This design comes from an exercise in tuning for small area, a short achievable clock period and few clock cycles on the open sky130 flow, not from production work.
At most, simulation tests tie the RTL to the original design; equivalence was not proved.
Not every run is shown, and edits may drop behaviour that the tests do not exercise.
For runs 2 to 4 and 6, only the layout was checked, not whether the RTL still works.

==> design.v <==
module alu(
    input logic [31:0] reg1, reg2,
    input logic [4:0] alu_op,
    output logic [31:0] result
);   
localparam ADD = 5'd0,
           SUB = 5'd1,
           AND = 5'd2,
           OR  = 5'd3,
           XOR = 5'd4,
           SLOG = 5'd5,
           SARI = 5'd6,
           ILTU = 5'd7,
           ILT = 5'd8,  
           EQ  = 5'd9,
           NEQ = 5'd10,
           ADDI= 5'd11,
           ANDI= 5'd12,
           ORI = 5'd13,
           XORI= 5'd14,
           SLOGI= 5'd15,
           SARII= 5'd16,
           ILTUI= 5'd17,
           ILTI = 5'd18,
           EQI = 5'd19,
           NEQI= 5'd20,
           LW = 5'd21,
           SW = 5'd22,
           BT = 5'd23,
           BF = 5'd24,
           JAL = 5'd25,
           JALR = 5'd26,
           LI = 5'd27,
           LUI = 5'd28,
           AUITPC = 5'd29,
           ECALL = 5'd30,
           EBREAK = 5'd31;
    always_comb begin 
            case(alu_op)
                ADD, ADDI,JALR: result = reg1 + reg2;
                SUB: result = reg1 - reg2;
                AND, ANDI: result = reg1 & reg2;
                OR, ORI: result = reg1 | reg2;
                XOR, XORI: result = reg1 ^ reg2;
                SLOG, SLOGI: result = $signed(reg2) > 0 ? $signed(reg1) >> reg2 : $signed(reg1) << ($signed(reg2)*-1);
                SARI, SARII: result = $signed(reg2) > 0 ? $signed(reg1) >>> reg2 : $signed(reg1) <<< ($signed(reg2)*-1);
                ILTU, ILTUI: result = {31'b0, reg1 < reg2};
                ILT, ILTI: result = {31'b0, $signed(reg1) < $signed(reg2)};
                EQI, EQ, BF: result = {31'b0, reg1 == reg2};
                NEQI, NEQ, BT: result = {31'b0, reg1 != reg2};
                default: result = reg1;
            endcase
    end
endmodule
module reg_file (
    input logic clk,
    input logic reset,
    input logic [4:0] rd1_addr,
    input logic [4:0] rd2_addr,
    input logic [4:0] wr_addr,
    input logic [31:0] wr_data,
    input logic write_en,
    output logic [31:0] rd1_data,
    output logic [31:0] rd2_data
);
assign rd1_data = rd1_addr == 0 ? 32'b0 : rd1_addr == wr_addr & write_en ? wr_data : registers[rd1_addr];
assign rd2_data = rd2_addr == 0 ? 32'b0 : rd2_addr == wr_addr & write_en ? wr_data : registers[rd2_addr];
logic [31:0] registers [31:0];
always_ff @(posedge clk or posedge reset) begin
    if (reset) begin
        for (int i = 0; i < 32; i++) begin
            registers[i] <= 32'b0;
        end
    end else if (write_en) begin
        registers[wr_addr] <= wr_data;
    end
end
endmodule
module Branch_Prediction_Unit(
    input logic clk,
    input logic stall,
    input logic halted,
    input logic [4:0] opcode,
    input logic [16:0] branch_target,
    output logic [16:0] predicted_offset,
    output logic [16:0] not_predicted_offset
);
localparam ADD = 5'd0,
           SUB = 5'd1,
           AND = 5'd2,
           OR  = 5'd3,
           XOR = 5'd4,
           SLOG = 5'd5,
           SARI = 5'd6,
           ILTU = 5'd7,
           ILT = 5'd8,  
           EQ  = 5'd9,
           NEQ = 5'd10,
           ADDI= 5'd11,
           ANDI= 5'd12,
           ORI = 5'd13,
           XORI= 5'd14,
           SLOGI= 5'd15,
           SARII= 5'd16,
           ILTUI= 5'd17,
           ILTI = 5'd18,
           EQI = 5'd19,
           NEQI= 5'd20,
           LW = 5'd21,
           SW = 5'd22,
           BT = 5'd23,
           BF = 5'd24,
           JAL = 5'd25,
           JALR = 5'd26,
           LI = 5'd27,
           LUI = 5'd28,
           AUITPC = 5'd29,
           ECALL = 5'd30,
           EBREAK = 5'd31;
logic [16:0] not_predicted_offset_ID;
    always_ff @(posedge clk) begin  
    if (stall | halted) begin
        not_predicted_offset <= not_predicted_offset;
    end else begin
        if (opcode == JAL) begin  
            not_predicted_offset <= not_predicted_offset_ID - branch_target + 17'd1;
        end else begin
            not_predicted_offset <= not_predicted_offset_ID;
        end
    end
end
always_comb begin
    if (opcode == BT || opcode == BF) begin
        if ($signed(branch_target) >= 0) begin  
            predicted_offset = 17'd1;
            not_predicted_offset_ID = branch_target - 17'd2;
        end else begin
            predicted_offset = branch_target;
            not_predicted_offset_ID = 17'd0 - branch_target;
        end
    end else if (opcode == JAL) begin
        predicted_offset = branch_target;
        not_predicted_offset_ID = 17'd0;
    end else begin
        predicted_offset = 17'd1;
        not_predicted_offset_ID = 17'd0;
    end
end
endmodule
module Execute_To_Memory(
    input logic clk,
    input logic reset,
    input logic halted,
    input logic [31:0] alu_result_in,
    input logic [16:0] memaddr_in,
    input logic [4:0] rd_in,
    input logic [4:0] alu_op_in,
    output logic [31:0] alu_result_out,
    output logic [16:0] memaddr_out,
    output logic [4:0] rd_out,
    output logic [4:0] alu_op_out
);
    always_ff @(posedge clk, posedge reset) begin
        if (reset) begin
            alu_result_out <= 32'b0;
            memaddr_out <= 17'b0;
            rd_out <= 5'b0;
            alu_op_out <= 5'b0;
        end else if (!halted) begin
            alu_result_out <= alu_result_in;
            memaddr_out <= memaddr_in;
            rd_out <= rd_in;
            alu_op_out <= alu_op_in;
        end else begin
            alu_result_out <= alu_result_out;
            memaddr_out <= memaddr_out;
            rd_out <= rd_out;
            alu_op_out <= alu_op_out;
        end
    end
endmodule
module Decode_To_Execute(
    input logic clk,
    input logic reset,
    input logic stall,
    input logic flush,
    input logic halted,
    input logic [31:0] operand1_in,
    input logic [31:0] operand2_in,
    input logic [4:0] rd_in,
    input logic [4:0] alu_op_in,
    output logic [31:0] operand1_out,
    output logic [31:0] operand2_out,
    output logic [4:0] alu_op_out,
    output logic [4:0] rd_out
);
    always_ff @(posedge clk,posedge reset) begin
        if (reset) begin
            operand1_out <= 32'b0;
            operand2_out <= 32'b0;
            alu_op_out <= 5'b0;
            rd_out <= 5'b0;
        end else if (flush) begin
            operand1_out <= 32'b0;
            operand2_out <= 32'b0;
            alu_op_out <= 5'b0;
            rd_out <= 5'b0;
        end else if (halted) begin
            operand1_out <= operand1_out;
            operand2_out <= operand2_out;
            alu_op_out <= alu_op_out;
            rd_out <= rd_out;
        end else if (!stall) begin
            operand1_out <= operand1_in;
            operand2_out <= operand2_in;
            alu_op_out <= alu_op_in;
            rd_out <= rd_in;
        end else begin
            operand1_out <= 32'b0;
            operand2_out <= 32'b0;
            alu_op_out <= 5'b0;
            rd_out <= 5'b0;
        end
    end
endmodule
module Hazard_unit(
    input logic clk,
    input logic [4:0] decode_reg1,
    input logic [4:0] decode_reg2,
    input logic [4:0] execute_reg_check,  
    input logic [4:0] memory_reg,
    input logic [4:0] writeback_reg,
    input logic [31:0] memory_data,
    input logic [31:0] writeback_data,
    input logic [4:0] opcode,
    input logic halted,
    output logic hazard1,
    output logic hazard2,
    output logic [31:0] forward_data1,
    output logic [31:0] forward_data2,
    output logic stall
);
localparam ADD = 5'd0,
           SUB = 5'd1,
           AND = 5'd2,
           OR  = 5'd3,
           XOR = 5'd4,
           SLOG = 5'd5,
           SARI = 5'd6,
           ILTU = 5'd7,
           ILT = 5'd8,  
           EQ  = 5'd9,
           NEQ = 5'd10,
           ADDI= 5'd11,
           ANDI= 5'd12,
           ORI = 5'd13,
           XORI= 5'd14,
           SLOGI= 5'd15,
           SARII= 5'd16,
           ILTUI= 5'd17,
           ILTI = 5'd18,
           EQI = 5'd19,
           NEQI= 5'd20,
           LW = 5'd21,
           SW = 5'd22,
           BT = 5'd23,
           BF = 5'd24,
           JAL = 5'd25,
           JALR = 5'd26,
           LI = 5'd27,
           LUI = 5'd28,
           AUITPC = 5'd29,
           ECALL = 5'd30,
           EBREAK = 5'd31;
    logic [4:0] execute_reg1;
    logic [4:0] execute_reg2;
    logic [4:0] mem_opcode;
    logic [4:0] wb_opcode;
    always_ff @(posedge clk) begin
        if(halted) begin
        execute_reg1 <= execute_reg1;
        execute_reg2 <= execute_reg2;
        mem_opcode <= mem_opcode;
        wb_opcode <= wb_opcode;
        end else if(!stall) begin
        execute_reg1 <= decode_reg1;
        execute_reg2 <= decode_reg2;
        mem_opcode <= opcode;
        wb_opcode <= mem_opcode;
        end else begin
        execute_reg1 <= execute_reg1;
        execute_reg2 <= execute_reg2;
        mem_opcode <= opcode;
        wb_opcode <= mem_opcode;
        end
    end
    always_comb begin
        if (memory_reg != 0 && memory_reg == execute_reg1 && mem_opcode != SW && mem_opcode != BT && mem_opcode != BF && mem_opcode != EBREAK) begin
            forward_data1 = memory_data;
            hazard1 = 1'b1;
        end else if (writeback_reg != 0 && writeback_reg == execute_reg1 && wb_opcode != SW && wb_opcode != BT && wb_opcode != BF && wb_opcode != EBREAK) begin
            forward_data1 = writeback_data;
            hazard1 = 1'b1;
        end else begin
            forward_data1 = 32'b0;
            hazard1 = 1'b0;
        end
        if(memory_reg != 0 && memory_reg == execute_reg2 && mem_opcode != SW && mem_opcode != BT && mem_opcode != BF && mem_opcode != EBREAK) begin
            forward_data2 = memory_data;
            hazard2 = 1'b1;
        end else if (writeback_reg != 0 && writeback_reg == execute_reg2 && wb_opcode != SW && wb_opcode != BT && wb_opcode != BF && wb_opcode != EBREAK) begin
            forward_data2 = writeback_data;
            hazard2 = 1'b1;
        end else begin
            forward_data2 = 32'b0;
            hazard2 = 1'b0;
        end
        if(((opcode == LW) | (opcode == LI) | (opcode == LUI)) & 
           ((execute_reg_check == decode_reg1) | (execute_reg_check == decode_reg2))) begin
            stall = 1'b1;
        end else begin
            stall = 1'b0;
        end
    end
endmodule
module pc_mem (
    input logic clk,
    input logic reset,
    input logic flush,
    input logic halted,
    input logic stall,
    input logic [31:0] mem_data,  
    output logic [31:0] read_data
);
    always_ff @(posedge clk or posedge reset) begin
        if (reset) begin
            read_data <= 32'h0000;
        end else if (flush) begin
            read_data <= 32'h0000;
        end else if (!stall & !halted) begin
            read_data <= mem_data;
        end else begin
            read_data <= read_data;
        end
    end
endmodule
module cpu(
    input logic clk,
    input logic reset,
    output logic [12:0] imem_addr,
    input logic [31:0] imem_rdata,
    output logic [16:0] dmem_addr,
    output logic dmem_we,
    output logic [31:0] dmem_wdata,
    input logic [31:0] dmem_rdata,
    output logic halted
);
localparam START_OF_PROGRAM = 13'h0000;
localparam RAM_SIZE = 131072;
localparam PC_SIZE = 8192;   
localparam ADD = 5'd0,
           SUB = 5'd1,
           AND = 5'd2,
           OR  = 5'd3,
           XOR = 5'd4,
           SLOG = 5'd5,
           SARI = 5'd6,
           ILTU = 5'd7,
           ILT = 5'd8,  
           EQ  = 5'd9,
           NEQ = 5'd10,
           ADDI= 5'd11,
           ANDI= 5'd12,
           ORI = 5'd13,
           XORI= 5'd14,
           SLOGI= 5'd15,
           SARII= 5'd16,
           ILTUI= 5'd17,
           ILTI = 5'd18,
           EQI = 5'd19,
           NEQI= 5'd20,
           LW = 5'd21,
           SW = 5'd22,
           BT = 5'd23,
           BF = 5'd24,
           JAL = 5'd25,
           JALR = 5'd26,
           LI = 5'd27,
           LUI = 5'd28,
           AUITPC = 5'd29,
           ECALL = 5'd30,
           EBREAK = 5'd31;
localparam R_TYPE = 5'd10;
logic [12:0] pc;
logic [31:0] instruction;
logic [31:0] operand1;
logic [31:0] operand2;
logic [4:0] alu_op;
logic [4:0] rd;
logic [31:0] alu_result;
logic [16:0] memaddr;
logic [31:0] memdata;
logic [31:0] writeback_data;
logic [31:0] writeback_data_in;
logic [4:0] writeback_regaddr;
logic [4:0] writeback_regaddr_in;
logic [31:0] reg_read_addr1;
logic [31:0] reg_read_addr2;
logic [31:0] reg_read_addr3;
logic write_en_in;
logic write_en;
logic [31:0] operand1_in;
logic [31:0] operand2_in;
logic hazard1;
logic hazard2;
logic [31:0] forward_data1;
logic [31:0] forward_data2;
logic [4:0] mem_alu_op;
logic [31:0] decode_result1;
logic [31:0] decode_result2;
logic stall;
logic flush;
logic [16:0] predicted_offset;
logic [16:0] not_predicted_offset;
logic [12:0] pc_ID;
logic [12:0] pc_EX;
logic debug;
logic [12:0] addr;
logic [31:0] RAM_read_data;
logic [31:0] mem_data_out;
logic [4:0] writeback_op;
    assign addr = flush ? (alu_op == JALR ? alu_result[12:0] : pc - 1 + not_predicted_offset ): pc - 1 + predicted_offset;  
alu alu_inst(
    .reg1(operand1),
    .reg2(operand2),
    .alu_op(alu_op),
    .result(alu_result)
);
reg_file reg_file_inst(
    .clk(clk),
    .reset(reset),
    .write_en(write_en),
    .wr_addr(writeback_regaddr), 
    .wr_data(writeback_data), 
    .rd1_addr(instruction[4:0] != SW  ? instruction[14:10] : instruction[9:5]),  
    .rd2_addr(instruction[19:15]),
    .rd1_data(reg_read_addr1),
    .rd2_data(reg_read_addr2)
);
Hazard_unit hazard_unit_inst(
    .clk(clk),
    .decode_reg1(instruction[4:0] != SW ?instruction[14:10] : instruction[9:5]),  
    .decode_reg2(instruction[4:0] <= R_TYPE ? instruction[19:15] : 5'b0),  
    .execute_reg_check(rd),
    .memory_reg(writeback_regaddr_in),
    .writeback_reg(writeback_regaddr),
    .memory_data(memdata),
    .writeback_data(writeback_data),
    .hazard1(hazard1),
    .hazard2(hazard2),
    .forward_data1(forward_data1),
    .forward_data2(forward_data2),
    .opcode(alu_op),
    .stall(stall),
    .halted(halted)
);
Branch_Prediction_Unit branch_prediction_unit_inst(
    .clk(clk),
    .stall(stall),
    .opcode(instruction[4:0]),
    .branch_target(instruction[31:15]),
    .predicted_offset(predicted_offset),
    .not_predicted_offset(not_predicted_offset),
    .halted(halted)
);
assign imem_addr = addr;
pc_mem pc_mem_inst(
    .clk(clk),
    .reset(reset),
    .flush(flush),
    .halted(halted),
    .stall(stall),
    .mem_data(imem_rdata),
    .read_data(instruction)
);
Decode_To_Execute decode_to_execute_inst(
    .clk(clk),
    .reset(reset),
    .stall(stall),
    .flush(flush),
    .operand1_in(operand1_in), 
    .operand2_in(operand2_in), 
    .rd_in(instruction[9:5]),
    .alu_op_in(instruction[4:0]),  
    .operand1_out(decode_result1),
    .operand2_out(decode_result2),
    .alu_op_out(alu_op),   
    .rd_out(rd),
    .halted(halted)
);
Execute_To_Memory execute_to_memory_inst(
    .clk(clk),
    .reset(reset),
    .alu_result_in(alu_op != JAL && alu_op != JALR ? alu_result : pc_EX), 
    .rd_in(rd),
    .memaddr_in(operand2[16:0]),
    .alu_op_in(alu_op),
    .alu_result_out(memdata), 
    .memaddr_out(memaddr),         
    .rd_out(writeback_regaddr_in),
    .alu_op_out(mem_alu_op),
    .halted(halted)
);
always_ff @(posedge clk, posedge reset) begin
    if (reset) begin
        pc <= START_OF_PROGRAM;
    end else if (flush) begin
        if(alu_op == JALR) begin
            pc <= alu_result[12:0];
        end else begin
            pc <= pc + not_predicted_offset;
        end
    end else if (stall | halted) begin
        pc <= pc;
    end else begin
        pc <= pc + predicted_offset;
    end
end
always_ff @(posedge clk) begin
    if (!stall & !halted) begin
        pc_ID <= addr + 1;  
        pc_EX <= pc_ID;
    end else begin
        pc_ID <= pc_ID;
        pc_EX <= pc_EX;
    end
end
always_comb begin   
    operand2_in = (instruction[4:0] <= R_TYPE ? reg_read_addr2 : (instruction[4:0] == ADDI | instruction[4:0] == ILT | instruction[4:0] == ILTI | instruction[4:0] == SLOG | instruction[4:0] == SLOGI | instruction[4:0] == SARI | instruction[4:0] == SARII | instruction[4:0] == BT | instruction[4:0] == BF | instruction[4:0] == JALR) & instruction[31] == 1 ? {{15{1'b1}},instruction[31:15]} : {{15{1'b0}},instruction[31:15]});
    operand1_in = reg_read_addr1;
end
assign operand1 = hazard1 ? forward_data1 : decode_result1;
assign operand2 = (alu_op == BT | alu_op == BF) ? 32'b0 : hazard2 ? forward_data2 : decode_result2;
always_comb begin
    if(alu_op == JALR) begin
        flush = 1'b1;
    end else if((alu_op == BT | alu_op == BF)) begin
        if(decode_result2[31] ^ alu_result[0]) begin  
            flush = 1'b1;
        end else begin
            flush = 1'b0;
        end
    end else begin
        flush = 1'b0;
    end
end
always_ff @(posedge clk or posedge reset) begin
    if(reset) begin
        debug <= 1'b0;
    end else if (alu_op == EBREAK) begin
        debug <= 1'b1;
    end else begin
        debug <= debug;
    end
end
always_ff @(posedge clk) begin
    writeback_op <= mem_alu_op;
    if(!halted) begin
        write_en <= (mem_alu_op == SW | mem_alu_op == BT | mem_alu_op == BF | mem_alu_op == EBREAK) ? 1'b0 : 1'b1;
        writeback_regaddr <= writeback_regaddr_in;
        if (mem_alu_op == SW) begin
            mem_data_out <= 32'b0;
        end else if(mem_alu_op == LI) begin
            mem_data_out <= {{15{1'b0}},memaddr};
        end else if(mem_alu_op == LUI) begin
            mem_data_out <= {memaddr[14:0],17'b0};
        end else begin
            mem_data_out <= memdata;
        end
    end
    else begin
        write_en <= write_en;
        writeback_regaddr <= writeback_regaddr;
        mem_data_out <= mem_data_out;
        writeback_op <= writeback_op;
    end
end
assign RAM_read_data = dmem_rdata;
assign dmem_addr = memaddr;
assign dmem_wdata = memdata;
assign dmem_we = (mem_alu_op == SW) & !halted;
assign writeback_data = (writeback_op == LW) ? RAM_read_data : mem_data_out;
assign halted = debug;
endmodule
==> run.sh <==
#!/bin/bash
# synth_recipe.tcl (not shown) runs the flow's synth.tcl, then flattens the netlist and writes it again
# the make line also repeats each setting of config.mk as NAME=value (left out here)
make -C /OpenROAD-flow-scripts/flow DESIGN_CONFIG=/design/flow/config.mk WORK_HOME=/design/flow/orfs CLKGATE_MAP_FILE= SYNTH_SCRIPT=/design/flow/synth_recipe.tcl finish
==> config.mk <==
export PLATFORM = sky130hd
export DESIGN_NAME = cpu
export DESIGN_NICKNAME = cpu
export VERILOG_FILES = /design/flow/design.v
export SDC_FILE = /design/flow/constraint.sdc
export NUM_CORES = 4
export LEC_CHECK = 0
export CAP_MARGIN = 20
export CORE_MARGIN = 2
export CORE_UTILIZATION = 30
export PLACE_DENSITY = 0.5
export SLEW_MARGIN = 20
==> constraint.sdc <==
create_clock -name core_clock -period 14.0 [get_ports {clk}]
set_input_delay 2.8000 -clock core_clock [delete_from_list [all_inputs] [get_ports {clk}]]
set_output_delay 2.8000 -clock core_clock [all_outputs]
set_load 0.01 [all_outputs]
==> results_dict.tcl, run 1 <==
set metrics [dict create \
    drive_gt1_share_pct 9.96 \
    netlist_instances 8492 \
    clock_latency_ns 0.88 \
    ys_seq_area_share_pct 43.8 \
    finClkSkew_ns 0.0546 \
    synth_xor_xnor_area_share_pct 1.73 \
    rsz0062_at_grt "false" \
    ctsResizeCount 0 \
    ys.flop_type "dfrtp_1" \
    grtUsageMet2_pct 44.6 \
    slew_headroom_pct 10.5 \
    outcome "finished clean" \
    crit_family "compound AO/OA/AOI/OAI gates" \
    critical_path_buf_inv_count 3 \
    final_common_cell "dfrtp_1" \
    synthArstFlopShare_pct 92.0 \
    netlist.top_cell.by_area "dfrtp_1" \
    crit_fanout 34 \
    synth_area_leaders "dfrtp_1, a21oi_1, nor2_1" \
    avgViaCountPerCell 6.50 \
    area_growth_pct 15.4 \
    synth_area_um2 74000 \
    drv_slew 0 \
    synth_top_area_share_pct 39.6 \
    place_hpwl_um 259000 \
    fin_area_um2 85300 \
    placed_area_um2 80100 \
    synth-adder-area-share_pct 3.18 \
    start_util_pct 30.1 \
    grt_pass1_wl_um 575000 \
    critPathKind "in -> out" \
    required_ns 11.20 \
    multi_input_area_share_pct 46.0 \
    layout_min_cycle_time_ns 12.75 \
    end_kind "output pin" \
    fmax_ghz 0.0784 \
    multi_input_area_um2 39200 \
    drt-initial-drc-count 13000 \
    cts_tree "done" \
    fillers 25100 \
    synth-edff-count 102 \
    first_pass_iters 10 \
    synth_top_family_by_area "compound AO/OA/AOI/OAI gates" \
    muxShareOfSynthArea_pct 3.77 \
    crit_top_cell "a21oi_1" \
    final_cell_mix "dfrtp_1, a21oi_1, nor2_1" \
    crit_slowest_cell "clkdlybuf4s50_1" \
    final_hold_viol_count 0 \
    cts_hold_buf 0 \
    comb.multi_input.count 6278 \
    clk_pin_slew_ns 0.06 \
    drc 0 \
    reg2reg_depth 26 \
    seqCellArea_um2 32400 \
    syn_avg_cell_area_um2 8.71 \
    min_delay_path_depth 0 \
    clock_buffers 201 \
    overflow 0 \
    finalCritPeriodShare_pct 91.1 \
    yosysWarnings 9 \
    crit_arrival_ns 9.95 \
    clk_path_buf_depth 3 \
    dieArea_um2 251000 \
    antenna-diode-count 24 \
    port_buffers 129 \
    start_kind "input port" \
    ios 130 \
    reg2reg_setup_slack_ns 3.93 \
    timing.rr.start "writeback_op[3]$_DFFE_PN_" \
    ys_types 100 \
    gr-usage-met3_pct 11.2 \
    n_tap_cell 3220 \
    grt_max_degree 160 \
    ant_nets 0 \
    dominant_cells "multi-input gates" \
    antenna_found_initial 40 \
    dpl_worst_slack_ns 1.37 \
    met1_usage_pct 43.7 \
]
Testbench counts for the RTL of run 1, summed over its fixed seeds: cycles 54,533.
run 1: flip-flops by register name, indices dropped and copies added, names as in the netlist, 17 cells and up:
name and count:
execute_to_memory_inst.memaddr_out 17, decode_to_execute_inst.operand2_out 32, decode_to_execute_inst.operand1_out 32, pc_mem_inst.read_data 32, execute_to_memory_inst.alu_result_out 32, reg_file_inst.registers 992, mem_data_out 32
run 1: worst max-delay path by stage:
stage | from | to | depth (start not counted) | slack, ns
detailed placement | dmem_rdata[0] | imem_addr[12] | 27 | 1.37
floorplan | reset | debug$_DFFE_PP0N_ | 1 | -4.97
finish | dmem_rdata[0] | imem_addr[12] | 27 | 1.25
global placement | dmem_rdata[0] | imem_addr[9] | 26 | 1.42
CTS | dmem_rdata[0] | imem_addr[12] | 27 | 1.33
global route | dmem_rdata[0] | imem_addr[12] | 27 | 0.98
run 1: metrics by stage:
stage / hold WS, ns / cells
2_1_floorplan: 0.400 / 8492
3_3_place_gp: 0.402 / 11400
3_5_place_dp: 0.407 / 11400
4_1_cts: 0.420 / 11700
5_1_grt: 0.423 / 11700
6_report: 0.418 / 11700
run 1: metal layers:
metal,wire length [um],vias up
met3,54700,1421
met2,168000,6066
met4,25900,40
li1,-,31000
met5,353,-
met1,168000,37500
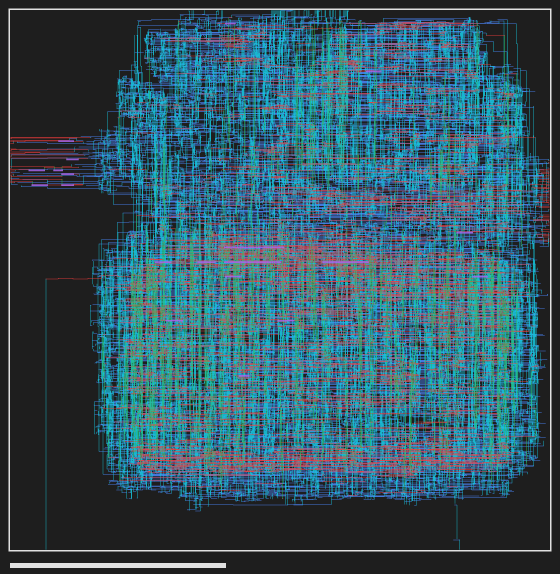
**Above:** run 1 (metal layers overlaid).
Scale bar: 200 um.
legend:
  met1:
    colour: blue
    wire_length: 168 mm
  met4:
    colour: green
    wire_length: 25.9 mm
  met2:
    colour: cyan
    wire_length: 168 mm
  met3:
    colour: red
    wire_length: 54.7 mm
  met5:
    colour: purple
    wire_length: 353 um
wire length per cell: 35.7 um
via count: 76,000
GR Util All Layers: 32.3%
WL final: 417,000 um

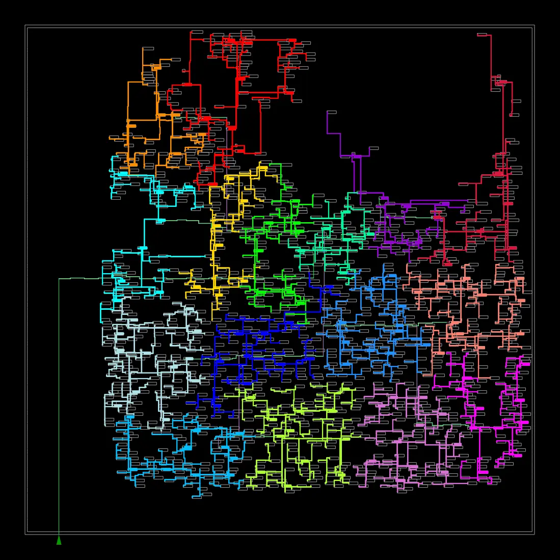
**Above:** run 1 (CTS result over the die).
clock buffer count from CTS: 147
final sequential cell count: 1,273
depth of the CTS H-tree: 4

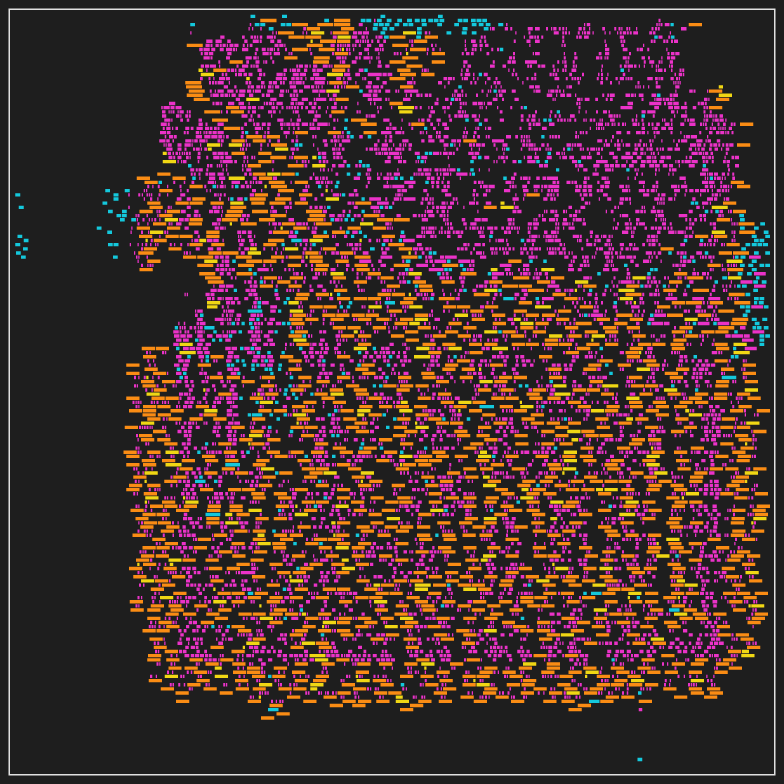
**Above:** run 1 (placement by cell class).
legend:
  other buffers and delay cells:
    colour: cyan
    cells: 455
  clock drivers and dummy loads:
    colour: yellow
    cells: 260
  all other logic:
    colour: magenta
    cells: 6,456
  flip-flops:
    colour: orange
    cells: 1,273
sequential share of cell area: 37.9%
core area: 245,000 um2
FP Rows: 182

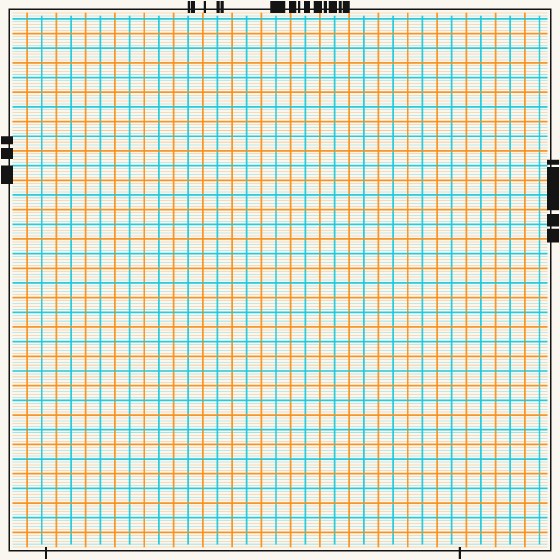
**Above:** run 1 (power grid).
Pins as bars on the die edge.
legend:
  VDD:
    colour: cyan
  VSS:
    colour: orange
rows: 182
met4 straps: 36
met5 straps: 36
signal pins: 130
met1 rails: 183
Chip Width: 501 um

**Run 1: routed clock nets over the placement**

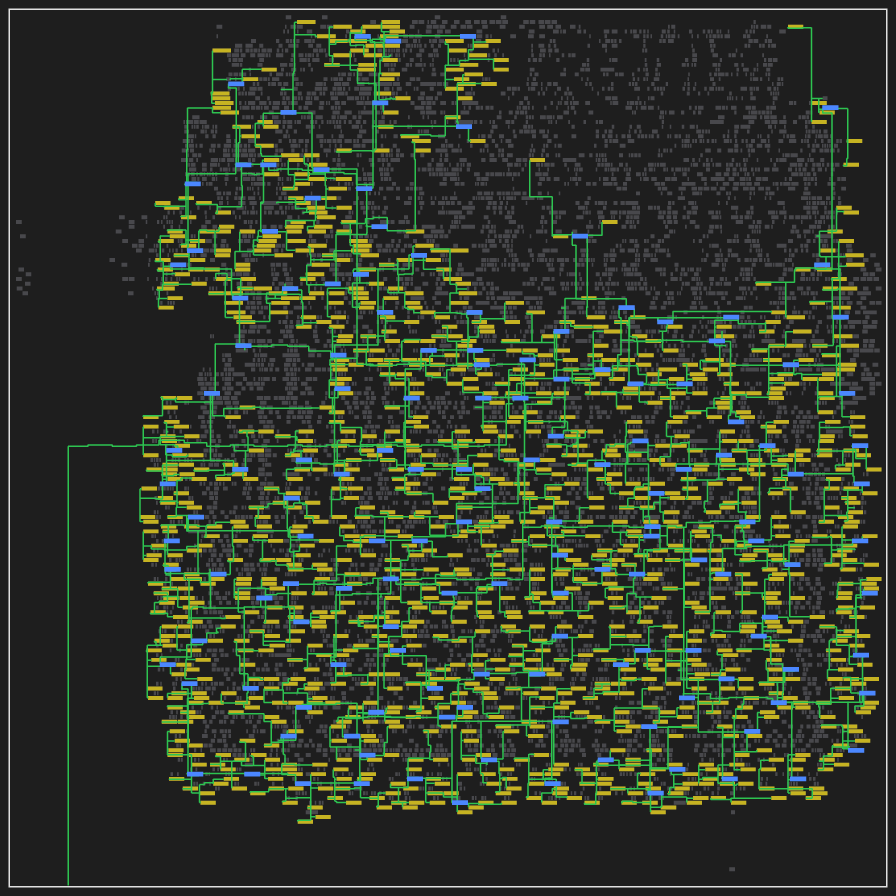

## Run 2: files that changed since run 1, shown whole
==> design.v <==
module alu (
    input  logic [31:0] a,
    input  logic [31:0] b,
    input  logic        sub,
    input  logic [3:0]  tt,
    input  logic        arith,
    input  logic [1:0]  cmp,
    input  logic [3:0]  fsel,    
    output logic [31:0] result
);
    logic [32:0] s;
    assign s = {1'b0, a} + {1'b0, b ^ {32{sub}}} + {32'b0, sub};
    wire ltu = ~s[32];
    wire lt  = (a[31] ^ b[31]) ? a[31] : s[31];
    wire eq  = (a == b);
    logic cbit;
    always_comb
        case (cmp)
            2'd0: cbit = ltu;
            2'd1: cbit = lt;
            2'd2: cbit = eq;
            default: cbit = ~eq;
        endcase
    logic [31:0] lg;
    always_comb
        for (int i = 0; i < 32; i++) lg[i] = tt[{a[i], b[i]}];
    wire        dl  = b[31];
    wire [4:0]  n   = b[4:0] ^ {5{dl}};            
    wire        big = dl ? ~&b[30:5] : |b[30:5];
    wire        fill = arith & a[31] & ~dl;
    logic [31:0] ar, x, y, yr;
    logic [32:0] y33;
    always_comb
        for (int i = 0; i < 32; i++) ar[i] = a[31 - i];
    assign x = dl ? {1'b0, ar[31:1]} : a;
    assign y33 = $signed({fill, x}) >>> n;
    assign y = y33[31:0];
    always_comb
        for (int i = 0; i < 32; i++) yr[i] = y[31 - i];
    wire [31:0] sh = big ? {32{fill}} : (dl ? yr : y);
    assign result = ({32{fsel[0]}} & s[31:0])
                  | ({32{fsel[1]}} & lg)
                  | ({32{fsel[2]}} & sh)
                  | {31'b0, fsel[3] & cbit};
endmodule
module reg_file (
    input  logic        clk,
    input  logic        reset,
    input  logic [4:0]  ra,
    input  logic [4:0]  rb,
    input  logic [4:0]  wa,
    input  logic [31:0] wd,
    input  logic        we,      
    output logic [31:0] rda,
    output logic [31:0] rdb
);
    logic [31:1][31:0] regs;
    logic [31:1]       vld;
    for (genvar i = 1; i < 32; i++) begin : g_reg
        always_ff @(posedge clk)
            if (we && wa == i) regs[i] <= wd;
        always_ff @(posedge clk or posedge reset)
            if (reset) vld[i] <= 1'b0;
            else if (we && wa == i) vld[i] <= 1'b1;
    end
    wire [31:0][31:0] rr = {regs, 32'b0};
    wire [31:0]       rv = {vld, 1'b0};
    wire hit_a = we && (wa == ra);
    wire hit_b = we && (wa == rb);
    assign rda = hit_a ? wd : (rr[ra] & {32{rv[ra]}});
    assign rdb = hit_b ? wd : (rr[rb] & {32{rv[rb]}});
endmodule
module cpu(
    input  logic        clk,
    input  logic        reset,
    output logic [12:0] imem_addr,
    input  logic [31:0] imem_rdata,
    output logic [16:0] dmem_addr,
    output logic        dmem_we,
    output logic [31:0] dmem_wdata,
    input  logic [31:0] dmem_rdata,
    output logic        halted
);
    localparam logic [4:0] ADD = 5'd0, SUB = 5'd1, AND = 5'd2, OR = 5'd3, XOR = 5'd4,
        SLOG = 5'd5, SARI = 5'd6, ILTU = 5'd7, ILT = 5'd8, EQ = 5'd9, NEQ = 5'd10,
        ADDI = 5'd11, ANDI = 5'd12, ORI = 5'd13, XORI = 5'd14, SLOGI = 5'd15, SARII = 5'd16,
        ILTUI = 5'd17, ILTI = 5'd18, EQI = 5'd19, NEQI = 5'd20, LW = 5'd21, SW = 5'd22,
        BT = 5'd23, BF = 5'd24, JAL = 5'd25, JALR = 5'd26, LI = 5'd27, LUI = 5'd28,
        AUIPC = 5'd29, ECALL = 5'd30, EBREAK = 5'd31;
    logic [12:0] pc;                  
    logic        d_valid;
    logic [31:0] d_ir;
    logic [12:0] d_pc;
    logic [4:0]  d_rb;                
    logic        d_ldok;              
    logic        e_wr;                
    logic        e_br;                
    logic        e_pt;                
    logic        e_bf;                
    logic [12:0] e_alt;               
    logic [4:0]  e_rd;
    logic        e_ld;
    logic        e_fa, e_fb;          
    logic [31:0] e_a, e_b;
    logic        e_sub, e_arith;
    logic [3:0]  e_tt;
    logic [1:0]  e_cmp;
    logic [3:0]  e_fsel;
    logic        w_wr;
    logic [4:0]  w_rd;
    logic [31:0] w_res;
    logic [16:0] ma;
    logic        mwe;
    logic [31:0] mwd;
    logic        halt_r;
    assign imem_addr  = pc;
    assign dmem_addr  = ma;
    assign dmem_we    = mwe;
    assign dmem_wdata = mwd;
    assign halted     = halt_r;
    localparam logic [4:0] R_LAST = NEQ;
    wire [4:0] f_rb = (imem_rdata[4:0] <= R_LAST) ? imem_rdata[19:15] : imem_rdata[9:5];
    wire [4:0]  op   = d_ir[4:0];
    wire [4:0]  rd   = d_ir[9:5];
    wire [4:0]  ra   = d_ir[14:10];
    wire [16:0] imm  = d_ir[31:15];
    wire rtype  = op <= R_LAST;
    wire is_sw  = op == SW;
    wire is_lw  = op == LW;
    wire is_bt  = op == BT;
    wire is_br  = op == BT || op == BF;
    wire is_jal = op == JAL;
    wire is_jr  = op == JALR;
    wire is_eb  = op == EBREAK;
    wire uses_a = op <= NEQI || is_br || is_jr || op == AUIPC || op == ECALL;
    wire writes = op <= LW || (op >= JAL && op <= ECALL);
    wire simm_op = op == ADDI || op == SLOGI || op == SARII || op == ILTI;
    logic [31:0] rda, rdb;
    reg_file rf (
        .clk(clk), .reset(reset),
        .ra(ra), .rb(d_rb),
        .wa(w_rd), .wd(w_res), .we(w_wr),
        .rda(rda), .rdb(rdb)
    );
    wire hz_a = e_wr && e_rd == ra;      
    wire hz_b = e_wr && e_rd == d_rb;    
    wire flush = e_br && (((|w_res) ^ e_bf) ^ e_pt);
    wire neg     = imm[16];
    wire cond_d  = (rda == 32'b0) ^ is_bt;
    wire br_tk   = is_br && (hz_a ? neg : cond_d);
    wire [12:0] tgt_pc = d_pc + imm[12:0];
    wire [12:0] tgt_jr = rda[12:0] + imm[12:0];
    wire [12:0] tgt    = is_jr ? tgt_jr : tgt_pc;
    wire stall = d_valid && (is_eb || (is_jr && hz_a) || (is_sw && hz_b) || (is_lw && !d_ldok));
    wire redir = d_valid && (is_jal || (is_jr && !hz_a) || br_tk);
    wire adv   = d_valid && !stall && !flush;
    logic [31:0] bval;
    always_comb begin
        if (rtype)                    bval = rdb;
        else if (op == LUI)           bval = {imm[14:0], 17'b0};
        else if (is_jal || is_jr)     bval = {19'b0, pc};           
        else if (simm_op)             bval = {{15{imm[16]}}, imm};
        else                          bval = {15'b0, imm};
    end
    logic       c_sub, c_arith;
    logic [3:0] c_tt;
    logic [1:0] c_cmp;
    logic [3:0] c_fsel;
    always_comb begin
        c_sub = 1'b0; c_arith = 1'b0; c_tt = 4'b1010; c_cmp = 2'd0; c_fsel = 4'b0010;
        case (op)
            ADD, ADDI:        c_fsel = 4'b0001;
            SUB:              begin c_fsel = 4'b0001; c_sub = 1'b1; end
            AND, ANDI:        c_tt = 4'b1000;
            OR, ORI:          c_tt = 4'b1110;
            XOR, XORI:        c_tt = 4'b0110;
            SLOG, SLOGI:      c_fsel = 4'b0100;
            SARI, SARII:      begin c_fsel = 4'b0100; c_arith = 1'b1; end
            ILTU, ILTUI:      begin c_fsel = 4'b1000; c_sub = 1'b1; c_cmp = 2'd0; end
            ILT, ILTI:        begin c_fsel = 4'b1000; c_sub = 1'b1; c_cmp = 2'd1; end
            EQ, EQI:          begin c_fsel = 4'b1000; c_cmp = 2'd2; end
            NEQ, NEQI:        begin c_fsel = 4'b1000; c_cmp = 2'd3; end
            LW:               c_fsel = 4'b0000;
            AUIPC, ECALL:     c_tt = 4'b1100;
            default:          c_tt = 4'b1010;    
        endcase
    end
    always_ff @(posedge clk or posedge reset) begin
        if (reset) begin
            pc      <= 13'd0;
            d_valid <= 1'b0;
        end else if (flush) begin
            pc      <= e_alt;
            d_valid <= 1'b0;
        end else if (!stall) begin
            pc      <= redir ? tgt : pc + 13'd1;
            d_valid <= !redir;
        end
    end
    always_ff @(posedge clk) begin
        if (!stall) begin
            d_ir <= imem_rdata;
            d_pc <= pc;
            d_rb <= f_rb;
        end
    end
    wire sel_d = d_valid && (is_sw || (is_lw && !d_ldok));
    always_ff @(posedge clk) begin
        ma     <= sel_d ? imm : imem_rdata[31:15];
        d_ldok <= !sel_d || (d_valid && is_lw);
        mwd    <= rdb;
    end
    always_ff @(posedge clk or posedge reset) begin
        if (reset) begin
            e_wr   <= 1'b0;
            e_br   <= 1'b0;
            mwe    <= 1'b0;
            halt_r <= 1'b0;
        end else begin
            e_wr   <= adv && writes && rd != 5'd0;
            e_br   <= adv && is_br && hz_a;
            mwe    <= adv && is_sw;
            halt_r <= halt_r || (d_valid && is_eb && !flush);
        end
    end
    always_ff @(posedge clk) begin
        e_pt    <= neg;
        e_bf    <= !is_bt;
        e_alt   <= neg ? pc : tgt_pc;
        e_rd    <= rd;
        e_ld    <= is_lw;
        e_fa    <= uses_a && hz_a;
        e_fb    <= rtype && hz_b;
        e_a     <= rda;
        e_b     <= bval;
        e_sub   <= c_sub;
        e_arith <= c_arith;
        e_tt    <= c_tt;
        e_cmp   <= c_cmp;
        e_fsel  <= c_fsel;
    end
    wire [31:0] xa = e_fa ? w_res : e_a;
    wire [31:0] xb = e_fb ? w_res : e_b;
    logic [31:0] alu_res;
    alu alu_i (
        .a(xa), .b(xb), .sub(e_sub), .tt(e_tt), .arith(e_arith), .cmp(e_cmp),
        .fsel(e_fsel), .result(alu_res)
    );
    always_ff @(posedge clk or posedge reset) begin
        if (reset) w_wr <= 1'b0;
        else       w_wr <= e_wr;
    end
    always_ff @(posedge clk) begin
        w_rd  <= e_rd;
        w_res <= e_ld ? dmem_rdata : alu_res;
    end
endmodule
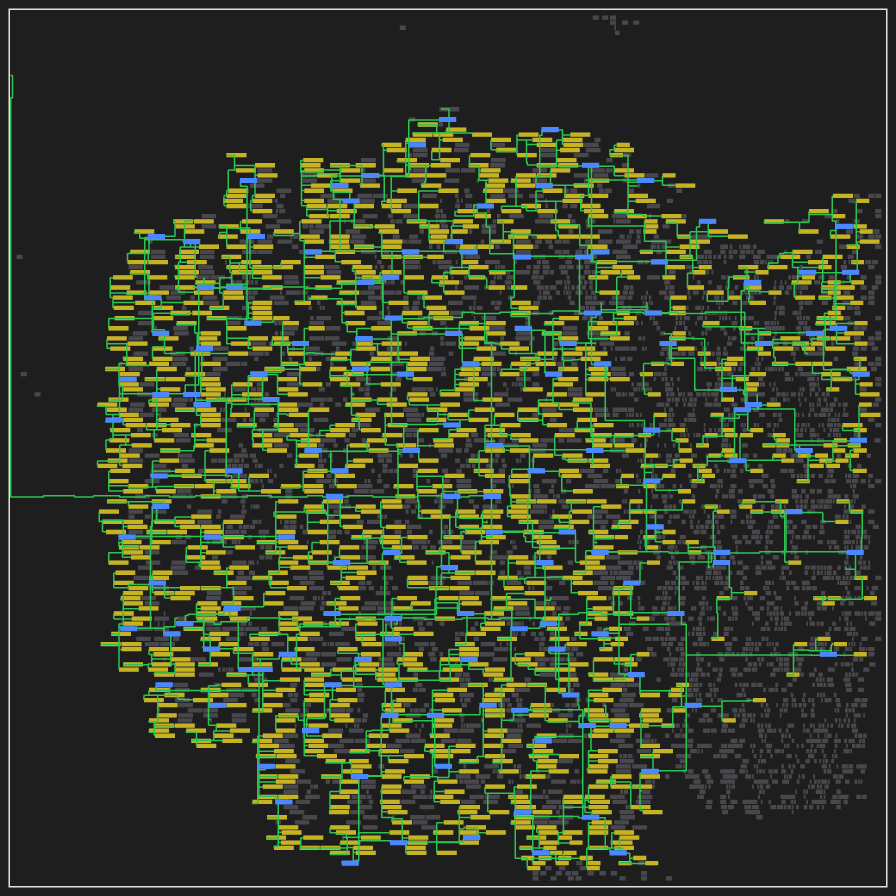
**Above:** run 2 (routed clock nets over the placement).
legend:
  clock wires:
    colour: green
    length: 17,500 um
  flip-flops:
    colour: yellow
    count: 1,277
  cells driving clock nets:
    colour: blue
    count: 145
flops lie: widely spread
Setup Skew: 0.0412 ns
clk latency of the worst-skew pair: 0.83 ns

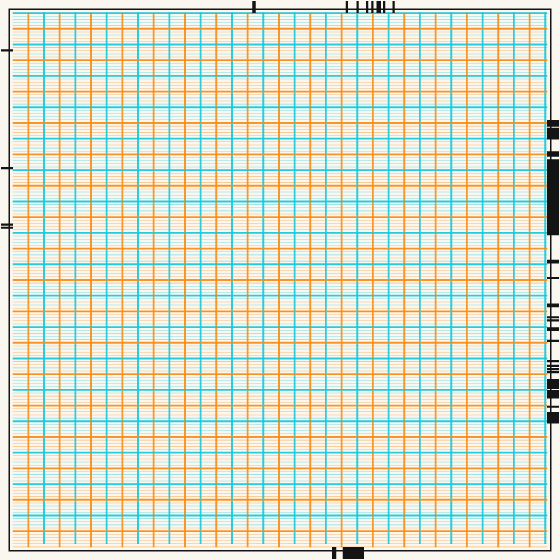
**Above:** run 2 (power grid).
Pins as bars on the die edge.
legend:
  VDD:
    colour: cyan
  VSS:
    colour: orange
met4 straps: 34
signal pins: 130
Chip Width: 468 um
Die Ht: 468 um

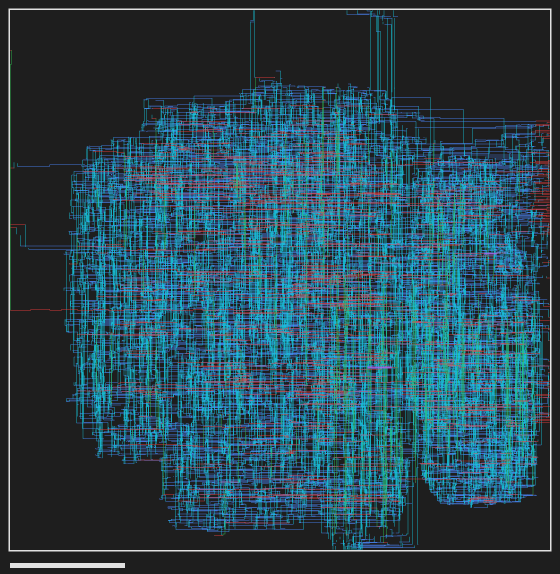
**Above:** run 2 (metal layers overlaid).
Scale bar: 100 um.
legend:
  met5:
    colour: purple
    wire_length: 28.5 um
  met2:
    colour: cyan
    wire_length: 111 mm
  met3:
    colour: red
    wire_length: 20.4 mm
  met4:
    colour: green
    wire_length: 9,820 um
  met1:
    colour: blue
    wire_length: 102 mm
WL final: 244,000 um
wire length per cell: 32.9 um
via count: 43,400
GR Util All Layers: 21.9%

==> run 2 against run 1 <==
Effect of this change:
- largest cell class is now flip-flops and latches
- global-route usage shrank 10 points
- worst setup slack improved by 5.8 ns
- first-iteration DRC count shrank 53%
- non-clock buffer count is 158 lower
- via count shrank 43%
- fmax up 84%
- synthesized cell count down 49%
==> results_dict.tcl, run 2 <==
set metrics [dict create \
    outcome "finished clean" \
    sh_seq_area_pct 48.7 \
    netlist.top_cell.by_area "edfxtp_1" \
    crit_family "compound AO/OA/AOI/OAI gates" \
    finalCritPeriodShare_pct 49.5 \
    seqCellArea_um2 36300 \
    cts_tree "done" \
    clk_path_buf_depth 3 \
    htree_levels 4 \
    ant_nets 0 \
    port_buffers 129 \
    numCtsBuffers 145 \
    required_ns 14.64 \
    synthArstFlopShare_pct 3.92 \
    final_cell_mix "edfxtp_1, mux4_2, nand2_1" \
    drc 0 \
    routed-wl-met3_um 20400 \
    dpl_worst_slack_ns 7.04 \
    drive_gt1_share_pct 25.5 \
    synth_top_area_share_pct 48.5 \
    antenna_found_initial 18 \
    gr-usage-met3_pct 4.26 \
    place_hpwl_um 149000 \
    syn_avg_cell_area_um2 14.9 \
    grt_max_degree 128 \
    top_register "rf.regs" \
    wl_met2_um 111000 \
    min_delay_path_depth 0 \
    critPathKind "reg -> reg" \
    drt-initial-drc-count 6081 \
    area_growth_pct 15.4 \
    startpoint "d_ir[10]$_DFFE_PN_" \
    placed_area_um2 69700 \
    fin_area_um2 74500 \
    antenna-diode-count 7 \
    ys_types 86 \
    multi_input_area_share_pct 36.3 \
    fmax_ghz 0.144 \
    netlist_instances 4317 \
    layout_min_cycle_time_ns 6.93 \
    crit_top_cell "buf_12" \
    ios 130 \
    start_util_pct 30.1 \
    ctsResizeCount 0 \
    synth_area_um2 64500 \
    final_common_cell "edfxtp_1" \
    routedLengthMet1_um 102000 \
    dieArea_um2 219000 \
    avgViaCountPerCell 5.86 \
    reg2reg_depth 14 \
    first_pass_iters 9 \
    largest_reg_flops 992 \
    comb.multi_input.count 2671 \
    routed.top_layer "met5" \
    synth_area_leaders "edfxtp_1, mux4_2, dfxtp_1" \
    ys.flop_type "edfxtp_1" \
    grt_pass1_wl_um 339000 \
    timing.rr.start "d_ir[10]$_DFFE_PN_" \
    crit_arrival_ns 7.57 \
    yosysWarnings 3 \
    ys_seq_area_share_pct 56.2 \
    fp.coreArea_um2 214000 \
    n_tap_cell 2838 \
    cts_hold_buf 0 \
    multi_input_area_um2 27000 \
    met1_usage_pct 30.3 \
    clock_buffers 177 \
    reg2reg_setup_slack_ns 7.07 \
    end_kind "register" \
    overflow 0 \
    fillers 20400 \
]
-- run 2: cell count changes after synthesis, moves of 471 or more --
cell      before   now
dfrtp_1     1171    50
edfxtp_1     102  1042
a21oi_1     1027   153
nor2_1       985   188
nand2_1      853   266
o21ai_0      707   195
mux4_2         6   510
clkbuf_1     664   193
-- run 2: logic make-up (layout without fill, tap and decap cells) --
kind of cell / Yosys count / in the layout / synth area share, %
other cells: 0 / 7 / 0
xor+xnor: 130 / 130 / 1.79
compound gates: 801 / 801 / 8.37
flops: 1277 / 1277 / 56.2
simple gates: 756 / 756 / 5.43
buf+inv: 369 / 621 / 2.51
mux: 920 / 920 / 24.5
fa+ha+maj: 64 / 64 / 1.28
-- run 2: stage by stage --
stage               hold slack (ns)  std cells
finish                        0.375       7414
CTS                           0.373       7407
global placement              0.367       7140
global route                  0.379       7410
floorplan                     0.346       4317
detailed placement            0.355       7140
**Run 2: CTS result over the die**

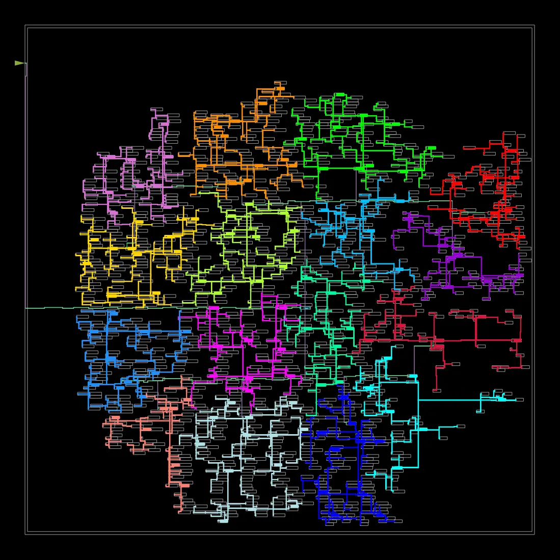

==> run 3: changes to the inputs <==
--- a/design.v
+++ b/design.v
@@ -11,3 +11,3 @@
     logic [32:0] s;
-    assign s = {1'b0, a} + {1'b0, b ^ {32{sub}}} + {32'b0, sub};
+    ks_add #(.W(32)) add_i (.a(a), .b(b ^ {32{sub}}), .ci(sub), .s(s[31:0]), .co(s[32]));
     wire ltu = ~s[32];
@@ -45,2 +45,30 @@
 endmodule
+module ks_add #(parameter int W = 13) (
+    input  logic [W-1:0] a,
+    input  logic [W-1:0] b,
+    input  logic         ci,
+    output logic [W-1:0] s,
+    output logic         co
+);
+    localparam int L = $clog2(W + 1);
+    logic [W:0] g [0:L];
+    logic [W:0] p [0:L];
+    assign g[0][0] = ci;
+    assign p[0][0] = 1'b0;
+    assign g[0][W:1] = a & b;
+    assign p[0][W:1] = a ^ b;
+    for (genvar k = 0; k < L; k++) begin : g_lvl
+        for (genvar i = 0; i <= W; i++) begin : g_bit
+            if (i >= (1 << k)) begin : g_op
+                assign g[k+1][i] = g[k][i] | (p[k][i] & g[k][i - (1 << k)]);
+                assign p[k+1][i] = p[k][i] & p[k][i - (1 << k)];
+            end else begin : g_pass
+                assign g[k+1][i] = g[k][i];
+                assign p[k+1][i] = p[k][i];
+            end
+        end
+    end
+    assign s  = p[0][W:1] ^ g[L][W-1:0];
+    assign co = g[L][W];
+endmodule
 module reg_file (
@@ -48,7 +76,14 @@
     input  logic        reset,
-    input  logic [4:0]  ra,
+    input  logic        hold,    
+    input  logic [4:0]  ra,      
     input  logic [4:0]  rb,
-    input  logic [4:0]  wa,
+    input  logic [4:0]  fra,     
+    input  logic [4:0]  frb0,    
+    input  logic [4:0]  frb1,
+    input  logic        frb_sel,
+    input  logic        pwe,     
+    input  logic [4:0]  pwa,
+    input  logic [4:0]  wa,      
     input  logic [31:0] wd,
-    input  logic        we,      
+    input  logic        we,
     output logic [31:0] rda,
@@ -58,15 +93,36 @@
     logic [31:1]       vld;
+    logic [31:1]       sa, sb;
+    logic              ha, hb;
     for (genvar i = 1; i < 32; i++) begin : g_reg
+        wire wi = we && wa == i;
         always_ff @(posedge clk)
-            if (we && wa == i) regs[i] <= wd;
+            if (wi) regs[i] <= wd;
         always_ff @(posedge clk or posedge reset)
             if (reset) vld[i] <= 1'b0;
-            else if (we && wa == i) vld[i] <= 1'b1;
-    end
-    wire [31:0][31:0] rr = {regs, 32'b0};
-    wire [31:0]       rv = {vld, 1'b0};
-    wire hit_a = we && (wa == ra);
-    wire hit_b = we && (wa == rb);
-    assign rda = hit_a ? wd : (rr[ra] & {32{rv[ra]}});
-    assign rdb = hit_b ? wd : (rr[rb] & {32{rv[rb]}});
+            else if (wi) vld[i] <= 1'b1;
+        wire ra_i = ra == i, fra_i = fra == i;
+        wire rb_i = rb == i, fb0_i = frb0 == i, fb1_i = frb1 == i;
+        wire fb_i = frb_sel ? fb0_i : fb1_i;
+        always_ff @(posedge clk) begin
+            sa[i] <= (hold ? ra_i : fra_i) && (vld[i] || wi);
+            sb[i] <= (hold ? rb_i : fb_i) && (vld[i] || wi);
+        end
+    end
+    wire ha_d = pwe && pwa == ra, ha_f = pwe && pwa == fra;
+    wire hb_d = pwe && pwa == rb, hb_0 = pwe && pwa == frb0, hb_1 = pwe && pwa == frb1;
+    always_ff @(posedge clk) begin
+        ha <= hold ? ha_d : ha_f;
+        hb <= hold ? hb_d : (frb_sel ? hb_0 : hb_1);
+    end
+    logic [31:0] ora, orb;
+    always_comb begin
+        ora = 32'b0;
+        orb = 32'b0;
+        for (int i = 1; i < 32; i++) begin
+            ora = ora | (regs[i] & {32{sa[i]}});
+            orb = orb | (regs[i] & {32{sb[i]}});
+        end
+    end
+    assign rda = ha ? wd : ora;
+    assign rdb = hb ? wd : orb;
 endmodule
@@ -93,2 +149,3 @@
     logic [12:0] d_pc;
+    logic [12:0] d_link;              
     logic [4:0]  d_rb;                
@@ -121,3 +178,9 @@
     localparam logic [4:0] R_LAST = NEQ;
-    wire [4:0] f_rb = (imem_rdata[4:0] <= R_LAST) ? imem_rdata[19:15] : imem_rdata[9:5];
+    wire       f_rtype = imem_rdata[4:0] <= R_LAST;
+    wire [4:0] f_rb = f_rtype ? imem_rdata[19:15] : imem_rdata[9:5];
+    wire [4:0]  f_op   = imem_rdata[4:0];
+    wire        f_jump = f_op == JAL || ((f_op == BT || f_op == BF) && imem_rdata[31]);
+    logic [12:0] f_tgt;
+    ks_add #(.W(13)) add_f (.a(pc), .b(imem_rdata[27:15]), .ci(1'b0), .s(f_tgt), .co());
+    wire [12:0] pc_inc = pc + 13'd1;
     wire [4:0]  op   = d_ir[4:0];
@@ -140,3 +203,6 @@
         .clk(clk), .reset(reset),
-        .ra(ra), .rb(d_rb),
+        .hold(stall), .ra(ra), .rb(d_rb),
+        .fra(imem_rdata[14:10]), .frb0(imem_rdata[19:15]), .frb1(imem_rdata[9:5]),
+        .frb_sel(f_rtype),
+        .pwe(e_wr), .pwa(e_rd),
         .wa(w_rd), .wd(w_res), .we(w_wr),
@@ -149,8 +215,9 @@
     wire cond_d  = (rda == 32'b0) ^ is_bt;
-    wire br_tk   = is_br && (hz_a ? neg : cond_d);
-    wire [12:0] tgt_pc = d_pc + imm[12:0];
-    wire [12:0] tgt_jr = rda[12:0] + imm[12:0];
-    wire [12:0] tgt    = is_jr ? tgt_jr : tgt_pc;
+    wire br_fix  = is_br && !hz_a && (cond_d ^ neg);
+    logic [12:0] tgt_pc, tgt_jr;
+    ks_add #(.W(13)) add_p (.a(d_pc), .b(imm[12:0]), .ci(1'b0), .s(tgt_pc), .co());
+    ks_add #(.W(13)) add_j (.a(rda[12:0]), .b(imm[12:0]), .ci(1'b0), .s(tgt_jr), .co());
+    wire [12:0] tgt    = is_jr ? tgt_jr : (neg ? d_link : tgt_pc);
     wire stall = d_valid && (is_eb || (is_jr && hz_a) || (is_sw && hz_b) || (is_lw && !d_ldok));
-    wire redir = d_valid && (is_jal || (is_jr && !hz_a) || br_tk);
+    wire redir = d_valid && ((is_jr && !hz_a) || br_fix);
     wire adv   = d_valid && !stall && !flush;
@@ -160,3 +227,3 @@
         else if (op == LUI)           bval = {imm[14:0], 17'b0};
-        else if (is_jal || is_jr)     bval = {19'b0, pc};           
+        else if (is_jal || is_jr)     bval = {19'b0, d_link};
         else if (simm_op)             bval = {{15{imm[16]}}, imm};
@@ -195,3 +262,3 @@
         end else if (!stall) begin
-            pc      <= redir ? tgt : pc + 13'd1;
+            pc      <= redir ? tgt : (f_jump ? f_tgt : pc_inc);
             d_valid <= !redir;
@@ -203,2 +270,3 @@
             d_pc <= pc;
+            d_link <= pc_inc;
             d_rb <= f_rb;
@@ -228,3 +296,3 @@
         e_bf    <= !is_bt;
-        e_alt   <= neg ? pc : tgt_pc;
+        e_alt   <= neg ? d_link : tgt_pc;
         e_rd    <= rd;
==> flow/run.sh (new file) <==
#!/bin/bash
# Standard layout, with timing repair told to aim for a setup slack margin well above
# the design's (the clock period and constraints stay the design's). Each step's log
# is kept in this folder.
set -euo pipefail
MARGIN=${MARGIN:-10.5}
bash standard.sh synth > synth.log 2>&1
bash standard.sh SETUP_SLACK_MARGIN=$MARGIN finish > layout.log 2>&1
==> standard.sh (new file) <==
#!/bin/bash
# synth_recipe.tcl (not shown) runs the flow's synth.tcl, then flattens the netlist and writes it again
# the make line also repeats each setting of config.mk as NAME=value (left out here)
make -C /OpenROAD-flow-scripts/flow DESIGN_CONFIG=/design/flow/config.mk WORK_HOME=/design/flow/orfs CLKGATE_MAP_FILE= SYNTH_SCRIPT=/design/flow/synth_recipe.tcl "${@:-finish}"
--- a/config.mk
+++ b/config.mk
@@ -7,6 +7,7 @@
 export LEC_CHECK = 0
+export ABC_CLOCK_PERIOD_IN_PS = 3500
 export CAP_MARGIN = 20
 export CORE_MARGIN = 2
-export CORE_UTILIZATION = 30
-export PLACE_DENSITY = 0.5
+export CORE_UTILIZATION = 45
+export PLACE_DENSITY = 0.6
 export SLEW_MARGIN = 20
removed: run.sh
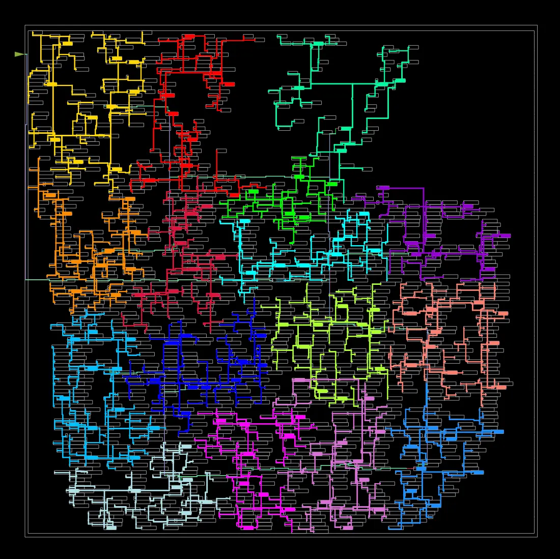
**Above:** run 3 (CTS result over the die).
clock buffer count from CTS: 143
final sequential cell count: 1,354
root buf cell: clkbuf_16
CTS sink count: 1,354

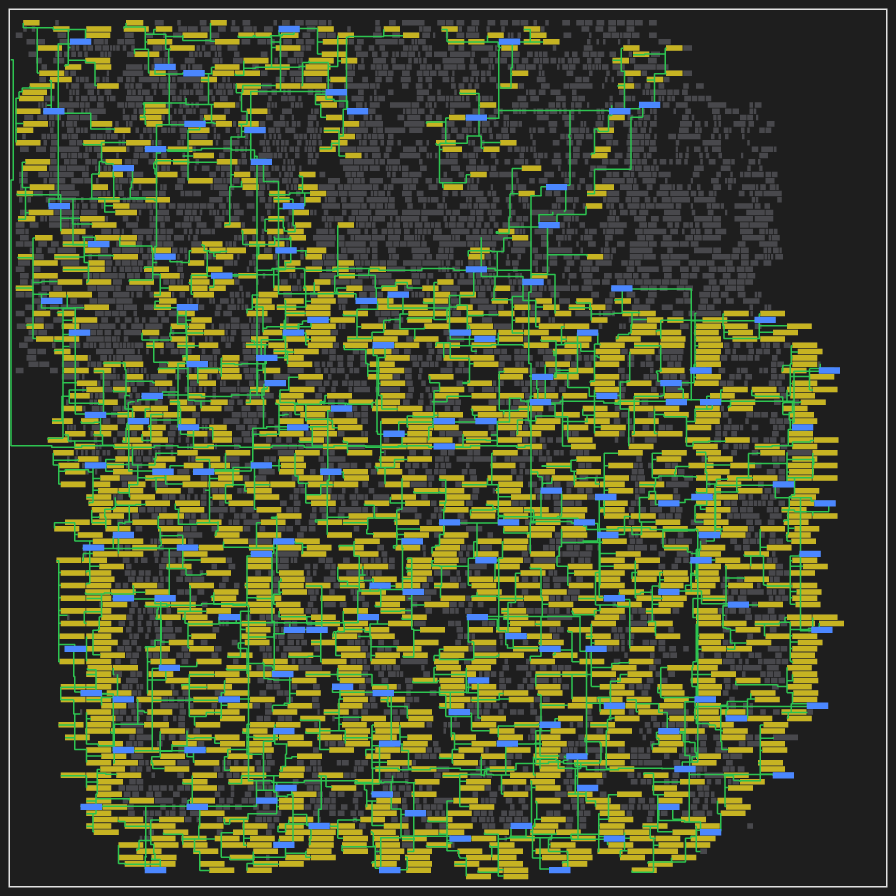
**Above:** run 3 (routed clock nets over the placement).
legend:
  cells driving clock nets:
    colour: blue
    count: 143
  clock wires:
    colour: green
    length: 16,200 um
  flip-flops:
    colour: yellow
    count: 1,354
flops lie: widely spread
clk latency of the worst-skew pair: 0.84 ns
Setup Skew: 0.0646 ns

==> run 3 against run 2 <==
Effect of this change:
- via count is 30% higher
- hold slack worse by 0.0061 ns
- cell count is 1.9% lower
- clock skew is 0.023 ns higher
- sequential share of layout area is 0.39 points higher
- first-iteration DRC count is 110% higher
==> results_dict.tcl, run 3 <==
set metrics [dict create \
    gr-usage-met3_pct 20.8 \
    slew_headroom_pct 10.5 \
    first_pass_iters 9 \
    drive_gt1_share_pct 25.4 \
    fp.coreArea_um2 138000 \
    antenna_found_initial 19 \
    final_cell_mix "edfxtp_1, a22o_1, buf_4" \
    finalCritPeriodShare_pct 30.0 \
    dieArea_um2 142000 \
    ys_seq_area_share_pct 60.6 \
    ant_nets 0 \
    fmax_ghz 0.238 \
    met1_usage_pct 54.8 \
    timing.rr.start "rf.ha$_DFF_P_" \
    end_kind "register" \
    dpl_worst_slack_ns 8.15 \
    final_hold_viol_count 0 \
    syn_avg_cell_area_um2 12.8 \
    reg2reg_depth 17 \
    critical_path_buf_inv_count 2 \
    ios 130 \
    ctsResizeCount 892 \
    drc 0 \
    overflow 0 \
    netlist.top_cell.by_area "edfxtp_1" \
    multi_input_area_um2 25800 \
    required_ns 14.70 \
    crit_family "compound AO/OA/AOI/OAI gates" \
    clk_path_buf_depth 3 \
    port_buffers 129 \
    grtUsageMet2_pct 57.7 \
    htree_levels 4 \
    routed-wl-met3_um 56600 \
    crit_fanout 2 \
    synth_area_leaders "edfxtp_1, dfxtp_1, a221oi_1" \
    critPathKind "in -> reg" \
    wirelength_um 316000 \
    place_hpwl_um 177000 \
    vias 56500 \
    largest_reg_flops 992 \
    wl_met2_um 122000 \
    outcome "finished clean" \
    drt-initial-drc-count 12500 \
    startpoint "imem_rdata[15]" \
    top_register "rf.regs" \
    ys.flop_type "edfxtp_1" \
    clk_pin_slew_ns 0.06 \
    place_inst 6690 \
    muxShareOfSynthArea_pct 5.10 \
    reg2reg_setup_slack_ns 9.81 \
    drv_slew 0 \
    seqCellArea_um2 38200 \
    synth_top_family_by_area "compound AO/OA/AOI/OAI gates" \
    layout_min_cycle_time_ns 4.20 \
    synth-edff-count 1055 \
]
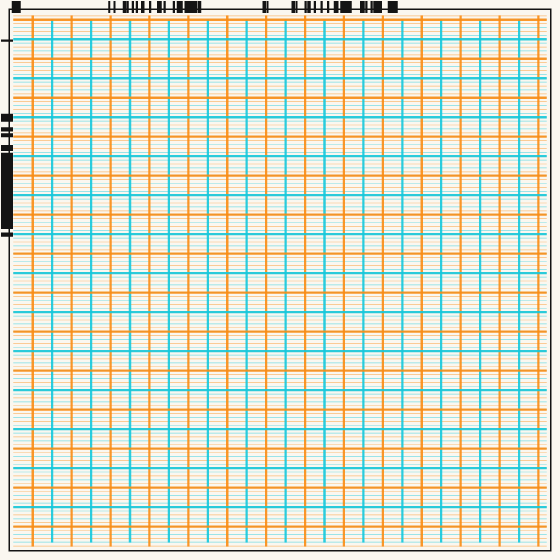
**Above:** run 3 (power grid).
Pins as bars on the die edge.
legend:
  VSS:
    colour: orange
  VDD:
    colour: cyan
met1 rails: 137
met5 straps: 27
signal pins: 130
rows: 136
Die Ht: 377 um
Chip Width: 377 um

run 3: changes by cell type after synthesis, sizes merged, moves of 80 or more:
cell / delta
a22o: +263
mux2: -91
a22oi: +273
inv: +80
mux4: -491
a221oi: +298
nor3: +98
nand4: +127
run 3: through the flow:
step	instance area (um2)	hold WS, ns
after floorplan	62900	0.346
after global placement	66600	0.354
after detailed placement	66600	0.359
after CTS	75700	0.371
after global routing	77700	0.389
final	77800	0.369
run 3: cell type report:
type / count / share of cell area, %
flip-flops and latches: 1354 / 49.1
multi-input cells: 3095 / 33.2
repair buffers: 600 / 7.94
clock buffers: 186 / 4.91
well taps: 1794 / 2.89
clock inverters: 82 / 1.20
inverters: 137 / 0.732
diodes: 20 / 0.0644
repair inverters: 2 / 0.0290
run 3: worst max-delay path by stage:
stage	depth (start not counted)	slack, ns	to
2_1_floorplan	13	9.20	pc[12]$_DFFE_PP0P_
3_5_place_dp	14	8.15	pc[12]$_DFFE_PP0P_
5_1_grt	17	9.65	pc[12]$_DFFE_PP0P_
4_1_cts	1	9.74	imem_addr[9]
6_report	14	9.80	pc[12]$_DFFE_PP0P_
3_3_place_gp	14	8.04	pc[12]$_DFFE_PP0P_
**Run 3: metal layers overlaid**

Scale bar: 100 um.
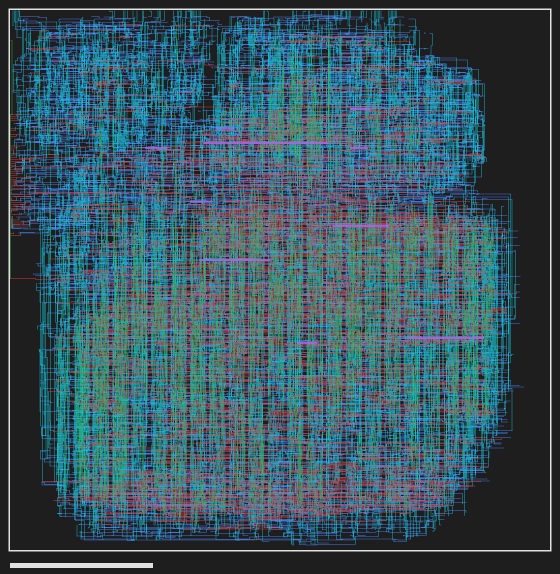

==> run 4: changes to the inputs <==
--- a/design.v
+++ b/design.v
@@ -3,2 +3,3 @@
     input  logic [31:0] b,
+    input  logic [4:0]  sa,
     input  logic        sub,
@@ -8,2 +9,4 @@
     input  logic [3:0]  fsel,    
+    input  logic        ld,
+    input  logic [31:0] ldata,
     output logic [31:0] result
@@ -26,16 +29,12 @@
         for (int i = 0; i < 32; i++) lg[i] = tt[{a[i], b[i]}];
-    wire        dl  = b[31];
-    wire [4:0]  n   = b[4:0] ^ {5{dl}};            
-    wire        big = dl ? ~&b[30:5] : |b[30:5];
-    wire        fill = arith & a[31] & ~dl;
-    logic [31:0] ar, x, y, yr;
-    logic [32:0] y33;
-    always_comb
-        for (int i = 0; i < 32; i++) ar[i] = a[31 - i];
-    assign x = dl ? {1'b0, ar[31:1]} : a;
-    assign y33 = $signed({fill, x}) >>> n;
-    assign y = y33[31:0];
-    always_comb
-        for (int i = 0; i < 32; i++) yr[i] = y[31 - i];
-    wire [31:0] sh = big ? {32{fill}} : (dl ? yr : y);
+    wire         dl   = b[31];
+    wire         big  = dl ? ~&b[30:5] : |b[30:5];
+    wire         fill = arith & a[31] & ~dl;
+    wire [63:0]  v    = dl ? {a, 32'b0} : {{32{fill}}, a};
+    wire [47:0]  t16  = sa[4] ? v[63:16]  : v[47:0];
+    wire [39:0]  t8   = sa[3] ? t16[47:8] : t16[39:0];
+    wire [35:0]  t4   = sa[2] ? t8[39:4]  : t8[35:0];
+    wire [33:0]  t2   = sa[1] ? t4[35:2]  : t4[33:0];
+    wire [31:0]  t1   = sa[0] ? t2[33:1]  : t2[31:0];
+    wire [31:0]  sh   = big ? {32{fill}} : t1;
     assign result = ({32{fsel[0]}} & s[31:0])
@@ -43,3 +42,4 @@
                   | ({32{fsel[2]}} & sh)
-                  | {31'b0, fsel[3] & cbit};
+                  | {31'b0, fsel[3] & cbit}
+                  | ({32{ld}} & ldata);
 endmodule
@@ -105,5 +105,6 @@
         wire fb_i = frb_sel ? fb0_i : fb1_i;
+        wire nw_i = !(pwe && pwa == i);
         always_ff @(posedge clk) begin
-            sa[i] <= (hold ? ra_i : fra_i) && (vld[i] || wi);
-            sb[i] <= (hold ? rb_i : fb_i) && (vld[i] || wi);
+            sa[i] <= (hold ? ra_i : fra_i) && (vld[i] || wi) && nw_i;
+            sb[i] <= (hold ? rb_i : fb_i) && (vld[i] || wi) && nw_i;
         end
@@ -125,4 +126,4 @@
     end
-    assign rda = ha ? wd : ora;
-    assign rdb = hb ? wd : orb;
+    assign rda = ora | (wd & {32{ha}});
+    assign rdb = orb | (wd & {32{hb}});
 endmodule
@@ -149,3 +150,2 @@
     logic [12:0] d_pc;
-    logic [12:0] d_link;              
     logic [4:0]  d_rb;                
@@ -159,4 +159,4 @@
     logic        e_ld;
-    logic        e_fa, e_fb;          
     logic [31:0] e_a, e_b;
+    logic [4:0]  e_sa;                
     logic        e_sub, e_arith;
@@ -172,3 +172,4 @@
     logic        halt_r;
-    assign imem_addr  = pc;
+    logic [12:0] pc_o;
+    assign imem_addr  = pc_o;
     assign dmem_addr  = ma;
@@ -200,3 +201,7 @@
     wire simm_op = op == ADDI || op == SLOGI || op == SARII || op == ILTI;
+    wire is_sh   = op == SLOG || op == SARI || op == SLOGI || op == SARII;
     logic [31:0] rda, rdb;
+    logic [31:0] res;                 
+    assign res = alu_res;
+    logic [31:0] alu_res;
     reg_file rf (
@@ -214,4 +219,11 @@
     wire neg     = imm[16];
-    wire cond_d  = (rda == 32'b0) ^ is_bt;
-    wire br_fix  = is_br && !hz_a && (cond_d ^ neg);
+    wire [12:0] d_link = d_pc + 13'd1;
+    wire [31:0] zb = e_b ^ {32{e_sub}};
+    wire [31:0] zp = e_a ^ zb;
+    wire [31:0] zk = {e_a[30:0] | zb[30:0], e_sub};
+    wire zero_e  = &(zp ~^ zk);
+    wire hz_br   = hz_a && !e_fsel[0];   
+    wire zero_a  = hz_a ? zero_e : (rda == 32'b0);
+    wire cond_d  = zero_a ^ is_bt;
+    wire br_fix  = is_br && !hz_br && (cond_d ^ neg);
     logic [12:0] tgt_pc, tgt_jr;
@@ -220,3 +232,3 @@
     wire [12:0] tgt    = is_jr ? tgt_jr : (neg ? d_link : tgt_pc);
-    wire stall = d_valid && (is_eb || (is_jr && hz_a) || (is_sw && hz_b) || (is_lw && !d_ldok));
+    wire stall = d_valid && (is_eb || (is_jr && hz_a) || (is_lw && !d_ldok));
     wire redir = d_valid && ((is_jr && !hz_a) || br_fix);
@@ -267,2 +279,7 @@
     always_ff @(posedge clk) begin
+        if (reset)       pc_o <= 13'd0;
+        else if (flush)  pc_o <= e_alt;
+        else if (!stall) pc_o <= redir ? tgt : (f_jump ? f_tgt : pc_inc);
+    end
+    always_ff @(posedge clk) begin
         if (!stall) begin
@@ -270,3 +287,2 @@
             d_pc <= pc;
-            d_link <= pc_inc;
             d_rb <= f_rb;
@@ -278,3 +294,3 @@
         d_ldok <= !sel_d || (d_valid && is_lw);
-        mwd    <= rdb;
+        mwd    <= hz_b ? res : rdb;
     end
@@ -288,3 +304,3 @@
             e_wr   <= adv && writes && rd != 5'd0;
-            e_br   <= adv && is_br && hz_a;
+            e_br   <= adv && is_br && hz_br;
             mwe    <= adv && is_sw;
@@ -299,6 +315,5 @@
         e_ld    <= is_lw;
-        e_fa    <= uses_a && hz_a;
-        e_fb    <= rtype && hz_b;
-        e_a     <= rda;
-        e_b     <= bval;
+        e_a     <= (uses_a && hz_a) ? res : rda;
+        e_b     <= (rtype && hz_b) ? res : bval;
+        e_sa    <= is_sh ? ((rtype && hz_b) ? res[4:0] : bval[4:0]) : 5'b0;
         e_sub   <= c_sub;
@@ -309,7 +324,4 @@
     end
-    wire [31:0] xa = e_fa ? w_res : e_a;
-    wire [31:0] xb = e_fb ? w_res : e_b;
-    logic [31:0] alu_res;
     alu alu_i (
-        .a(xa), .b(xb), .sub(e_sub), .tt(e_tt), .arith(e_arith), .cmp(e_cmp),
+        .a(e_a), .b(e_b), .sa(e_sa), .ld(e_ld), .ldata(dmem_rdata), .sub(e_sub), .tt(e_tt), .arith(e_arith), .cmp(e_cmp),
         .fsel(e_fsel), .result(alu_res)
@@ -322,3 +334,3 @@
         w_rd  <= e_rd;
-        w_res <= e_ld ? dmem_rdata : alu_res;
+        w_res <= res;
     end
--- a/flow/run.sh
+++ b/flow/run.sh
@@ -5,3 +5,3 @@
 set -euo pipefail
-MARGIN=${MARGIN:-10.5}
+MARGIN=${MARGIN:-9.8}
 bash standard.sh synth > synth.log 2>&1
--- a/config.mk
+++ b/config.mk
@@ -7,7 +7,8 @@
 export LEC_CHECK = 0
-export ABC_CLOCK_PERIOD_IN_PS = 3500
 export CAP_MARGIN = 20
 export CORE_MARGIN = 2
-export CORE_UTILIZATION = 45
-export PLACE_DENSITY = 0.6
+export CORE_UTILIZATION = 40
+export CTS_BUF_LIST = sky130_fd_sc_hd__clkbuf_4 sky130_fd_sc_hd__clkbuf_8 sky130_fd_sc_hd__clkbuf_16
+export PLACE_DENSITY = 0.55
 export SLEW_MARGIN = 20
+export SYNTH_HIERARCHICAL = 1
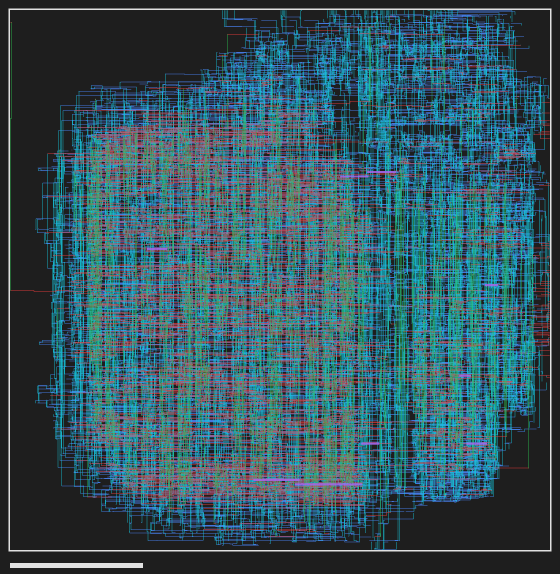
**Above:** run 4 (metal layers overlaid).
Scale bar: 100 um.
legend:
  met1:
    colour: blue
    wire_length: 111 mm
  met5:
    colour: purple
    wire_length: 177 um
  met4:
    colour: green
    wire_length: 28.3 mm
  met2:
    colour: cyan
    wire_length: 135 mm
  met3:
    colour: red
    wire_length: 49.9 mm
wire length per cell: 42.3 um
via count: 56,700

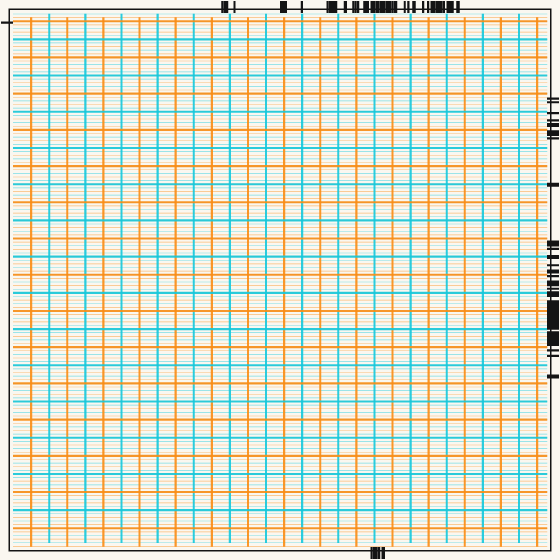
**Above:** run 4 (power grid).
Pins as bars on the die edge.
legend:
  VDD:
    colour: cyan
  VSS:
    colour: orange
signal pins: 130
met5 straps: 29
met4 straps: 29
rows: 147
met1 rails: 148
Die Ht: 406 um
Chip Width: 406 um
core area: 160,000 um2

==> run 4 against run 3 <==
Effect of this change:
- still clean on timing, DRC and antenna
- clock skew down 0.024 ns
- critical path depth down 8
- first-iteration DRC count fell by 0.86%
- non-clock buffer count shrank 186
- final area down 2.3%
==> results_dict.tcl, run 4 <==
set metrics [dict create \
    outcome "finished clean" \
    grt_pass1_wl_um 431000 \
    cts_hold_buf 0 \
    grt_max_degree 66 \
    drt-initial-drc-count 12400 \
    yosysWarnings 18 \
    drv_slew 0 \
    startpoint "dmem_rdata[17]" \
    final_cell_mix "edfxtp_1, a22oi_1, nand4_1" \
    root_buffer "clkbuf_16" \
    avgViaCountPerCell 7.42 \
    met1_usage_pct 45.9 \
    timing.rr.start "rf.sa[8]$_DFF_P_" \
    track_usage_pct 37.9 \
    finClkSkew_ns 0.0403 \
    cts_tree "done" \
    area_growth_pct 17.8 \
    fillers 14400 \
    layout_min_cycle_time_ns 4.23 \
    drc 0 \
    fmax_ghz 0.236 \
    dieArea_um2 164000 \
    reg2reg_depth 14 \
    htree_levels 4 \
    critPathKind "in -> reg" \
    reg2reg_setup_slack_ns 9.77 \
    place_hpwl_um 188000 \
    syn_avg_cell_area_um2 12.6 \
    clk_pin_slew_ns 0.06 \
    start_kind "input port" \
    clock-sinks 1357 \
    largest_reg_flops 992 \
    slew_headroom_pct 20.9 \
    endpoint "e_b[17]$_DFF_P_" \
    antenna_found_initial 16 \
    netlist_instances 5125 \
    wirelength_um 324000 \
    overflow 0 \
]
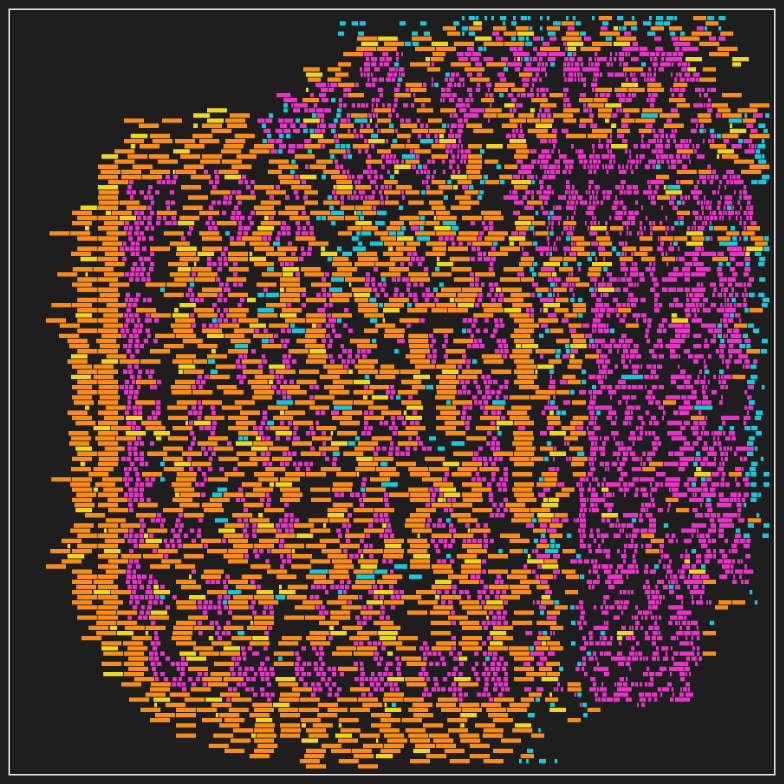
**Above:** run 4 (placement by cell class).
legend:
  clock drivers and dummy loads:
    colour: yellow
    cells: 276
  other buffers and delay cells:
    colour: cyan
    cells: 414
  all other logic:
    colour: magenta
    cells: 3,428
  flip-flops:
    colour: orange
    cells: 1,357
Core Util, Final: 47.4%
FP Rows: 147
design area: 76,000 um2
sequential share of cell area: 50.1%

run 4: metal layers:
metal  vias to the layer above  wire [um]
met5                         -        176
li1                      21500          -
met4                        18      28300
met3                      1778      49900
met2                      5766     135000
met1                     27700     111000
run 4: metrics by stage:
step	instance area (um2)	setup slack [ns]	std cells
final	76000	9.77	7648
after CTS	74700	9.78	7585
after floorplan	64700	9.56	5135
after global placement	69100	8.26	7271
after detailed placement	69100	8.30	7271
after global routing	76000	9.74	7635
run 4: final cells by class:
class                           count  area [um2]  share of cell area, %
Antenna cell                       13        32.5                 0.0428
Clock buffer                      195        4100                   5.40
Clock inverter                     81         862                   1.13
Inverter                           76         289                  0.380
Multi-Input combinational cell   3352       26100                   34.3
Sequential cell                  1357       38000                   50.1
Tap cell                         2160        2700                   3.56
Timing Repair Buffer              414        3870                   5.09
run 4: repair_timing:
action,CTS,global route
endpoints found under the setup margin,260,140
setup buffers,36,46
gates cloned,2,4
gates resized for setup,376,190
pin swaps,31,45
run 4: critical path: stages:
cell and delay (ns):
clkdlybuf4s50_1 0.44, a222oi_1 0.80, o21ai_1 0.33, mux2_4 0.39
nor2_1 0.10, a21oi_1 0.05
**Run 4: CTS result over the die**

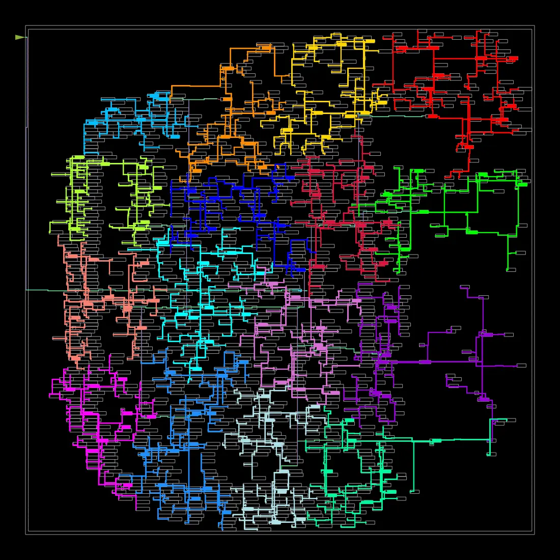

==> run 5: changes to the inputs <==
--- a/design.v
+++ b/design.v
@@ -52,3 +52,4 @@
 );
-    localparam int L = $clog2(W + 1);
+    localparam int L = (W + 1 <= 2) ? 1 : (W + 1 <= 4) ? 2 : (W + 1 <= 8) ? 3 :
+                       (W + 1 <= 16) ? 4 : (W + 1 <= 32) ? 5 : 6;    
     logic [W:0] g [0:L];
@@ -150,9 +151,4 @@
     logic [12:0] d_pc;
-    logic [4:0]  d_rb;                
     logic        d_ldok;              
     logic        e_wr;                
-    logic        e_br;                
-    logic        e_pt;                
-    logic        e_bf;                
-    logic [12:0] e_alt;               
     logic [4:0]  e_rd;
@@ -180,3 +176,2 @@
     wire       f_rtype = imem_rdata[4:0] <= R_LAST;
-    wire [4:0] f_rb = f_rtype ? imem_rdata[19:15] : imem_rdata[9:5];
     wire [4:0]  f_op   = imem_rdata[4:0];
@@ -216,4 +211,4 @@
     wire hz_a = e_wr && e_rd == ra;      
+    wire [4:0] d_rb = rtype ? d_ir[19:15] : rd;    
     wire hz_b = e_wr && e_rd == d_rb;    
-    wire flush = e_br && (((|w_res) ^ e_bf) ^ e_pt);
     wire neg     = imm[16];
@@ -232,5 +227,5 @@
     wire [12:0] tgt    = is_jr ? tgt_jr : (neg ? d_link : tgt_pc);
-    wire stall = d_valid && (is_eb || (is_jr && hz_a) || (is_lw && !d_ldok));
+    wire stall = d_valid && (is_eb || (is_jr && hz_a) || (is_br && hz_br) || (is_lw && !d_ldok));
     wire redir = d_valid && ((is_jr && !hz_a) || br_fix);
-    wire adv   = d_valid && !stall && !flush;
+    wire adv   = d_valid && !stall;
     logic [31:0] bval;
@@ -270,5 +265,2 @@
             d_valid <= 1'b0;
-        end else if (flush) begin
-            pc      <= e_alt;
-            d_valid <= 1'b0;
         end else if (!stall) begin
@@ -280,3 +272,2 @@
         if (reset)       pc_o <= 13'd0;
-        else if (flush)  pc_o <= e_alt;
         else if (!stall) pc_o <= redir ? tgt : (f_jump ? f_tgt : pc_inc);
@@ -287,3 +278,2 @@
             d_pc <= pc;
-            d_rb <= f_rb;
         end
@@ -299,3 +289,2 @@
             e_wr   <= 1'b0;
-            e_br   <= 1'b0;
             mwe    <= 1'b0;
@@ -304,5 +293,4 @@
             e_wr   <= adv && writes && rd != 5'd0;
-            e_br   <= adv && is_br && hz_br;
             mwe    <= adv && is_sw;
-            halt_r <= halt_r || (d_valid && is_eb && !flush);
+            halt_r <= halt_r || (d_valid && is_eb);
         end
@@ -310,5 +298,2 @@
     always_ff @(posedge clk) begin
-        e_pt    <= neg;
-        e_bf    <= !is_bt;
-        e_alt   <= neg ? d_link : tgt_pc;
         e_rd    <= rd;
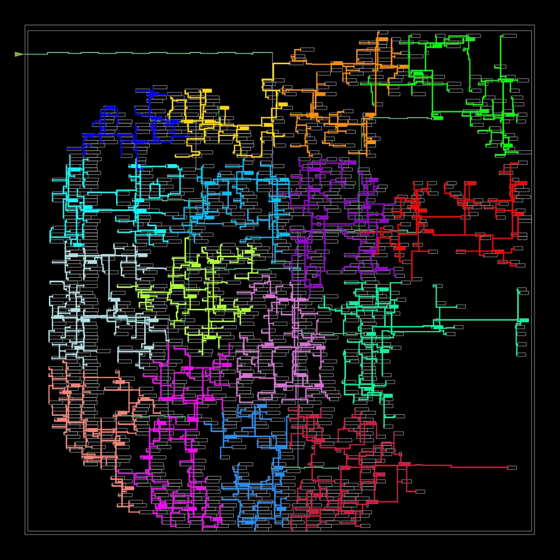
**Above:** run 5 (CTS result over the die).
final sequential cell count: 1,336
clock buffer count from CTS: 145

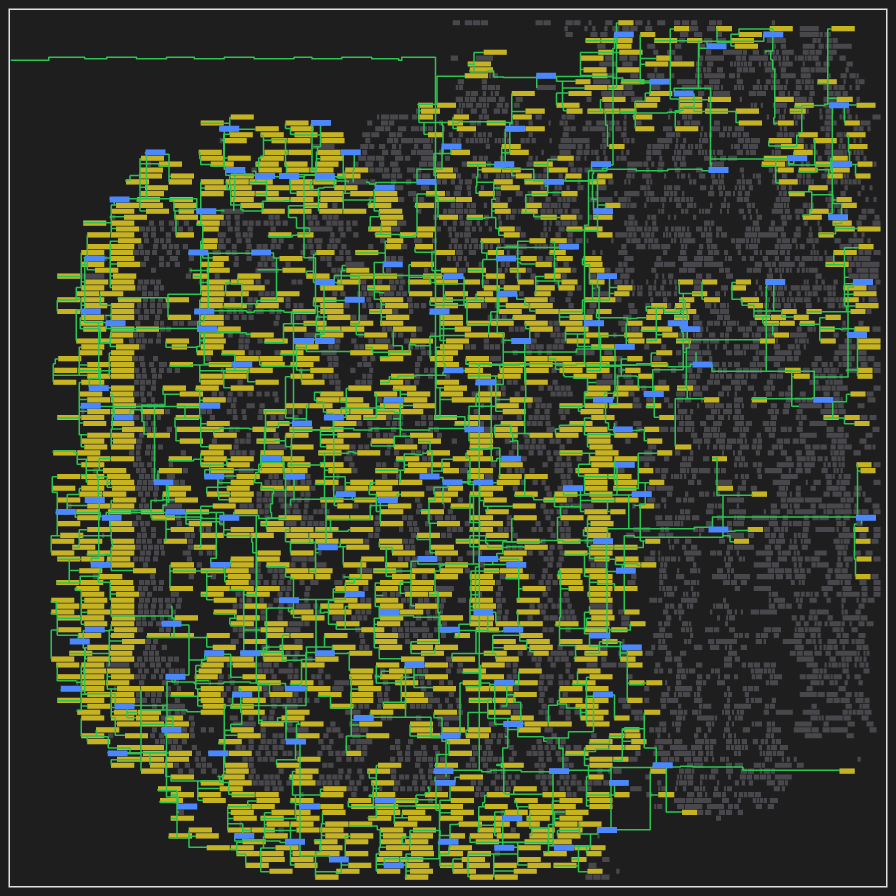
**Above:** run 5 (routed clock nets over the placement).
legend:
  clock wires:
    colour: green
    length: 16,600 um
  cells driving clock nets:
    colour: blue
    count: 145
  flip-flops:
    colour: yellow
    count: 1,336
routed clock nets: 146
flops lie: widely spread
clk latency of the worst-skew pair: 0.83 ns

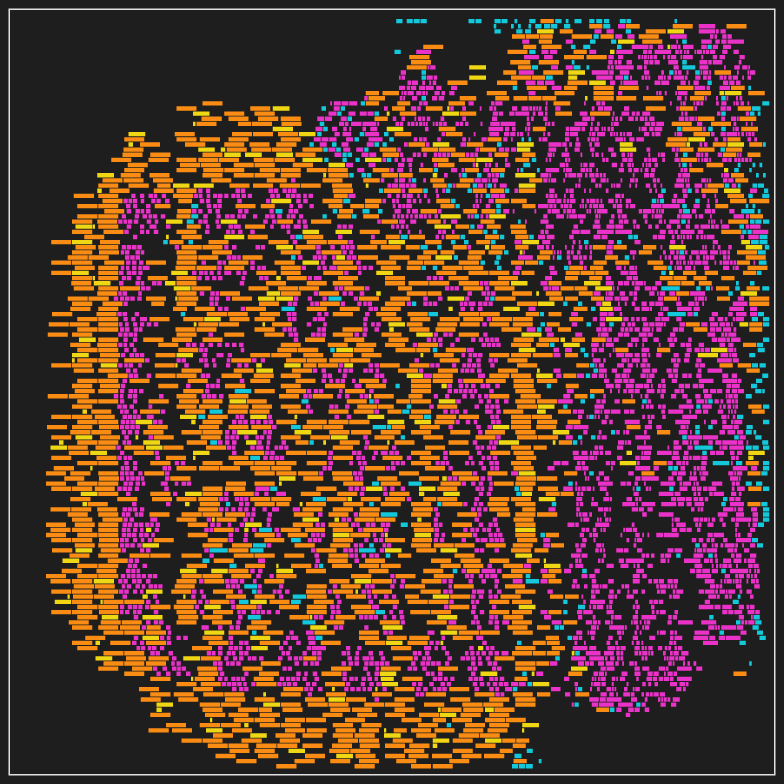
**Above:** run 5 (placement by cell class).
legend:
  flip-flops:
    colour: orange
    cells: 1,336
  all other logic:
    colour: magenta
    cells: 3,437
  clock drivers and dummy loads:
    colour: yellow
    cells: 271
  other buffers and delay cells:
    colour: cyan
    cells: 405
sequential share of cell area: 49.6%
FP Rows: 146
design area: 75,700 um2
Core Util, Final: 47.7%

==> run 5 against run 4 <==
Effect of this change:
- worst setup slack worse by 0.023 ns
- count of clock-buffer cells in the layout fell by 16
- cell count fell by 1.5%
- global-route usage increased by 0.25 points
- critical path depth shrank 1
- synthesized area shrank 0.58%
- die area decreased by 0.58%
- flip-flop and latch count decreased by 21
- synthesized cell count fell by 0.27%
==> results_dict.tcl, run 5 <==
set metrics [dict create \
    outcome "finished clean" \
    htree_levels 4 \
    wire_per_inst_um 43.0 \
    die_y_um 404 \
    grtUsageMet2_pct 55.7 \
    grt_max_degree 66 \
    drv_cap 0 \
    wirelength_um 324000 \
    fmax_ghz 0.235 \
    end_kind "register" \
    synth_area_um2 64100 \
    crit_fanout 3 \
    clock-sinks 1336 \
    min_delay_path_depth 0 \
    final_hold_viol_count 0 \
    finalCritPeriodShare_pct 30.4 \
    clk_path_buf_depth 3 \
    busiest_layer "met2" \
    worstMarginPinSlew_ns 1.23 \
    grt_pass1_vias 53100 \
    reg2reg_setup_slack_ns 9.75 \
    endpoint "e_b[12]$_DFF_P_" \
    place_hpwl_um 185000 \
    area_growth_pct 18.0 \
    gp_congestion 1.01 \
    startpoint "dmem_rdata[12]" \
    hp-start "d_ir[9]$_DFFE_PN_" \
    fillers 14000 \
    yosysWarnings 18 \
    syn_avg_cell_area_um2 12.5 \
    routed.top_layer "met5" \
    largest_reg_flops 992 \
    setup_viol 0 \
    start_kind "input port" \
    start_util_pct 40.4 \
    clk_pin_slew_ns 0.06 \
    slowest_delay_ns 0.65 \
    final_cell_mix "edfxtp_1, a22oi_1, nand4_1" \
    ant_nets 0 \
    critical_path_buf_inv_count 1 \
    routed-wl-met3_um 51600 \
    root_buffer "clkbuf_16" \
    drc 0 \
    ios 130 \
    drive_gt1_share_pct 21.1 \
    rsz0062_at_grt "true" \
    crit_arrival_ns 4.94 \
    fp.coreArea_um2 159000 \
    gr-usage-met3_pct 16.3 \
    layout_min_cycle_time_ns 4.26 \
    chipWidth_um 404 \
    met1_usage_pct 46.1 \
    drv_slew 0 \
    dpl_worst_slack_ns 8.19 \
    cts_tree "done" \
    first_pass_iters 12 \
    cp.depth 5 \
    port_buffers 129 \
    routedLengthMet1_um 110000 \
    finClkSkew_ns 0.0394 \
    track_usage_pct 38.2 \
    layout_setup_ws_ns 9.74 \
    reg2reg_depth 13 \
    top_register "rf.regs" \
    critPathKind "in -> reg" \
    avgViaCountPerCell 7.52 \
    crit_family "compound AO/OA/AOI/OAI gates" \
    hold_end "e_rd[4]$_DFF_P_" \
    path_cells "clkdlybuf4s50_1 > a222oi_1 > o31ai_1 > mux2_2 > a221o_1" \
    crit_slowest_cell "a222oi_1" \
    vias 56600 \
    timing.rr.start "rf.sa[4]$_DFF_P_" \
    rr_endpoint "pc_o[9]$_SDFFE_PP0N_" \
    drt-initial-drc-count 12300 \
    final_common_cell "edfxtp_1" \
    fin_tns_setup_ns 0 \
    wl_met2_um 134000 \
    netlist_instances 5111 \
    overflow 0 \
    dieArea_um2 164000 \
    hold_class "reg -> reg" \
    required_ns 14.68 \
    slew_headroom_pct 18.2 \
    nNetsFinal 5506 \
    antenna_found_initial 24 \
    grt_pass1_wl_um 434000 \
]
Testbench counts for the RTL of run 5, summed over its fixed seeds: cycles 49,418.
[run 5: cell type report]
class	instances	area, um2	share of cell area [%]
Antenna cell	9	22.5	0.0298
Clock buffer	179	4000	5.29
Clock inverter	92	1070	1.41
Inverter	74	284	0.375
Multi-Input combinational cell	3363	26500	35.0
Sequential cell	1336	37500	49.6
Tap cell	2072	2590	3.43
Timing Repair Buffer	405	3710	4.90
[run 5: what timing repair did]
item / 4_1_cts / 5_1_grt
hold buffers: 0 / 0
resized for setup: 401 / 187
endpoints found under the setup margin: 277 / 131
setup buffers: 26 / 49
cloned: 2 / 5
pin swaps: 27 / 42
[run 5: stage by stage]
stage               instance area [um2]  hold WS, ns  std cells
finish                            75700        0.399       7530
CTS                               74500        0.396       7467
floorplan                         64300        0.365       5121
global route                      75700        0.412       7527
global placement                  68500        0.388       7168
detailed placement                68500        0.387       7168
**Run 5: power grid**

Pins as bars on the die edge.
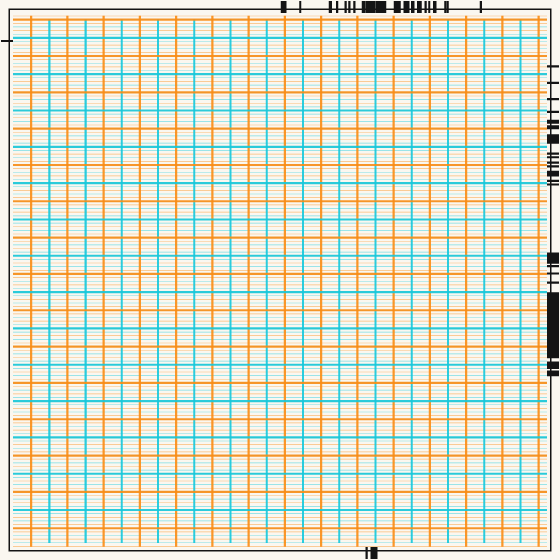

==> run 6: changes to the inputs <==
--- a/design.v
+++ b/design.v
@@ -302,3 +302,3 @@
         e_b     <= (rtype && hz_b) ? res : bval;
-        e_sa    <= is_sh ? ((rtype && hz_b) ? res[4:0] : bval[4:0]) : 5'b0;
+        e_sa    <= (rtype && hz_b) ? res[4:0] : (is_sh ? bval[4:0] : 5'b0);
         e_sub   <= c_sub;
--- a/config.mk
+++ b/config.mk
@@ -10,3 +10,4 @@
 export CORE_UTILIZATION = 40
-export CTS_BUF_LIST = sky130_fd_sc_hd__clkbuf_4 sky130_fd_sc_hd__clkbuf_8 sky130_fd_sc_hd__clkbuf_16
+export CTS_CLUSTER_DIAMETER = 150
+export CTS_CLUSTER_SIZE = 20
 export PLACE_DENSITY = 0.55
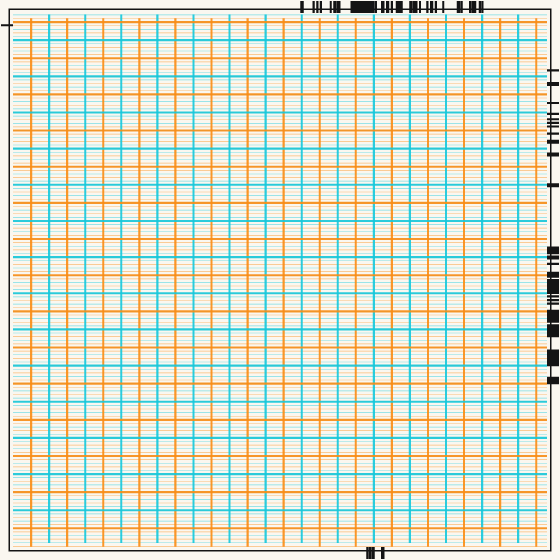
**Above:** run 6 (power grid).
Pins as bars on the die edge.
legend:
  VDD:
    colour: cyan
  VSS:
    colour: orange
met4 straps: 29
signal pins: 130
rows: 147
core area: 161,000 um2
Die Ht: 406 um
Chip Width: 406 um

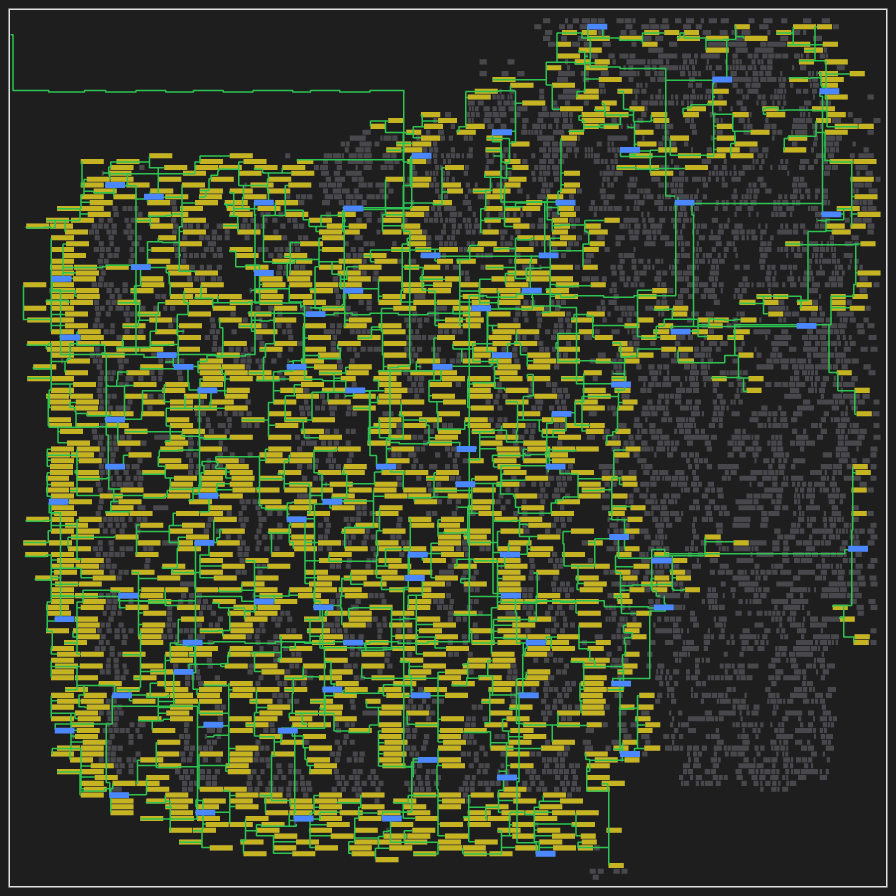
**Above:** run 6 (routed clock nets over the placement).
legend:
  cells driving clock nets:
    colour: blue
    count: 77
  flip-flops:
    colour: yellow
    count: 1,336
  clock wires:
    colour: green
    length: 15,400 um
routed clock nets: 78
Setup Skew: 0.0566 ns
clk latency of the worst-skew pair: 0.75 ns

==> run 6 against run 5 <==
Effect of this change:
- highest routed layer unchanged
- synthesized cell count rose by 1.9%
- register-to-register slack improved by 0.04 ns
- final area decreased by 4.0%
- critical endpoint is now pc_o[12]$_SDFFE_PP0N_
==> results_dict.tcl, run 6 <==
set metrics [dict create \
    hp-start "d_ir[6]$_DFFE_PN_" \
    start_util_pct 40.3 \
    drv_cap 0 \
    seq_cell_count 1336 \
    top_register "rf.regs" \
    ant_nets 0 \
    slew_headroom_pct 13.8 \
    final_hold_viol_count 0 \
    drive_gt1_share_pct 16.2 \
    min_delay_path_depth 0 \
    first_pass_iters 13 \
    slowest_delay_ns 0.61 \
    n_all_buffers 339 \
    grt_pass1_vias 51800 \
    num-nonclk-inverters 77 \
    drc 0 \
    synth_area_um2 64700 \
    crit_slowest_cell "or4_4" \
    largest_reg_flops 992 \
    gr-usage-met3_pct 14.3 \
    end_kind "register" \
    placed_area_um2 68900 \
    finalCritPeriodShare_pct 30.0 \
    fin_area_um2 72700 \
    crit_fanout 24 \
    clock-sinks 1336 \
    fmax_ghz 0.238 \
    final_cell_mix "a22oi_1, edfxtp_1, nand4_1" \
    numCtsBuffers 77 \
    hold_end "e_rd[1]$_DFF_P_" \
    rsz0062_at_grt "true" \
    clk_path_buf_depth 3 \
    rr_endpoint "pc_o[12]$_SDFFE_PP0N_" \
    clk_share_pct 3.14 \
    fillers 14500 \
    rows 147 \
    final_common_cell "a22oi_1" \
    antenna-diode-count 16 \
    routedLengthMet1_um 111000 \
    syn_avg_cell_area_um2 12.4 \
    met1_usage_pct 47.2 \
    clock_buffers 130 \
    port_buffers 129 \
    clk_pin_slew_ns 0.09 \
    routed.top_layer "met5" \
    hold_class "reg -> reg" \
    cts_tree "done" \
    n_tap_cell 2160 \
    nNetsFinal 5444 \
    avgViaCountPerCell 7.48 \
    gp_congestion 1.00 \
    outcome "finished clean" \
    yosysWarnings 18 \
    dominant_cells "flip-flops and latches" \
    multi_input_area_um2 26600 \
    cp.depth 14 \
    critPathKind "reg -> reg" \
    seqCellArea_um2 37600 \
    required_ns 14.68 \
    area_growth_pct 12.3 \
    startpoint "rf.sa[31]$_DFF_P_" \
    timing.rr.start "rf.sa[31]$_DFF_P_" \
    fin_tns_setup_ns 0 \
    track_usage_pct 37.5 \
    grtUsageMet2_pct 54.1 \
    reg2reg_depth 14 \
    cts_hold_buf 0 \
    buffer_area_share_pct 4.35 \
    dieArea_um2 165000 \
    reg2reg_setup_slack_ns 9.79 \
    htree_levels 3 \
    path_cells "buf_6 > a22oi_1 > nand4_1 > or4_4 > ha_2 > a21o_1 > a21o_1 > a211o_1 > and2_0 > a311oi_2 > a21oi_1 > and3_1 > o31a_1 > o2bb2ai_1" \
    overflow 0 \
    grt_max_degree 68 \
    worstMarginPinSlew_ns 1.29 \
    netlist_instances 5206 \
    antenna_found_initial 13 \
    busiest_layer "met2" \
    critical_path_buf_inv_count 1 \
    endpoint "pc_o[12]$_SDFFE_PP0N_" \
    crit_top_cell "a21o_1" \
    ios 130 \
    grt_pass1_wl_um 428000 \
    multi_input_area_share_pct 36.6 \
    crit_family "compound AO/OA/AOI/OAI gates" \
    layout_min_cycle_time_ns 4.21 \
    sh_seq_area_pct 51.7 \
]
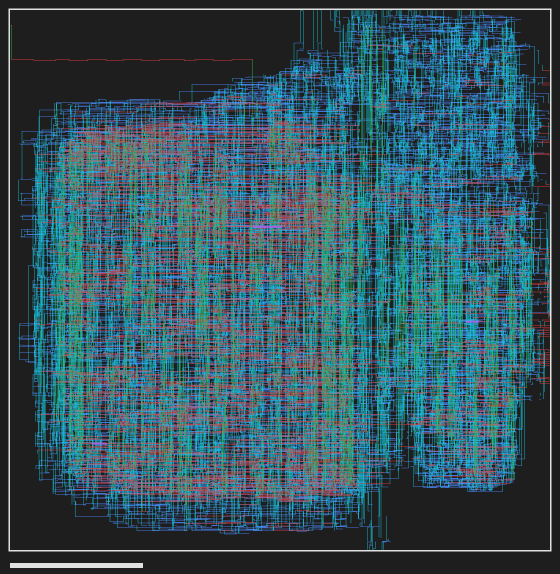
**Above:** run 6 (metal layers overlaid).
Scale bar: 100 um.
legend:
  met1:
    colour: blue
    wire_length: 111 mm
  met4:
    colour: green
    wire_length: 26.1 mm
  met3:
    colour: red
    wire_length: 49.4 mm
  met2:
    colour: cyan
    wire_length: 132 mm
  met5:
    colour: purple
    wire_length: 38.6 um
WL final: 319,000 um
wire length per cell: 42.6 um
via count: 56,100

==> run 6: timing repair <==
item / CTS / global route
gates cloned: 2 / 1
endpoints found under the setup margin: 214 / 141
pin swaps: 9 / 36
setup buffers: 11 / 29
resized for setup: 239 / 202
==> run 6: stage by stage <==
| step | setup slack (ns) | util, % | std cells |
|---|---|---|---|
| 3_3_place_gp | 8.69 | 42.9 | 7301 |
| 2_1_floorplan | 9.58 | - | 5216 |
| 3_5_place_dp | 8.73 | 42.9 | 7301 |
| 6_report | 9.79 | 45.3 | 7497 |
| 4_1_cts | 9.70 | 44.6 | 7451 |
| 5_1_grt | 9.71 | 45.2 | 7482 |
**Run 6: CTS result over the die**

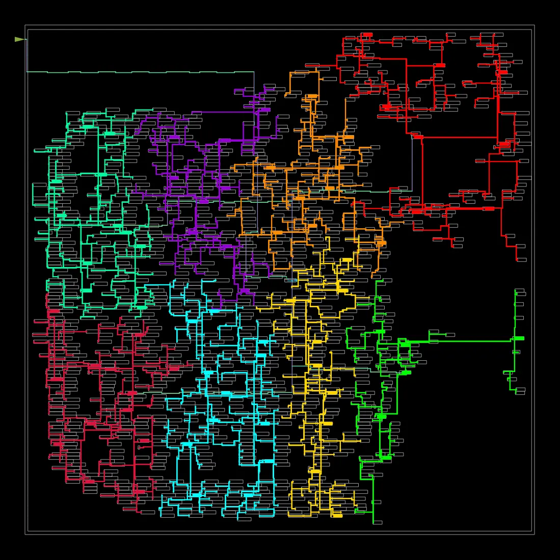

==> run 7: changes to the inputs <==
--- a/design.v
+++ b/design.v
@@ -169,2 +169,3 @@
     logic [12:0] pc_o;
+    logic        halt_o;              
     assign imem_addr  = pc_o;
@@ -173,3 +174,3 @@
     assign dmem_wdata = mwd;
-    assign halted     = halt_r;
+    assign halted     = halt_o;
     localparam logic [4:0] R_LAST = NEQ;
@@ -270,2 +271,6 @@
     end
+    always_ff @(posedge clk) begin
+        if (reset) halt_o <= 1'b0;
+        else       halt_o <= halt_r || (d_valid && is_eb);
+    end
     always_ff @(posedge clk) begin
--- a/flow/run.sh
+++ b/flow/run.sh
@@ -5,3 +5,3 @@
 set -euo pipefail
-MARGIN=${MARGIN:-9.8}
+MARGIN=${MARGIN:-10.0}
 bash standard.sh synth > synth.log 2>&1
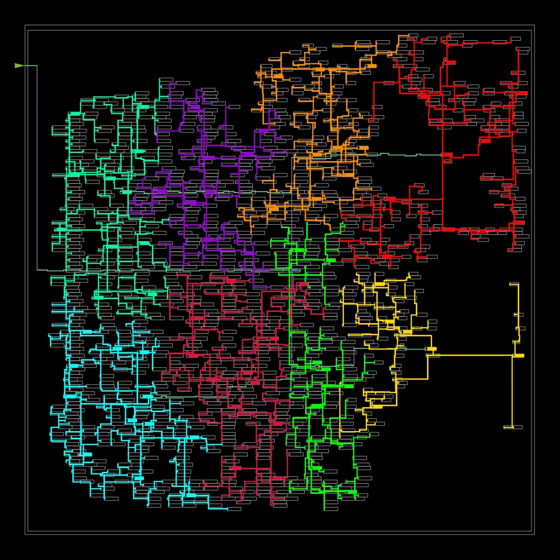
**Above:** run 7 (CTS result over the die).
clock buffer count from CTS: 77
CTS sink count: 1,337
final sequential cell count: 1,337
depth of the CTS H-tree: 3

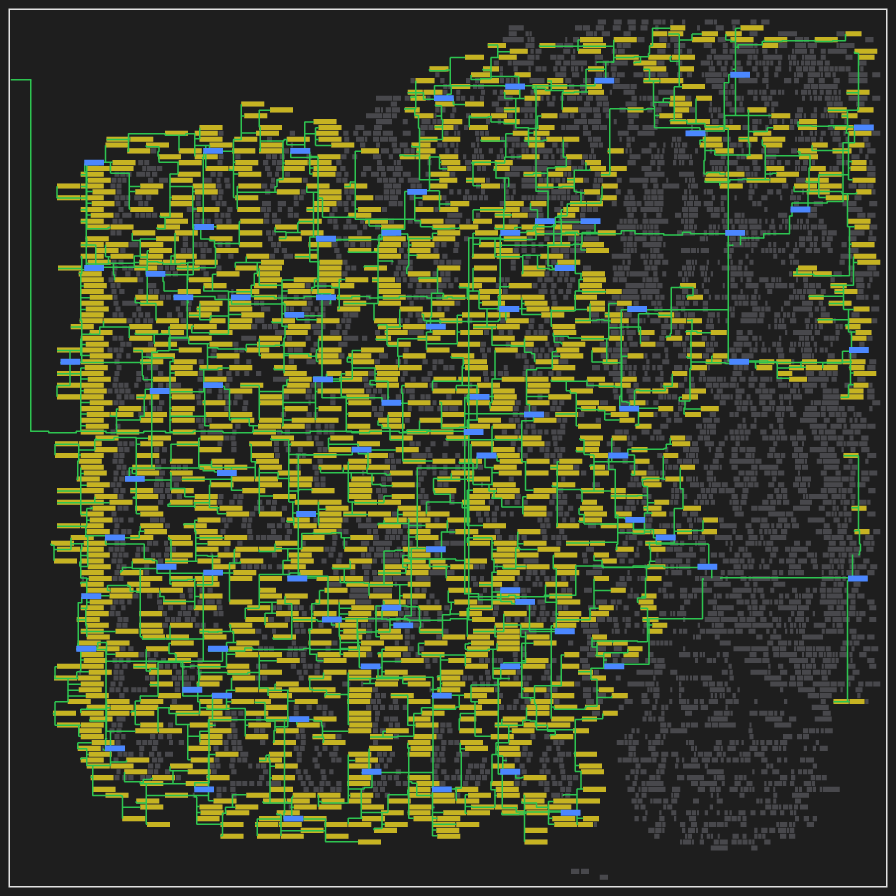
**Above:** run 7 (routed clock nets over the placement).
legend:
  cells driving clock nets:
    colour: blue
    count: 77
  flip-flops:
    colour: yellow
    count: 1,337
  clock wires:
    colour: green
    length: 15,400 um
flops lie: widely spread
routed clock nets: 78
Setup Skew: 0.0604 ns

==> run 7 against run 6 <==
Effect of this change:
- still clean
- final area increased by 4.4%
- flip-flop and latch count grew 1
- critical path type unchanged
- critical endpoint is now pc[8]$_DFFE_PP0N_
- highest routed layer unchanged
==> results_dict.tcl, run 7 <==
set metrics [dict create \
    fmax_ghz 0.243 \
    postLayoutCoreUtil_pct 47.2 \
    multi_input_area_um2 27900 \
    clk_path_buf_depth 3 \
    ios 130 \
    routed.top_layer "met5" \
    drive_gt1_share_pct 22.8 \
    outcome "finished clean" \
    gp_congestion 0.996 \
    fillers 14400 \
    start_kind "register" \
    grtUsageMet2_pct 55.5 \
    grt_max_degree 66 \
    overflow 0 \
    layout_setup_ws_ns 9.88 \
    yosysWarnings 18 \
    slowest_delay_ns 0.70 \
    port_buffers 129 \
    chipWidth_um 407 \
    place_hpwl_um 179000 \
    final_common_cell "edfxtp_1" \
    crit_fanout 32 \
    cts_hold_buf 0 \
    grt_pass1_vias 52000 \
    fin_area_um2 75900 \
    path_cells "buf_12 > a22oi_1 > nand4_1 > or4_4 > buf_6 > nor4_4 > nand4_1 > buf_4 > or2_4 > a221o_2 > o211ai_4 > nand2_1 > o221ai_1" \
    dieArea_um2 165000 \
    start_util_pct 40.4 \
    rsz0062_at_grt "true" \
    nNetsFinal 5611 \
    met1_usage_pct 47.4 \
    die_y_um 407 \
    ant_nets 0 \
    worstMarginPinSlew_ns 1.33 \
]
Testbench counts for the RTL of run 7, summed over its fixed seeds: cycles 49,418.
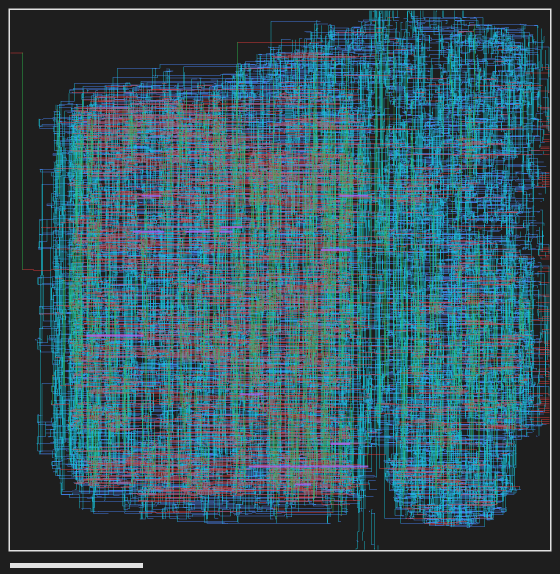
**Above:** run 7 (metal layers overlaid).
Scale bar: 100 um.
legend:
  met5:
    colour: purple
    wire_length: 284 um
  met1:
    colour: blue
    wire_length: 114 mm
  met4:
    colour: green
    wire_length: 26.5 mm
  met2:
    colour: cyan
    wire_length: 138 mm
  met3:
    colour: red
    wire_length: 50.9 mm
wire length per cell: 43.0 um
GR Util All Layers: 37.6%
via count: 57,200

[run 7: area by class of cell]
class                   instances  share of cell area (%)
flip-flops and latches       1337                    49.7
well taps                    2160                    3.56
repair buffers                488                    6.63
multi-input cells            3451                    36.7
diodes                         16                  0.0528
inverters                      75                   0.383
clock inverters                 7                   0.163
clock buffers                 127                    2.82
[run 7: timing repair]
item / in CTS / in global routing
pin swaps: 48 / 110
cloned: 2 / 16
setup endpoints to repair: 262 / 210
resized for setup: 637 / 314
buffers inserted: 57 / 112
[run 7: final timing paths]
| check | from | depth (start not counted) | endpoint |
|---|---|---|---|
| max | rf.sa[17]$_DFF_P_ | 13 | pc[8]$_DFFE_PP0N_ |
| min | d_ir[8]$_DFFE_PN_ | 0 | e_rd[3]$_DFF_P_ |
| max reg2reg | rf.sa[17]$_DFF_P_ | 13 | pc[8]$_DFFE_PP0N_ |
| min reg2reg | d_ir[8]$_DFFE_PN_ | 0 | e_rd[3]$_DFF_P_ |
| max in group asynchronous | reset | 3 | rf.vld[26]$_DFFE_PP0P_ |
| min in group asynchronous | reset | 2 | mwe$_DFF_PP0_ |
**Run 7: power grid**

Pins as bars on the die edge.
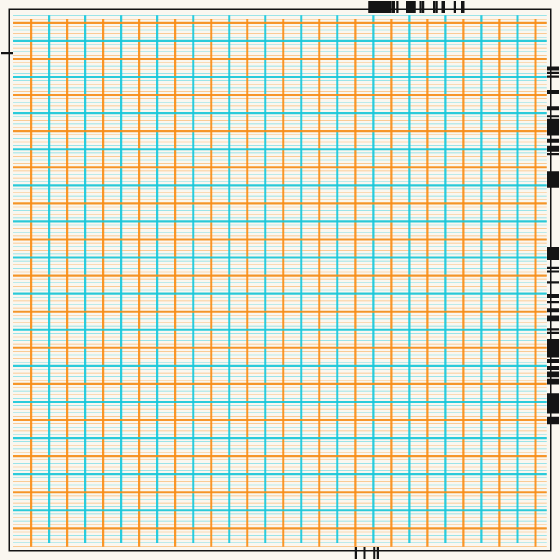

==> run 8: changes to the inputs <==
--- a/design.v
+++ b/design.v
@@ -150,3 +150,4 @@
     logic [31:0] d_ir;
-    logic [12:0] d_pc;
+    logic [12:0] d_link;              
+    logic [12:0] d_tgt;               
     logic        d_ldok;              
@@ -215,3 +216,2 @@
     wire neg     = imm[16];
-    wire [12:0] d_link = d_pc + 13'd1;
     wire [31:0] zb = e_b ^ {32{e_sub}};
@@ -224,6 +224,5 @@
     wire br_fix  = is_br && !hz_br && (cond_d ^ neg);
-    logic [12:0] tgt_pc, tgt_jr;
-    ks_add #(.W(13)) add_p (.a(d_pc), .b(imm[12:0]), .ci(1'b0), .s(tgt_pc), .co());
+    logic [12:0] tgt_jr;
     ks_add #(.W(13)) add_j (.a(rda[12:0]), .b(imm[12:0]), .ci(1'b0), .s(tgt_jr), .co());
-    wire [12:0] tgt    = is_jr ? tgt_jr : (neg ? d_link : tgt_pc);
+    wire [12:0] tgt    = is_jr ? tgt_jr : (neg ? d_link : d_tgt);
     wire stall = d_valid && (is_eb || (is_jr && hz_a) || (is_br && hz_br) || (is_lw && !d_ldok));
@@ -282,3 +281,4 @@
             d_ir <= imem_rdata;
-            d_pc <= pc;
+            d_link <= pc_inc;
+            d_tgt  <= f_tgt;
         end
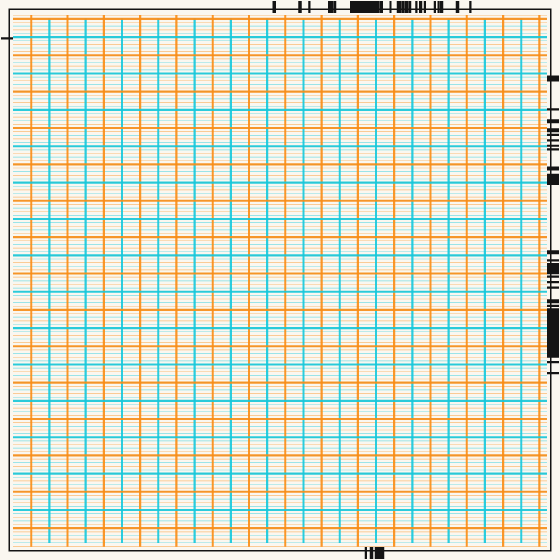
**Above:** run 8 (power grid).
Pins as bars on the die edge.
legend:
  VDD:
    colour: cyan
  VSS:
    colour: orange
rows: 146
met5 straps: 29
signal pins: 130
Die Ht: 404 um
core area: 159,000 um2
Chip Width: 404 um

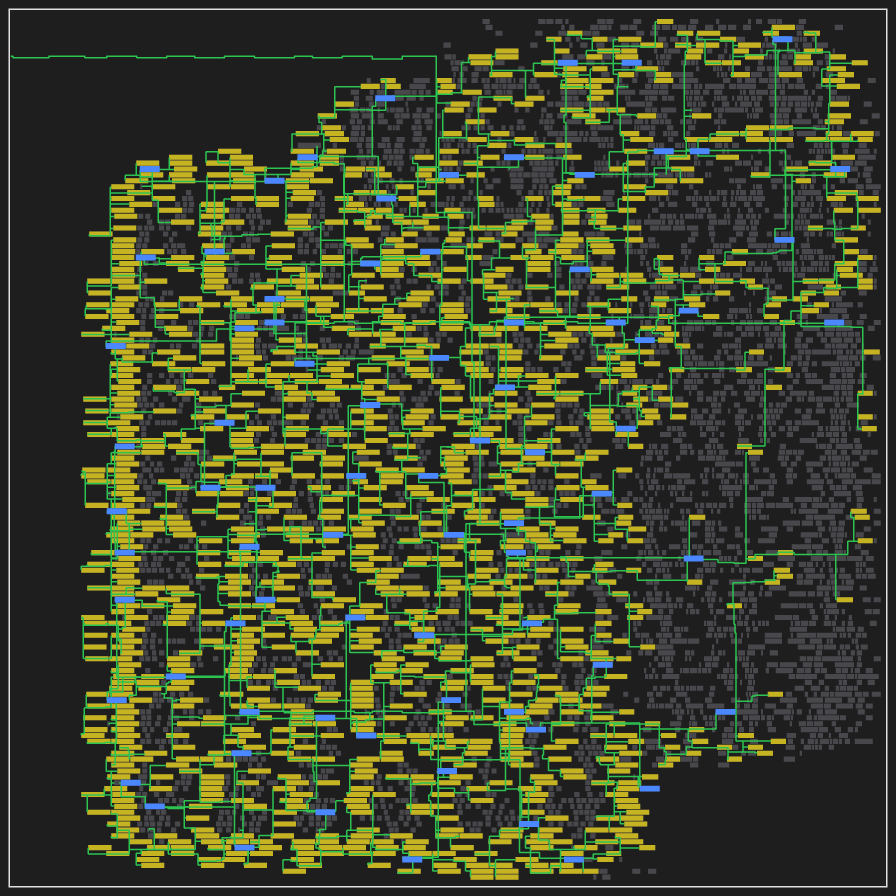
**Above:** run 8 (routed clock nets over the placement).
legend:
  flip-flops:
    colour: yellow
    count: 1,350
  cells driving clock nets:
    colour: blue
    count: 77
  clock wires:
    colour: green
    length: 15,900 um
routed clock nets: 78
Setup Skew: 0.0663 ns
clk latency of the worst-skew pair: 0.77 ns

==> run 8 against run 7 <==
Effect of this change:
- sequential share of layout area grew 2.2 points
- largest cell class unchanged
- flip-flop and latch count grew 13
- worst setup slack lost 0.025 ns
- critical path depth shrank 4
- fmax shrank 0.60%
- final area shrank 3.3%
- hold slack lost 0.026 ns
- count of clock-buffer cells in the layout grew 8
- critical path type is now in -> reg
==> results_dict.tcl, run 8 <==
set metrics [dict create \
    avgViaCountPerCell 7.51 \
    required_ns 14.61 \
    layout_min_cycle_time_ns 4.14 \
    drt-initial-drc-count 11200 \
    layout_setup_ws_ns 9.86 \
    nNetsFinal 5298 \
    ios 130 \
    antenna_found_initial 18 \
    reg2reg_depth 13 \
    numCtsBuffers 77 \
    wire_per_inst_um 43.0 \
    start_kind "input port" \
    fmax_ghz 0.241 \
    rr_endpoint "pc_o[9]$_SDFFE_PP0N_" \
    finalCritPeriodShare_pct 29.6 \
    grt_max_degree 75 \
    finalNonFillerCells 7282 \
    root_buffer "clkbuf_16" \
    dieArea_um2 163000 \
    seqCellArea_um2 38100 \
    area_growth_pct 14.7 \
    fin_tns_setup_ns 0 \
    final_common_cell "edfxtp_1" \
    clock-sinks 1350 \
    cts_hold_buf 0 \
    holdWs_ns 0.411 \
    syn_avg_cell_area_um2 12.8 \
    multi_input_area_um2 26300 \
    fillers 14100 \
    start_util_pct 40.3 \
    gp_congestion 0.953 \
    crit_fanout 2 \
    clk_path_buf_depth 3 \
    track_usage_pct 36.7 \
    synth_area_um2 63900 \
    htree_levels 3 \
    place_hpwl_um 168000 \
    drive_gt1_share_pct 21.6 \
    final_hold_viol_count 0 \
    first_pass_iters 12 \
    worstMarginPinSlew_ns 1.21 \
    drv_slew 0 \
    place_inst 7008 \
    cts_tree "done" \
    ant_nets 0 \
    clk_pin_slew_ns 0.09 \
    placed_area_um2 68200 \
    outcome "finished clean" \
    drc 0 \
    final_cell_mix "edfxtp_1, a22oi_1, nand4_1" \
    vias 54700 \
    port_buffers 129 \
    crit_family "compound AO/OA/AOI/OAI gates" \
    path_cells "buf_8 > fa_2 > a211oi_4 > o211ai_1 > a31o_2 > a21oi_4 > xnor2_2 > mux2i_1 > a2111oi_1" \
    end_kind "register" \
    yosysWarnings 18 \
    netlist_instances 4996 \
    top_register "rf.regs" \
    rows 146 \
    slew_headroom_pct 19.6 \
    critPathKind "in -> reg" \
    setup_viol 0 \
    timing.rr.start "rf.sa[1]$_DFF_P_" \
    critical_path_buf_inv_count 1 \
    largest_reg_flops 992 \
    hold_class "reg -> reg" \
    hp-start "d_ir[8]$_DFFE_PN_" \
    grt_pass1_vias 50800 \
    crit_arrival_ns 4.76 \
    overflow 0 \
    rsz0062_at_grt "true" \
    wirelength_um 313000 \
    dpl_worst_slack_ns 8.55 \
    min_delay_path_depth 0 \
    grt_pass1_wl_um 417000 \
    drv_cap 0 \
    reg2reg_setup_slack_ns 9.89 \
    crit_slowest_cell "a2111oi_1" \
    hold_end "e_rd[3]$_DFF_P_" \
    slowest_delay_ns 0.39 \
]
Testbench counts for the RTL of run 8, summed over its fixed seeds: cycles 49,418.
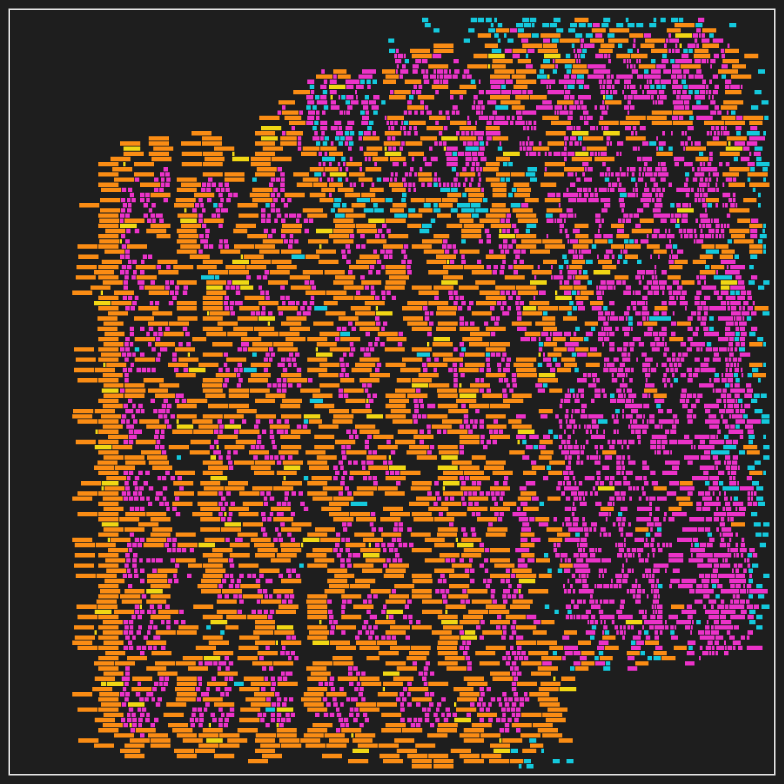
**Above:** run 8 (placement by cell class).
legend:
  flip-flops:
    colour: orange
    cells: 1,350
  all other logic:
    colour: magenta
    cells: 3,303
  clock drivers and dummy loads:
    colour: yellow
    cells: 143
  other buffers and delay cells:
    colour: cyan
    cells: 400
sequential share of cell area: 51.9%
design area: 73,400 um2
Core Util, Final: 46.3%

run 8: how the worst max path moves through the flow:
stage,startpoint,end,cells after the start
floorplan,imem_rdata[24],pc_o[12]$_SDFFE_PP0N_,8
global placement,imem_rdata[24],pc_o[12]$_SDFFE_PP0N_,9
detailed placement,imem_rdata[24],pc_o[12]$_SDFFE_PP0N_,9
CTS,imem_rdata[15],pc_o[9]$_SDFFE_PP0N_,9
global route,imem_rdata[15],pc_o[9]$_SDFFE_PP0N_,9
finish,imem_rdata[15],pc_o[9]$_SDFFE_PP0N_,9
run 8: routing by layer:
layer	track usage [%]	share of wire, %	vias up
li1	-	-	20800
met4	24.0	8.6	12
met3	12.9	15	1608
met1	44.8	34	27000
met2	54.8	43	5320
met5	0.476	0.058	-
run 8: cell type report:
cell class | count | share of cell area, %
diodes | 14 | 0.0478
clock buffers | 135 | 2.94
clock inverters | 8 | 0.210
inverters | 69 | 0.360
well taps | 2072 | 3.53
multi-input cells | 3234 | 35.9
repair buffers | 400 | 5.14
flip-flops and latches | 1350 | 51.9
run 8: timing repair:
action                                  CTS  global route
resized for setup                       593           257
endpoints found under the setup margin  278           190
buffers inserted                         51            61
gates cloned                              3             2
pin swaps                                59            84

==> static timing again, ports no longer ideal <==
The results above use ideal ports. As a check the final layouts listed here were re-extracted and re-timed, cells and wires unchanged.
Step 1 sets driving cells, clkbuf_16 on the clock port and buf_2 on the other inputs (assumed; they add their load-dependent delay and slew).
Step 2 also shifts input and output timing later by t, the mid clock arrival at the registers, as if the neighbouring blocks saw the same clock.
a / b / c = ideal / step 1 / step 2; a / b = the first two.
run | t (ns) | setup slack, ns | worst setup path at the end | clock arrival spread, ns
run 1 | 0.941 | 1.245 / 1.215 / 1.215 | input to output | 0.063 / 0.063
run 2 | 0.891 | 7.072 / 7.072 / 7.072 | register to register | 0.052 / 0.052
run 3 | 0.881 | 9.796 / 9.720 / 8.944 | input to register | 0.067 / 0.068
run 4 | 0.893 | 9.766 / 9.748 / 8.934 | input to register | 0.065 / 0.065
run 5 | 0.879 | 9.742 / 9.745 / 8.921 | input to register | 0.056 / 0.057
run 6 | 0.807 | 9.794 / 9.725 / 9.023 | input to register | 0.056 / 0.056
run 7 | 0.806 | 9.881 / 9.848 / 9.181 | input to register | 0.061 / 0.061
run 8 | 0.824 | 9.856 / 9.829 / 9.061 | input to register | 0.068 / 0.068
After both steps every run listed still meets setup and hold. The setup slack of run 3, which loses most, moves by -0.076 ns with the drivers and by -0.852 ns with both steps.
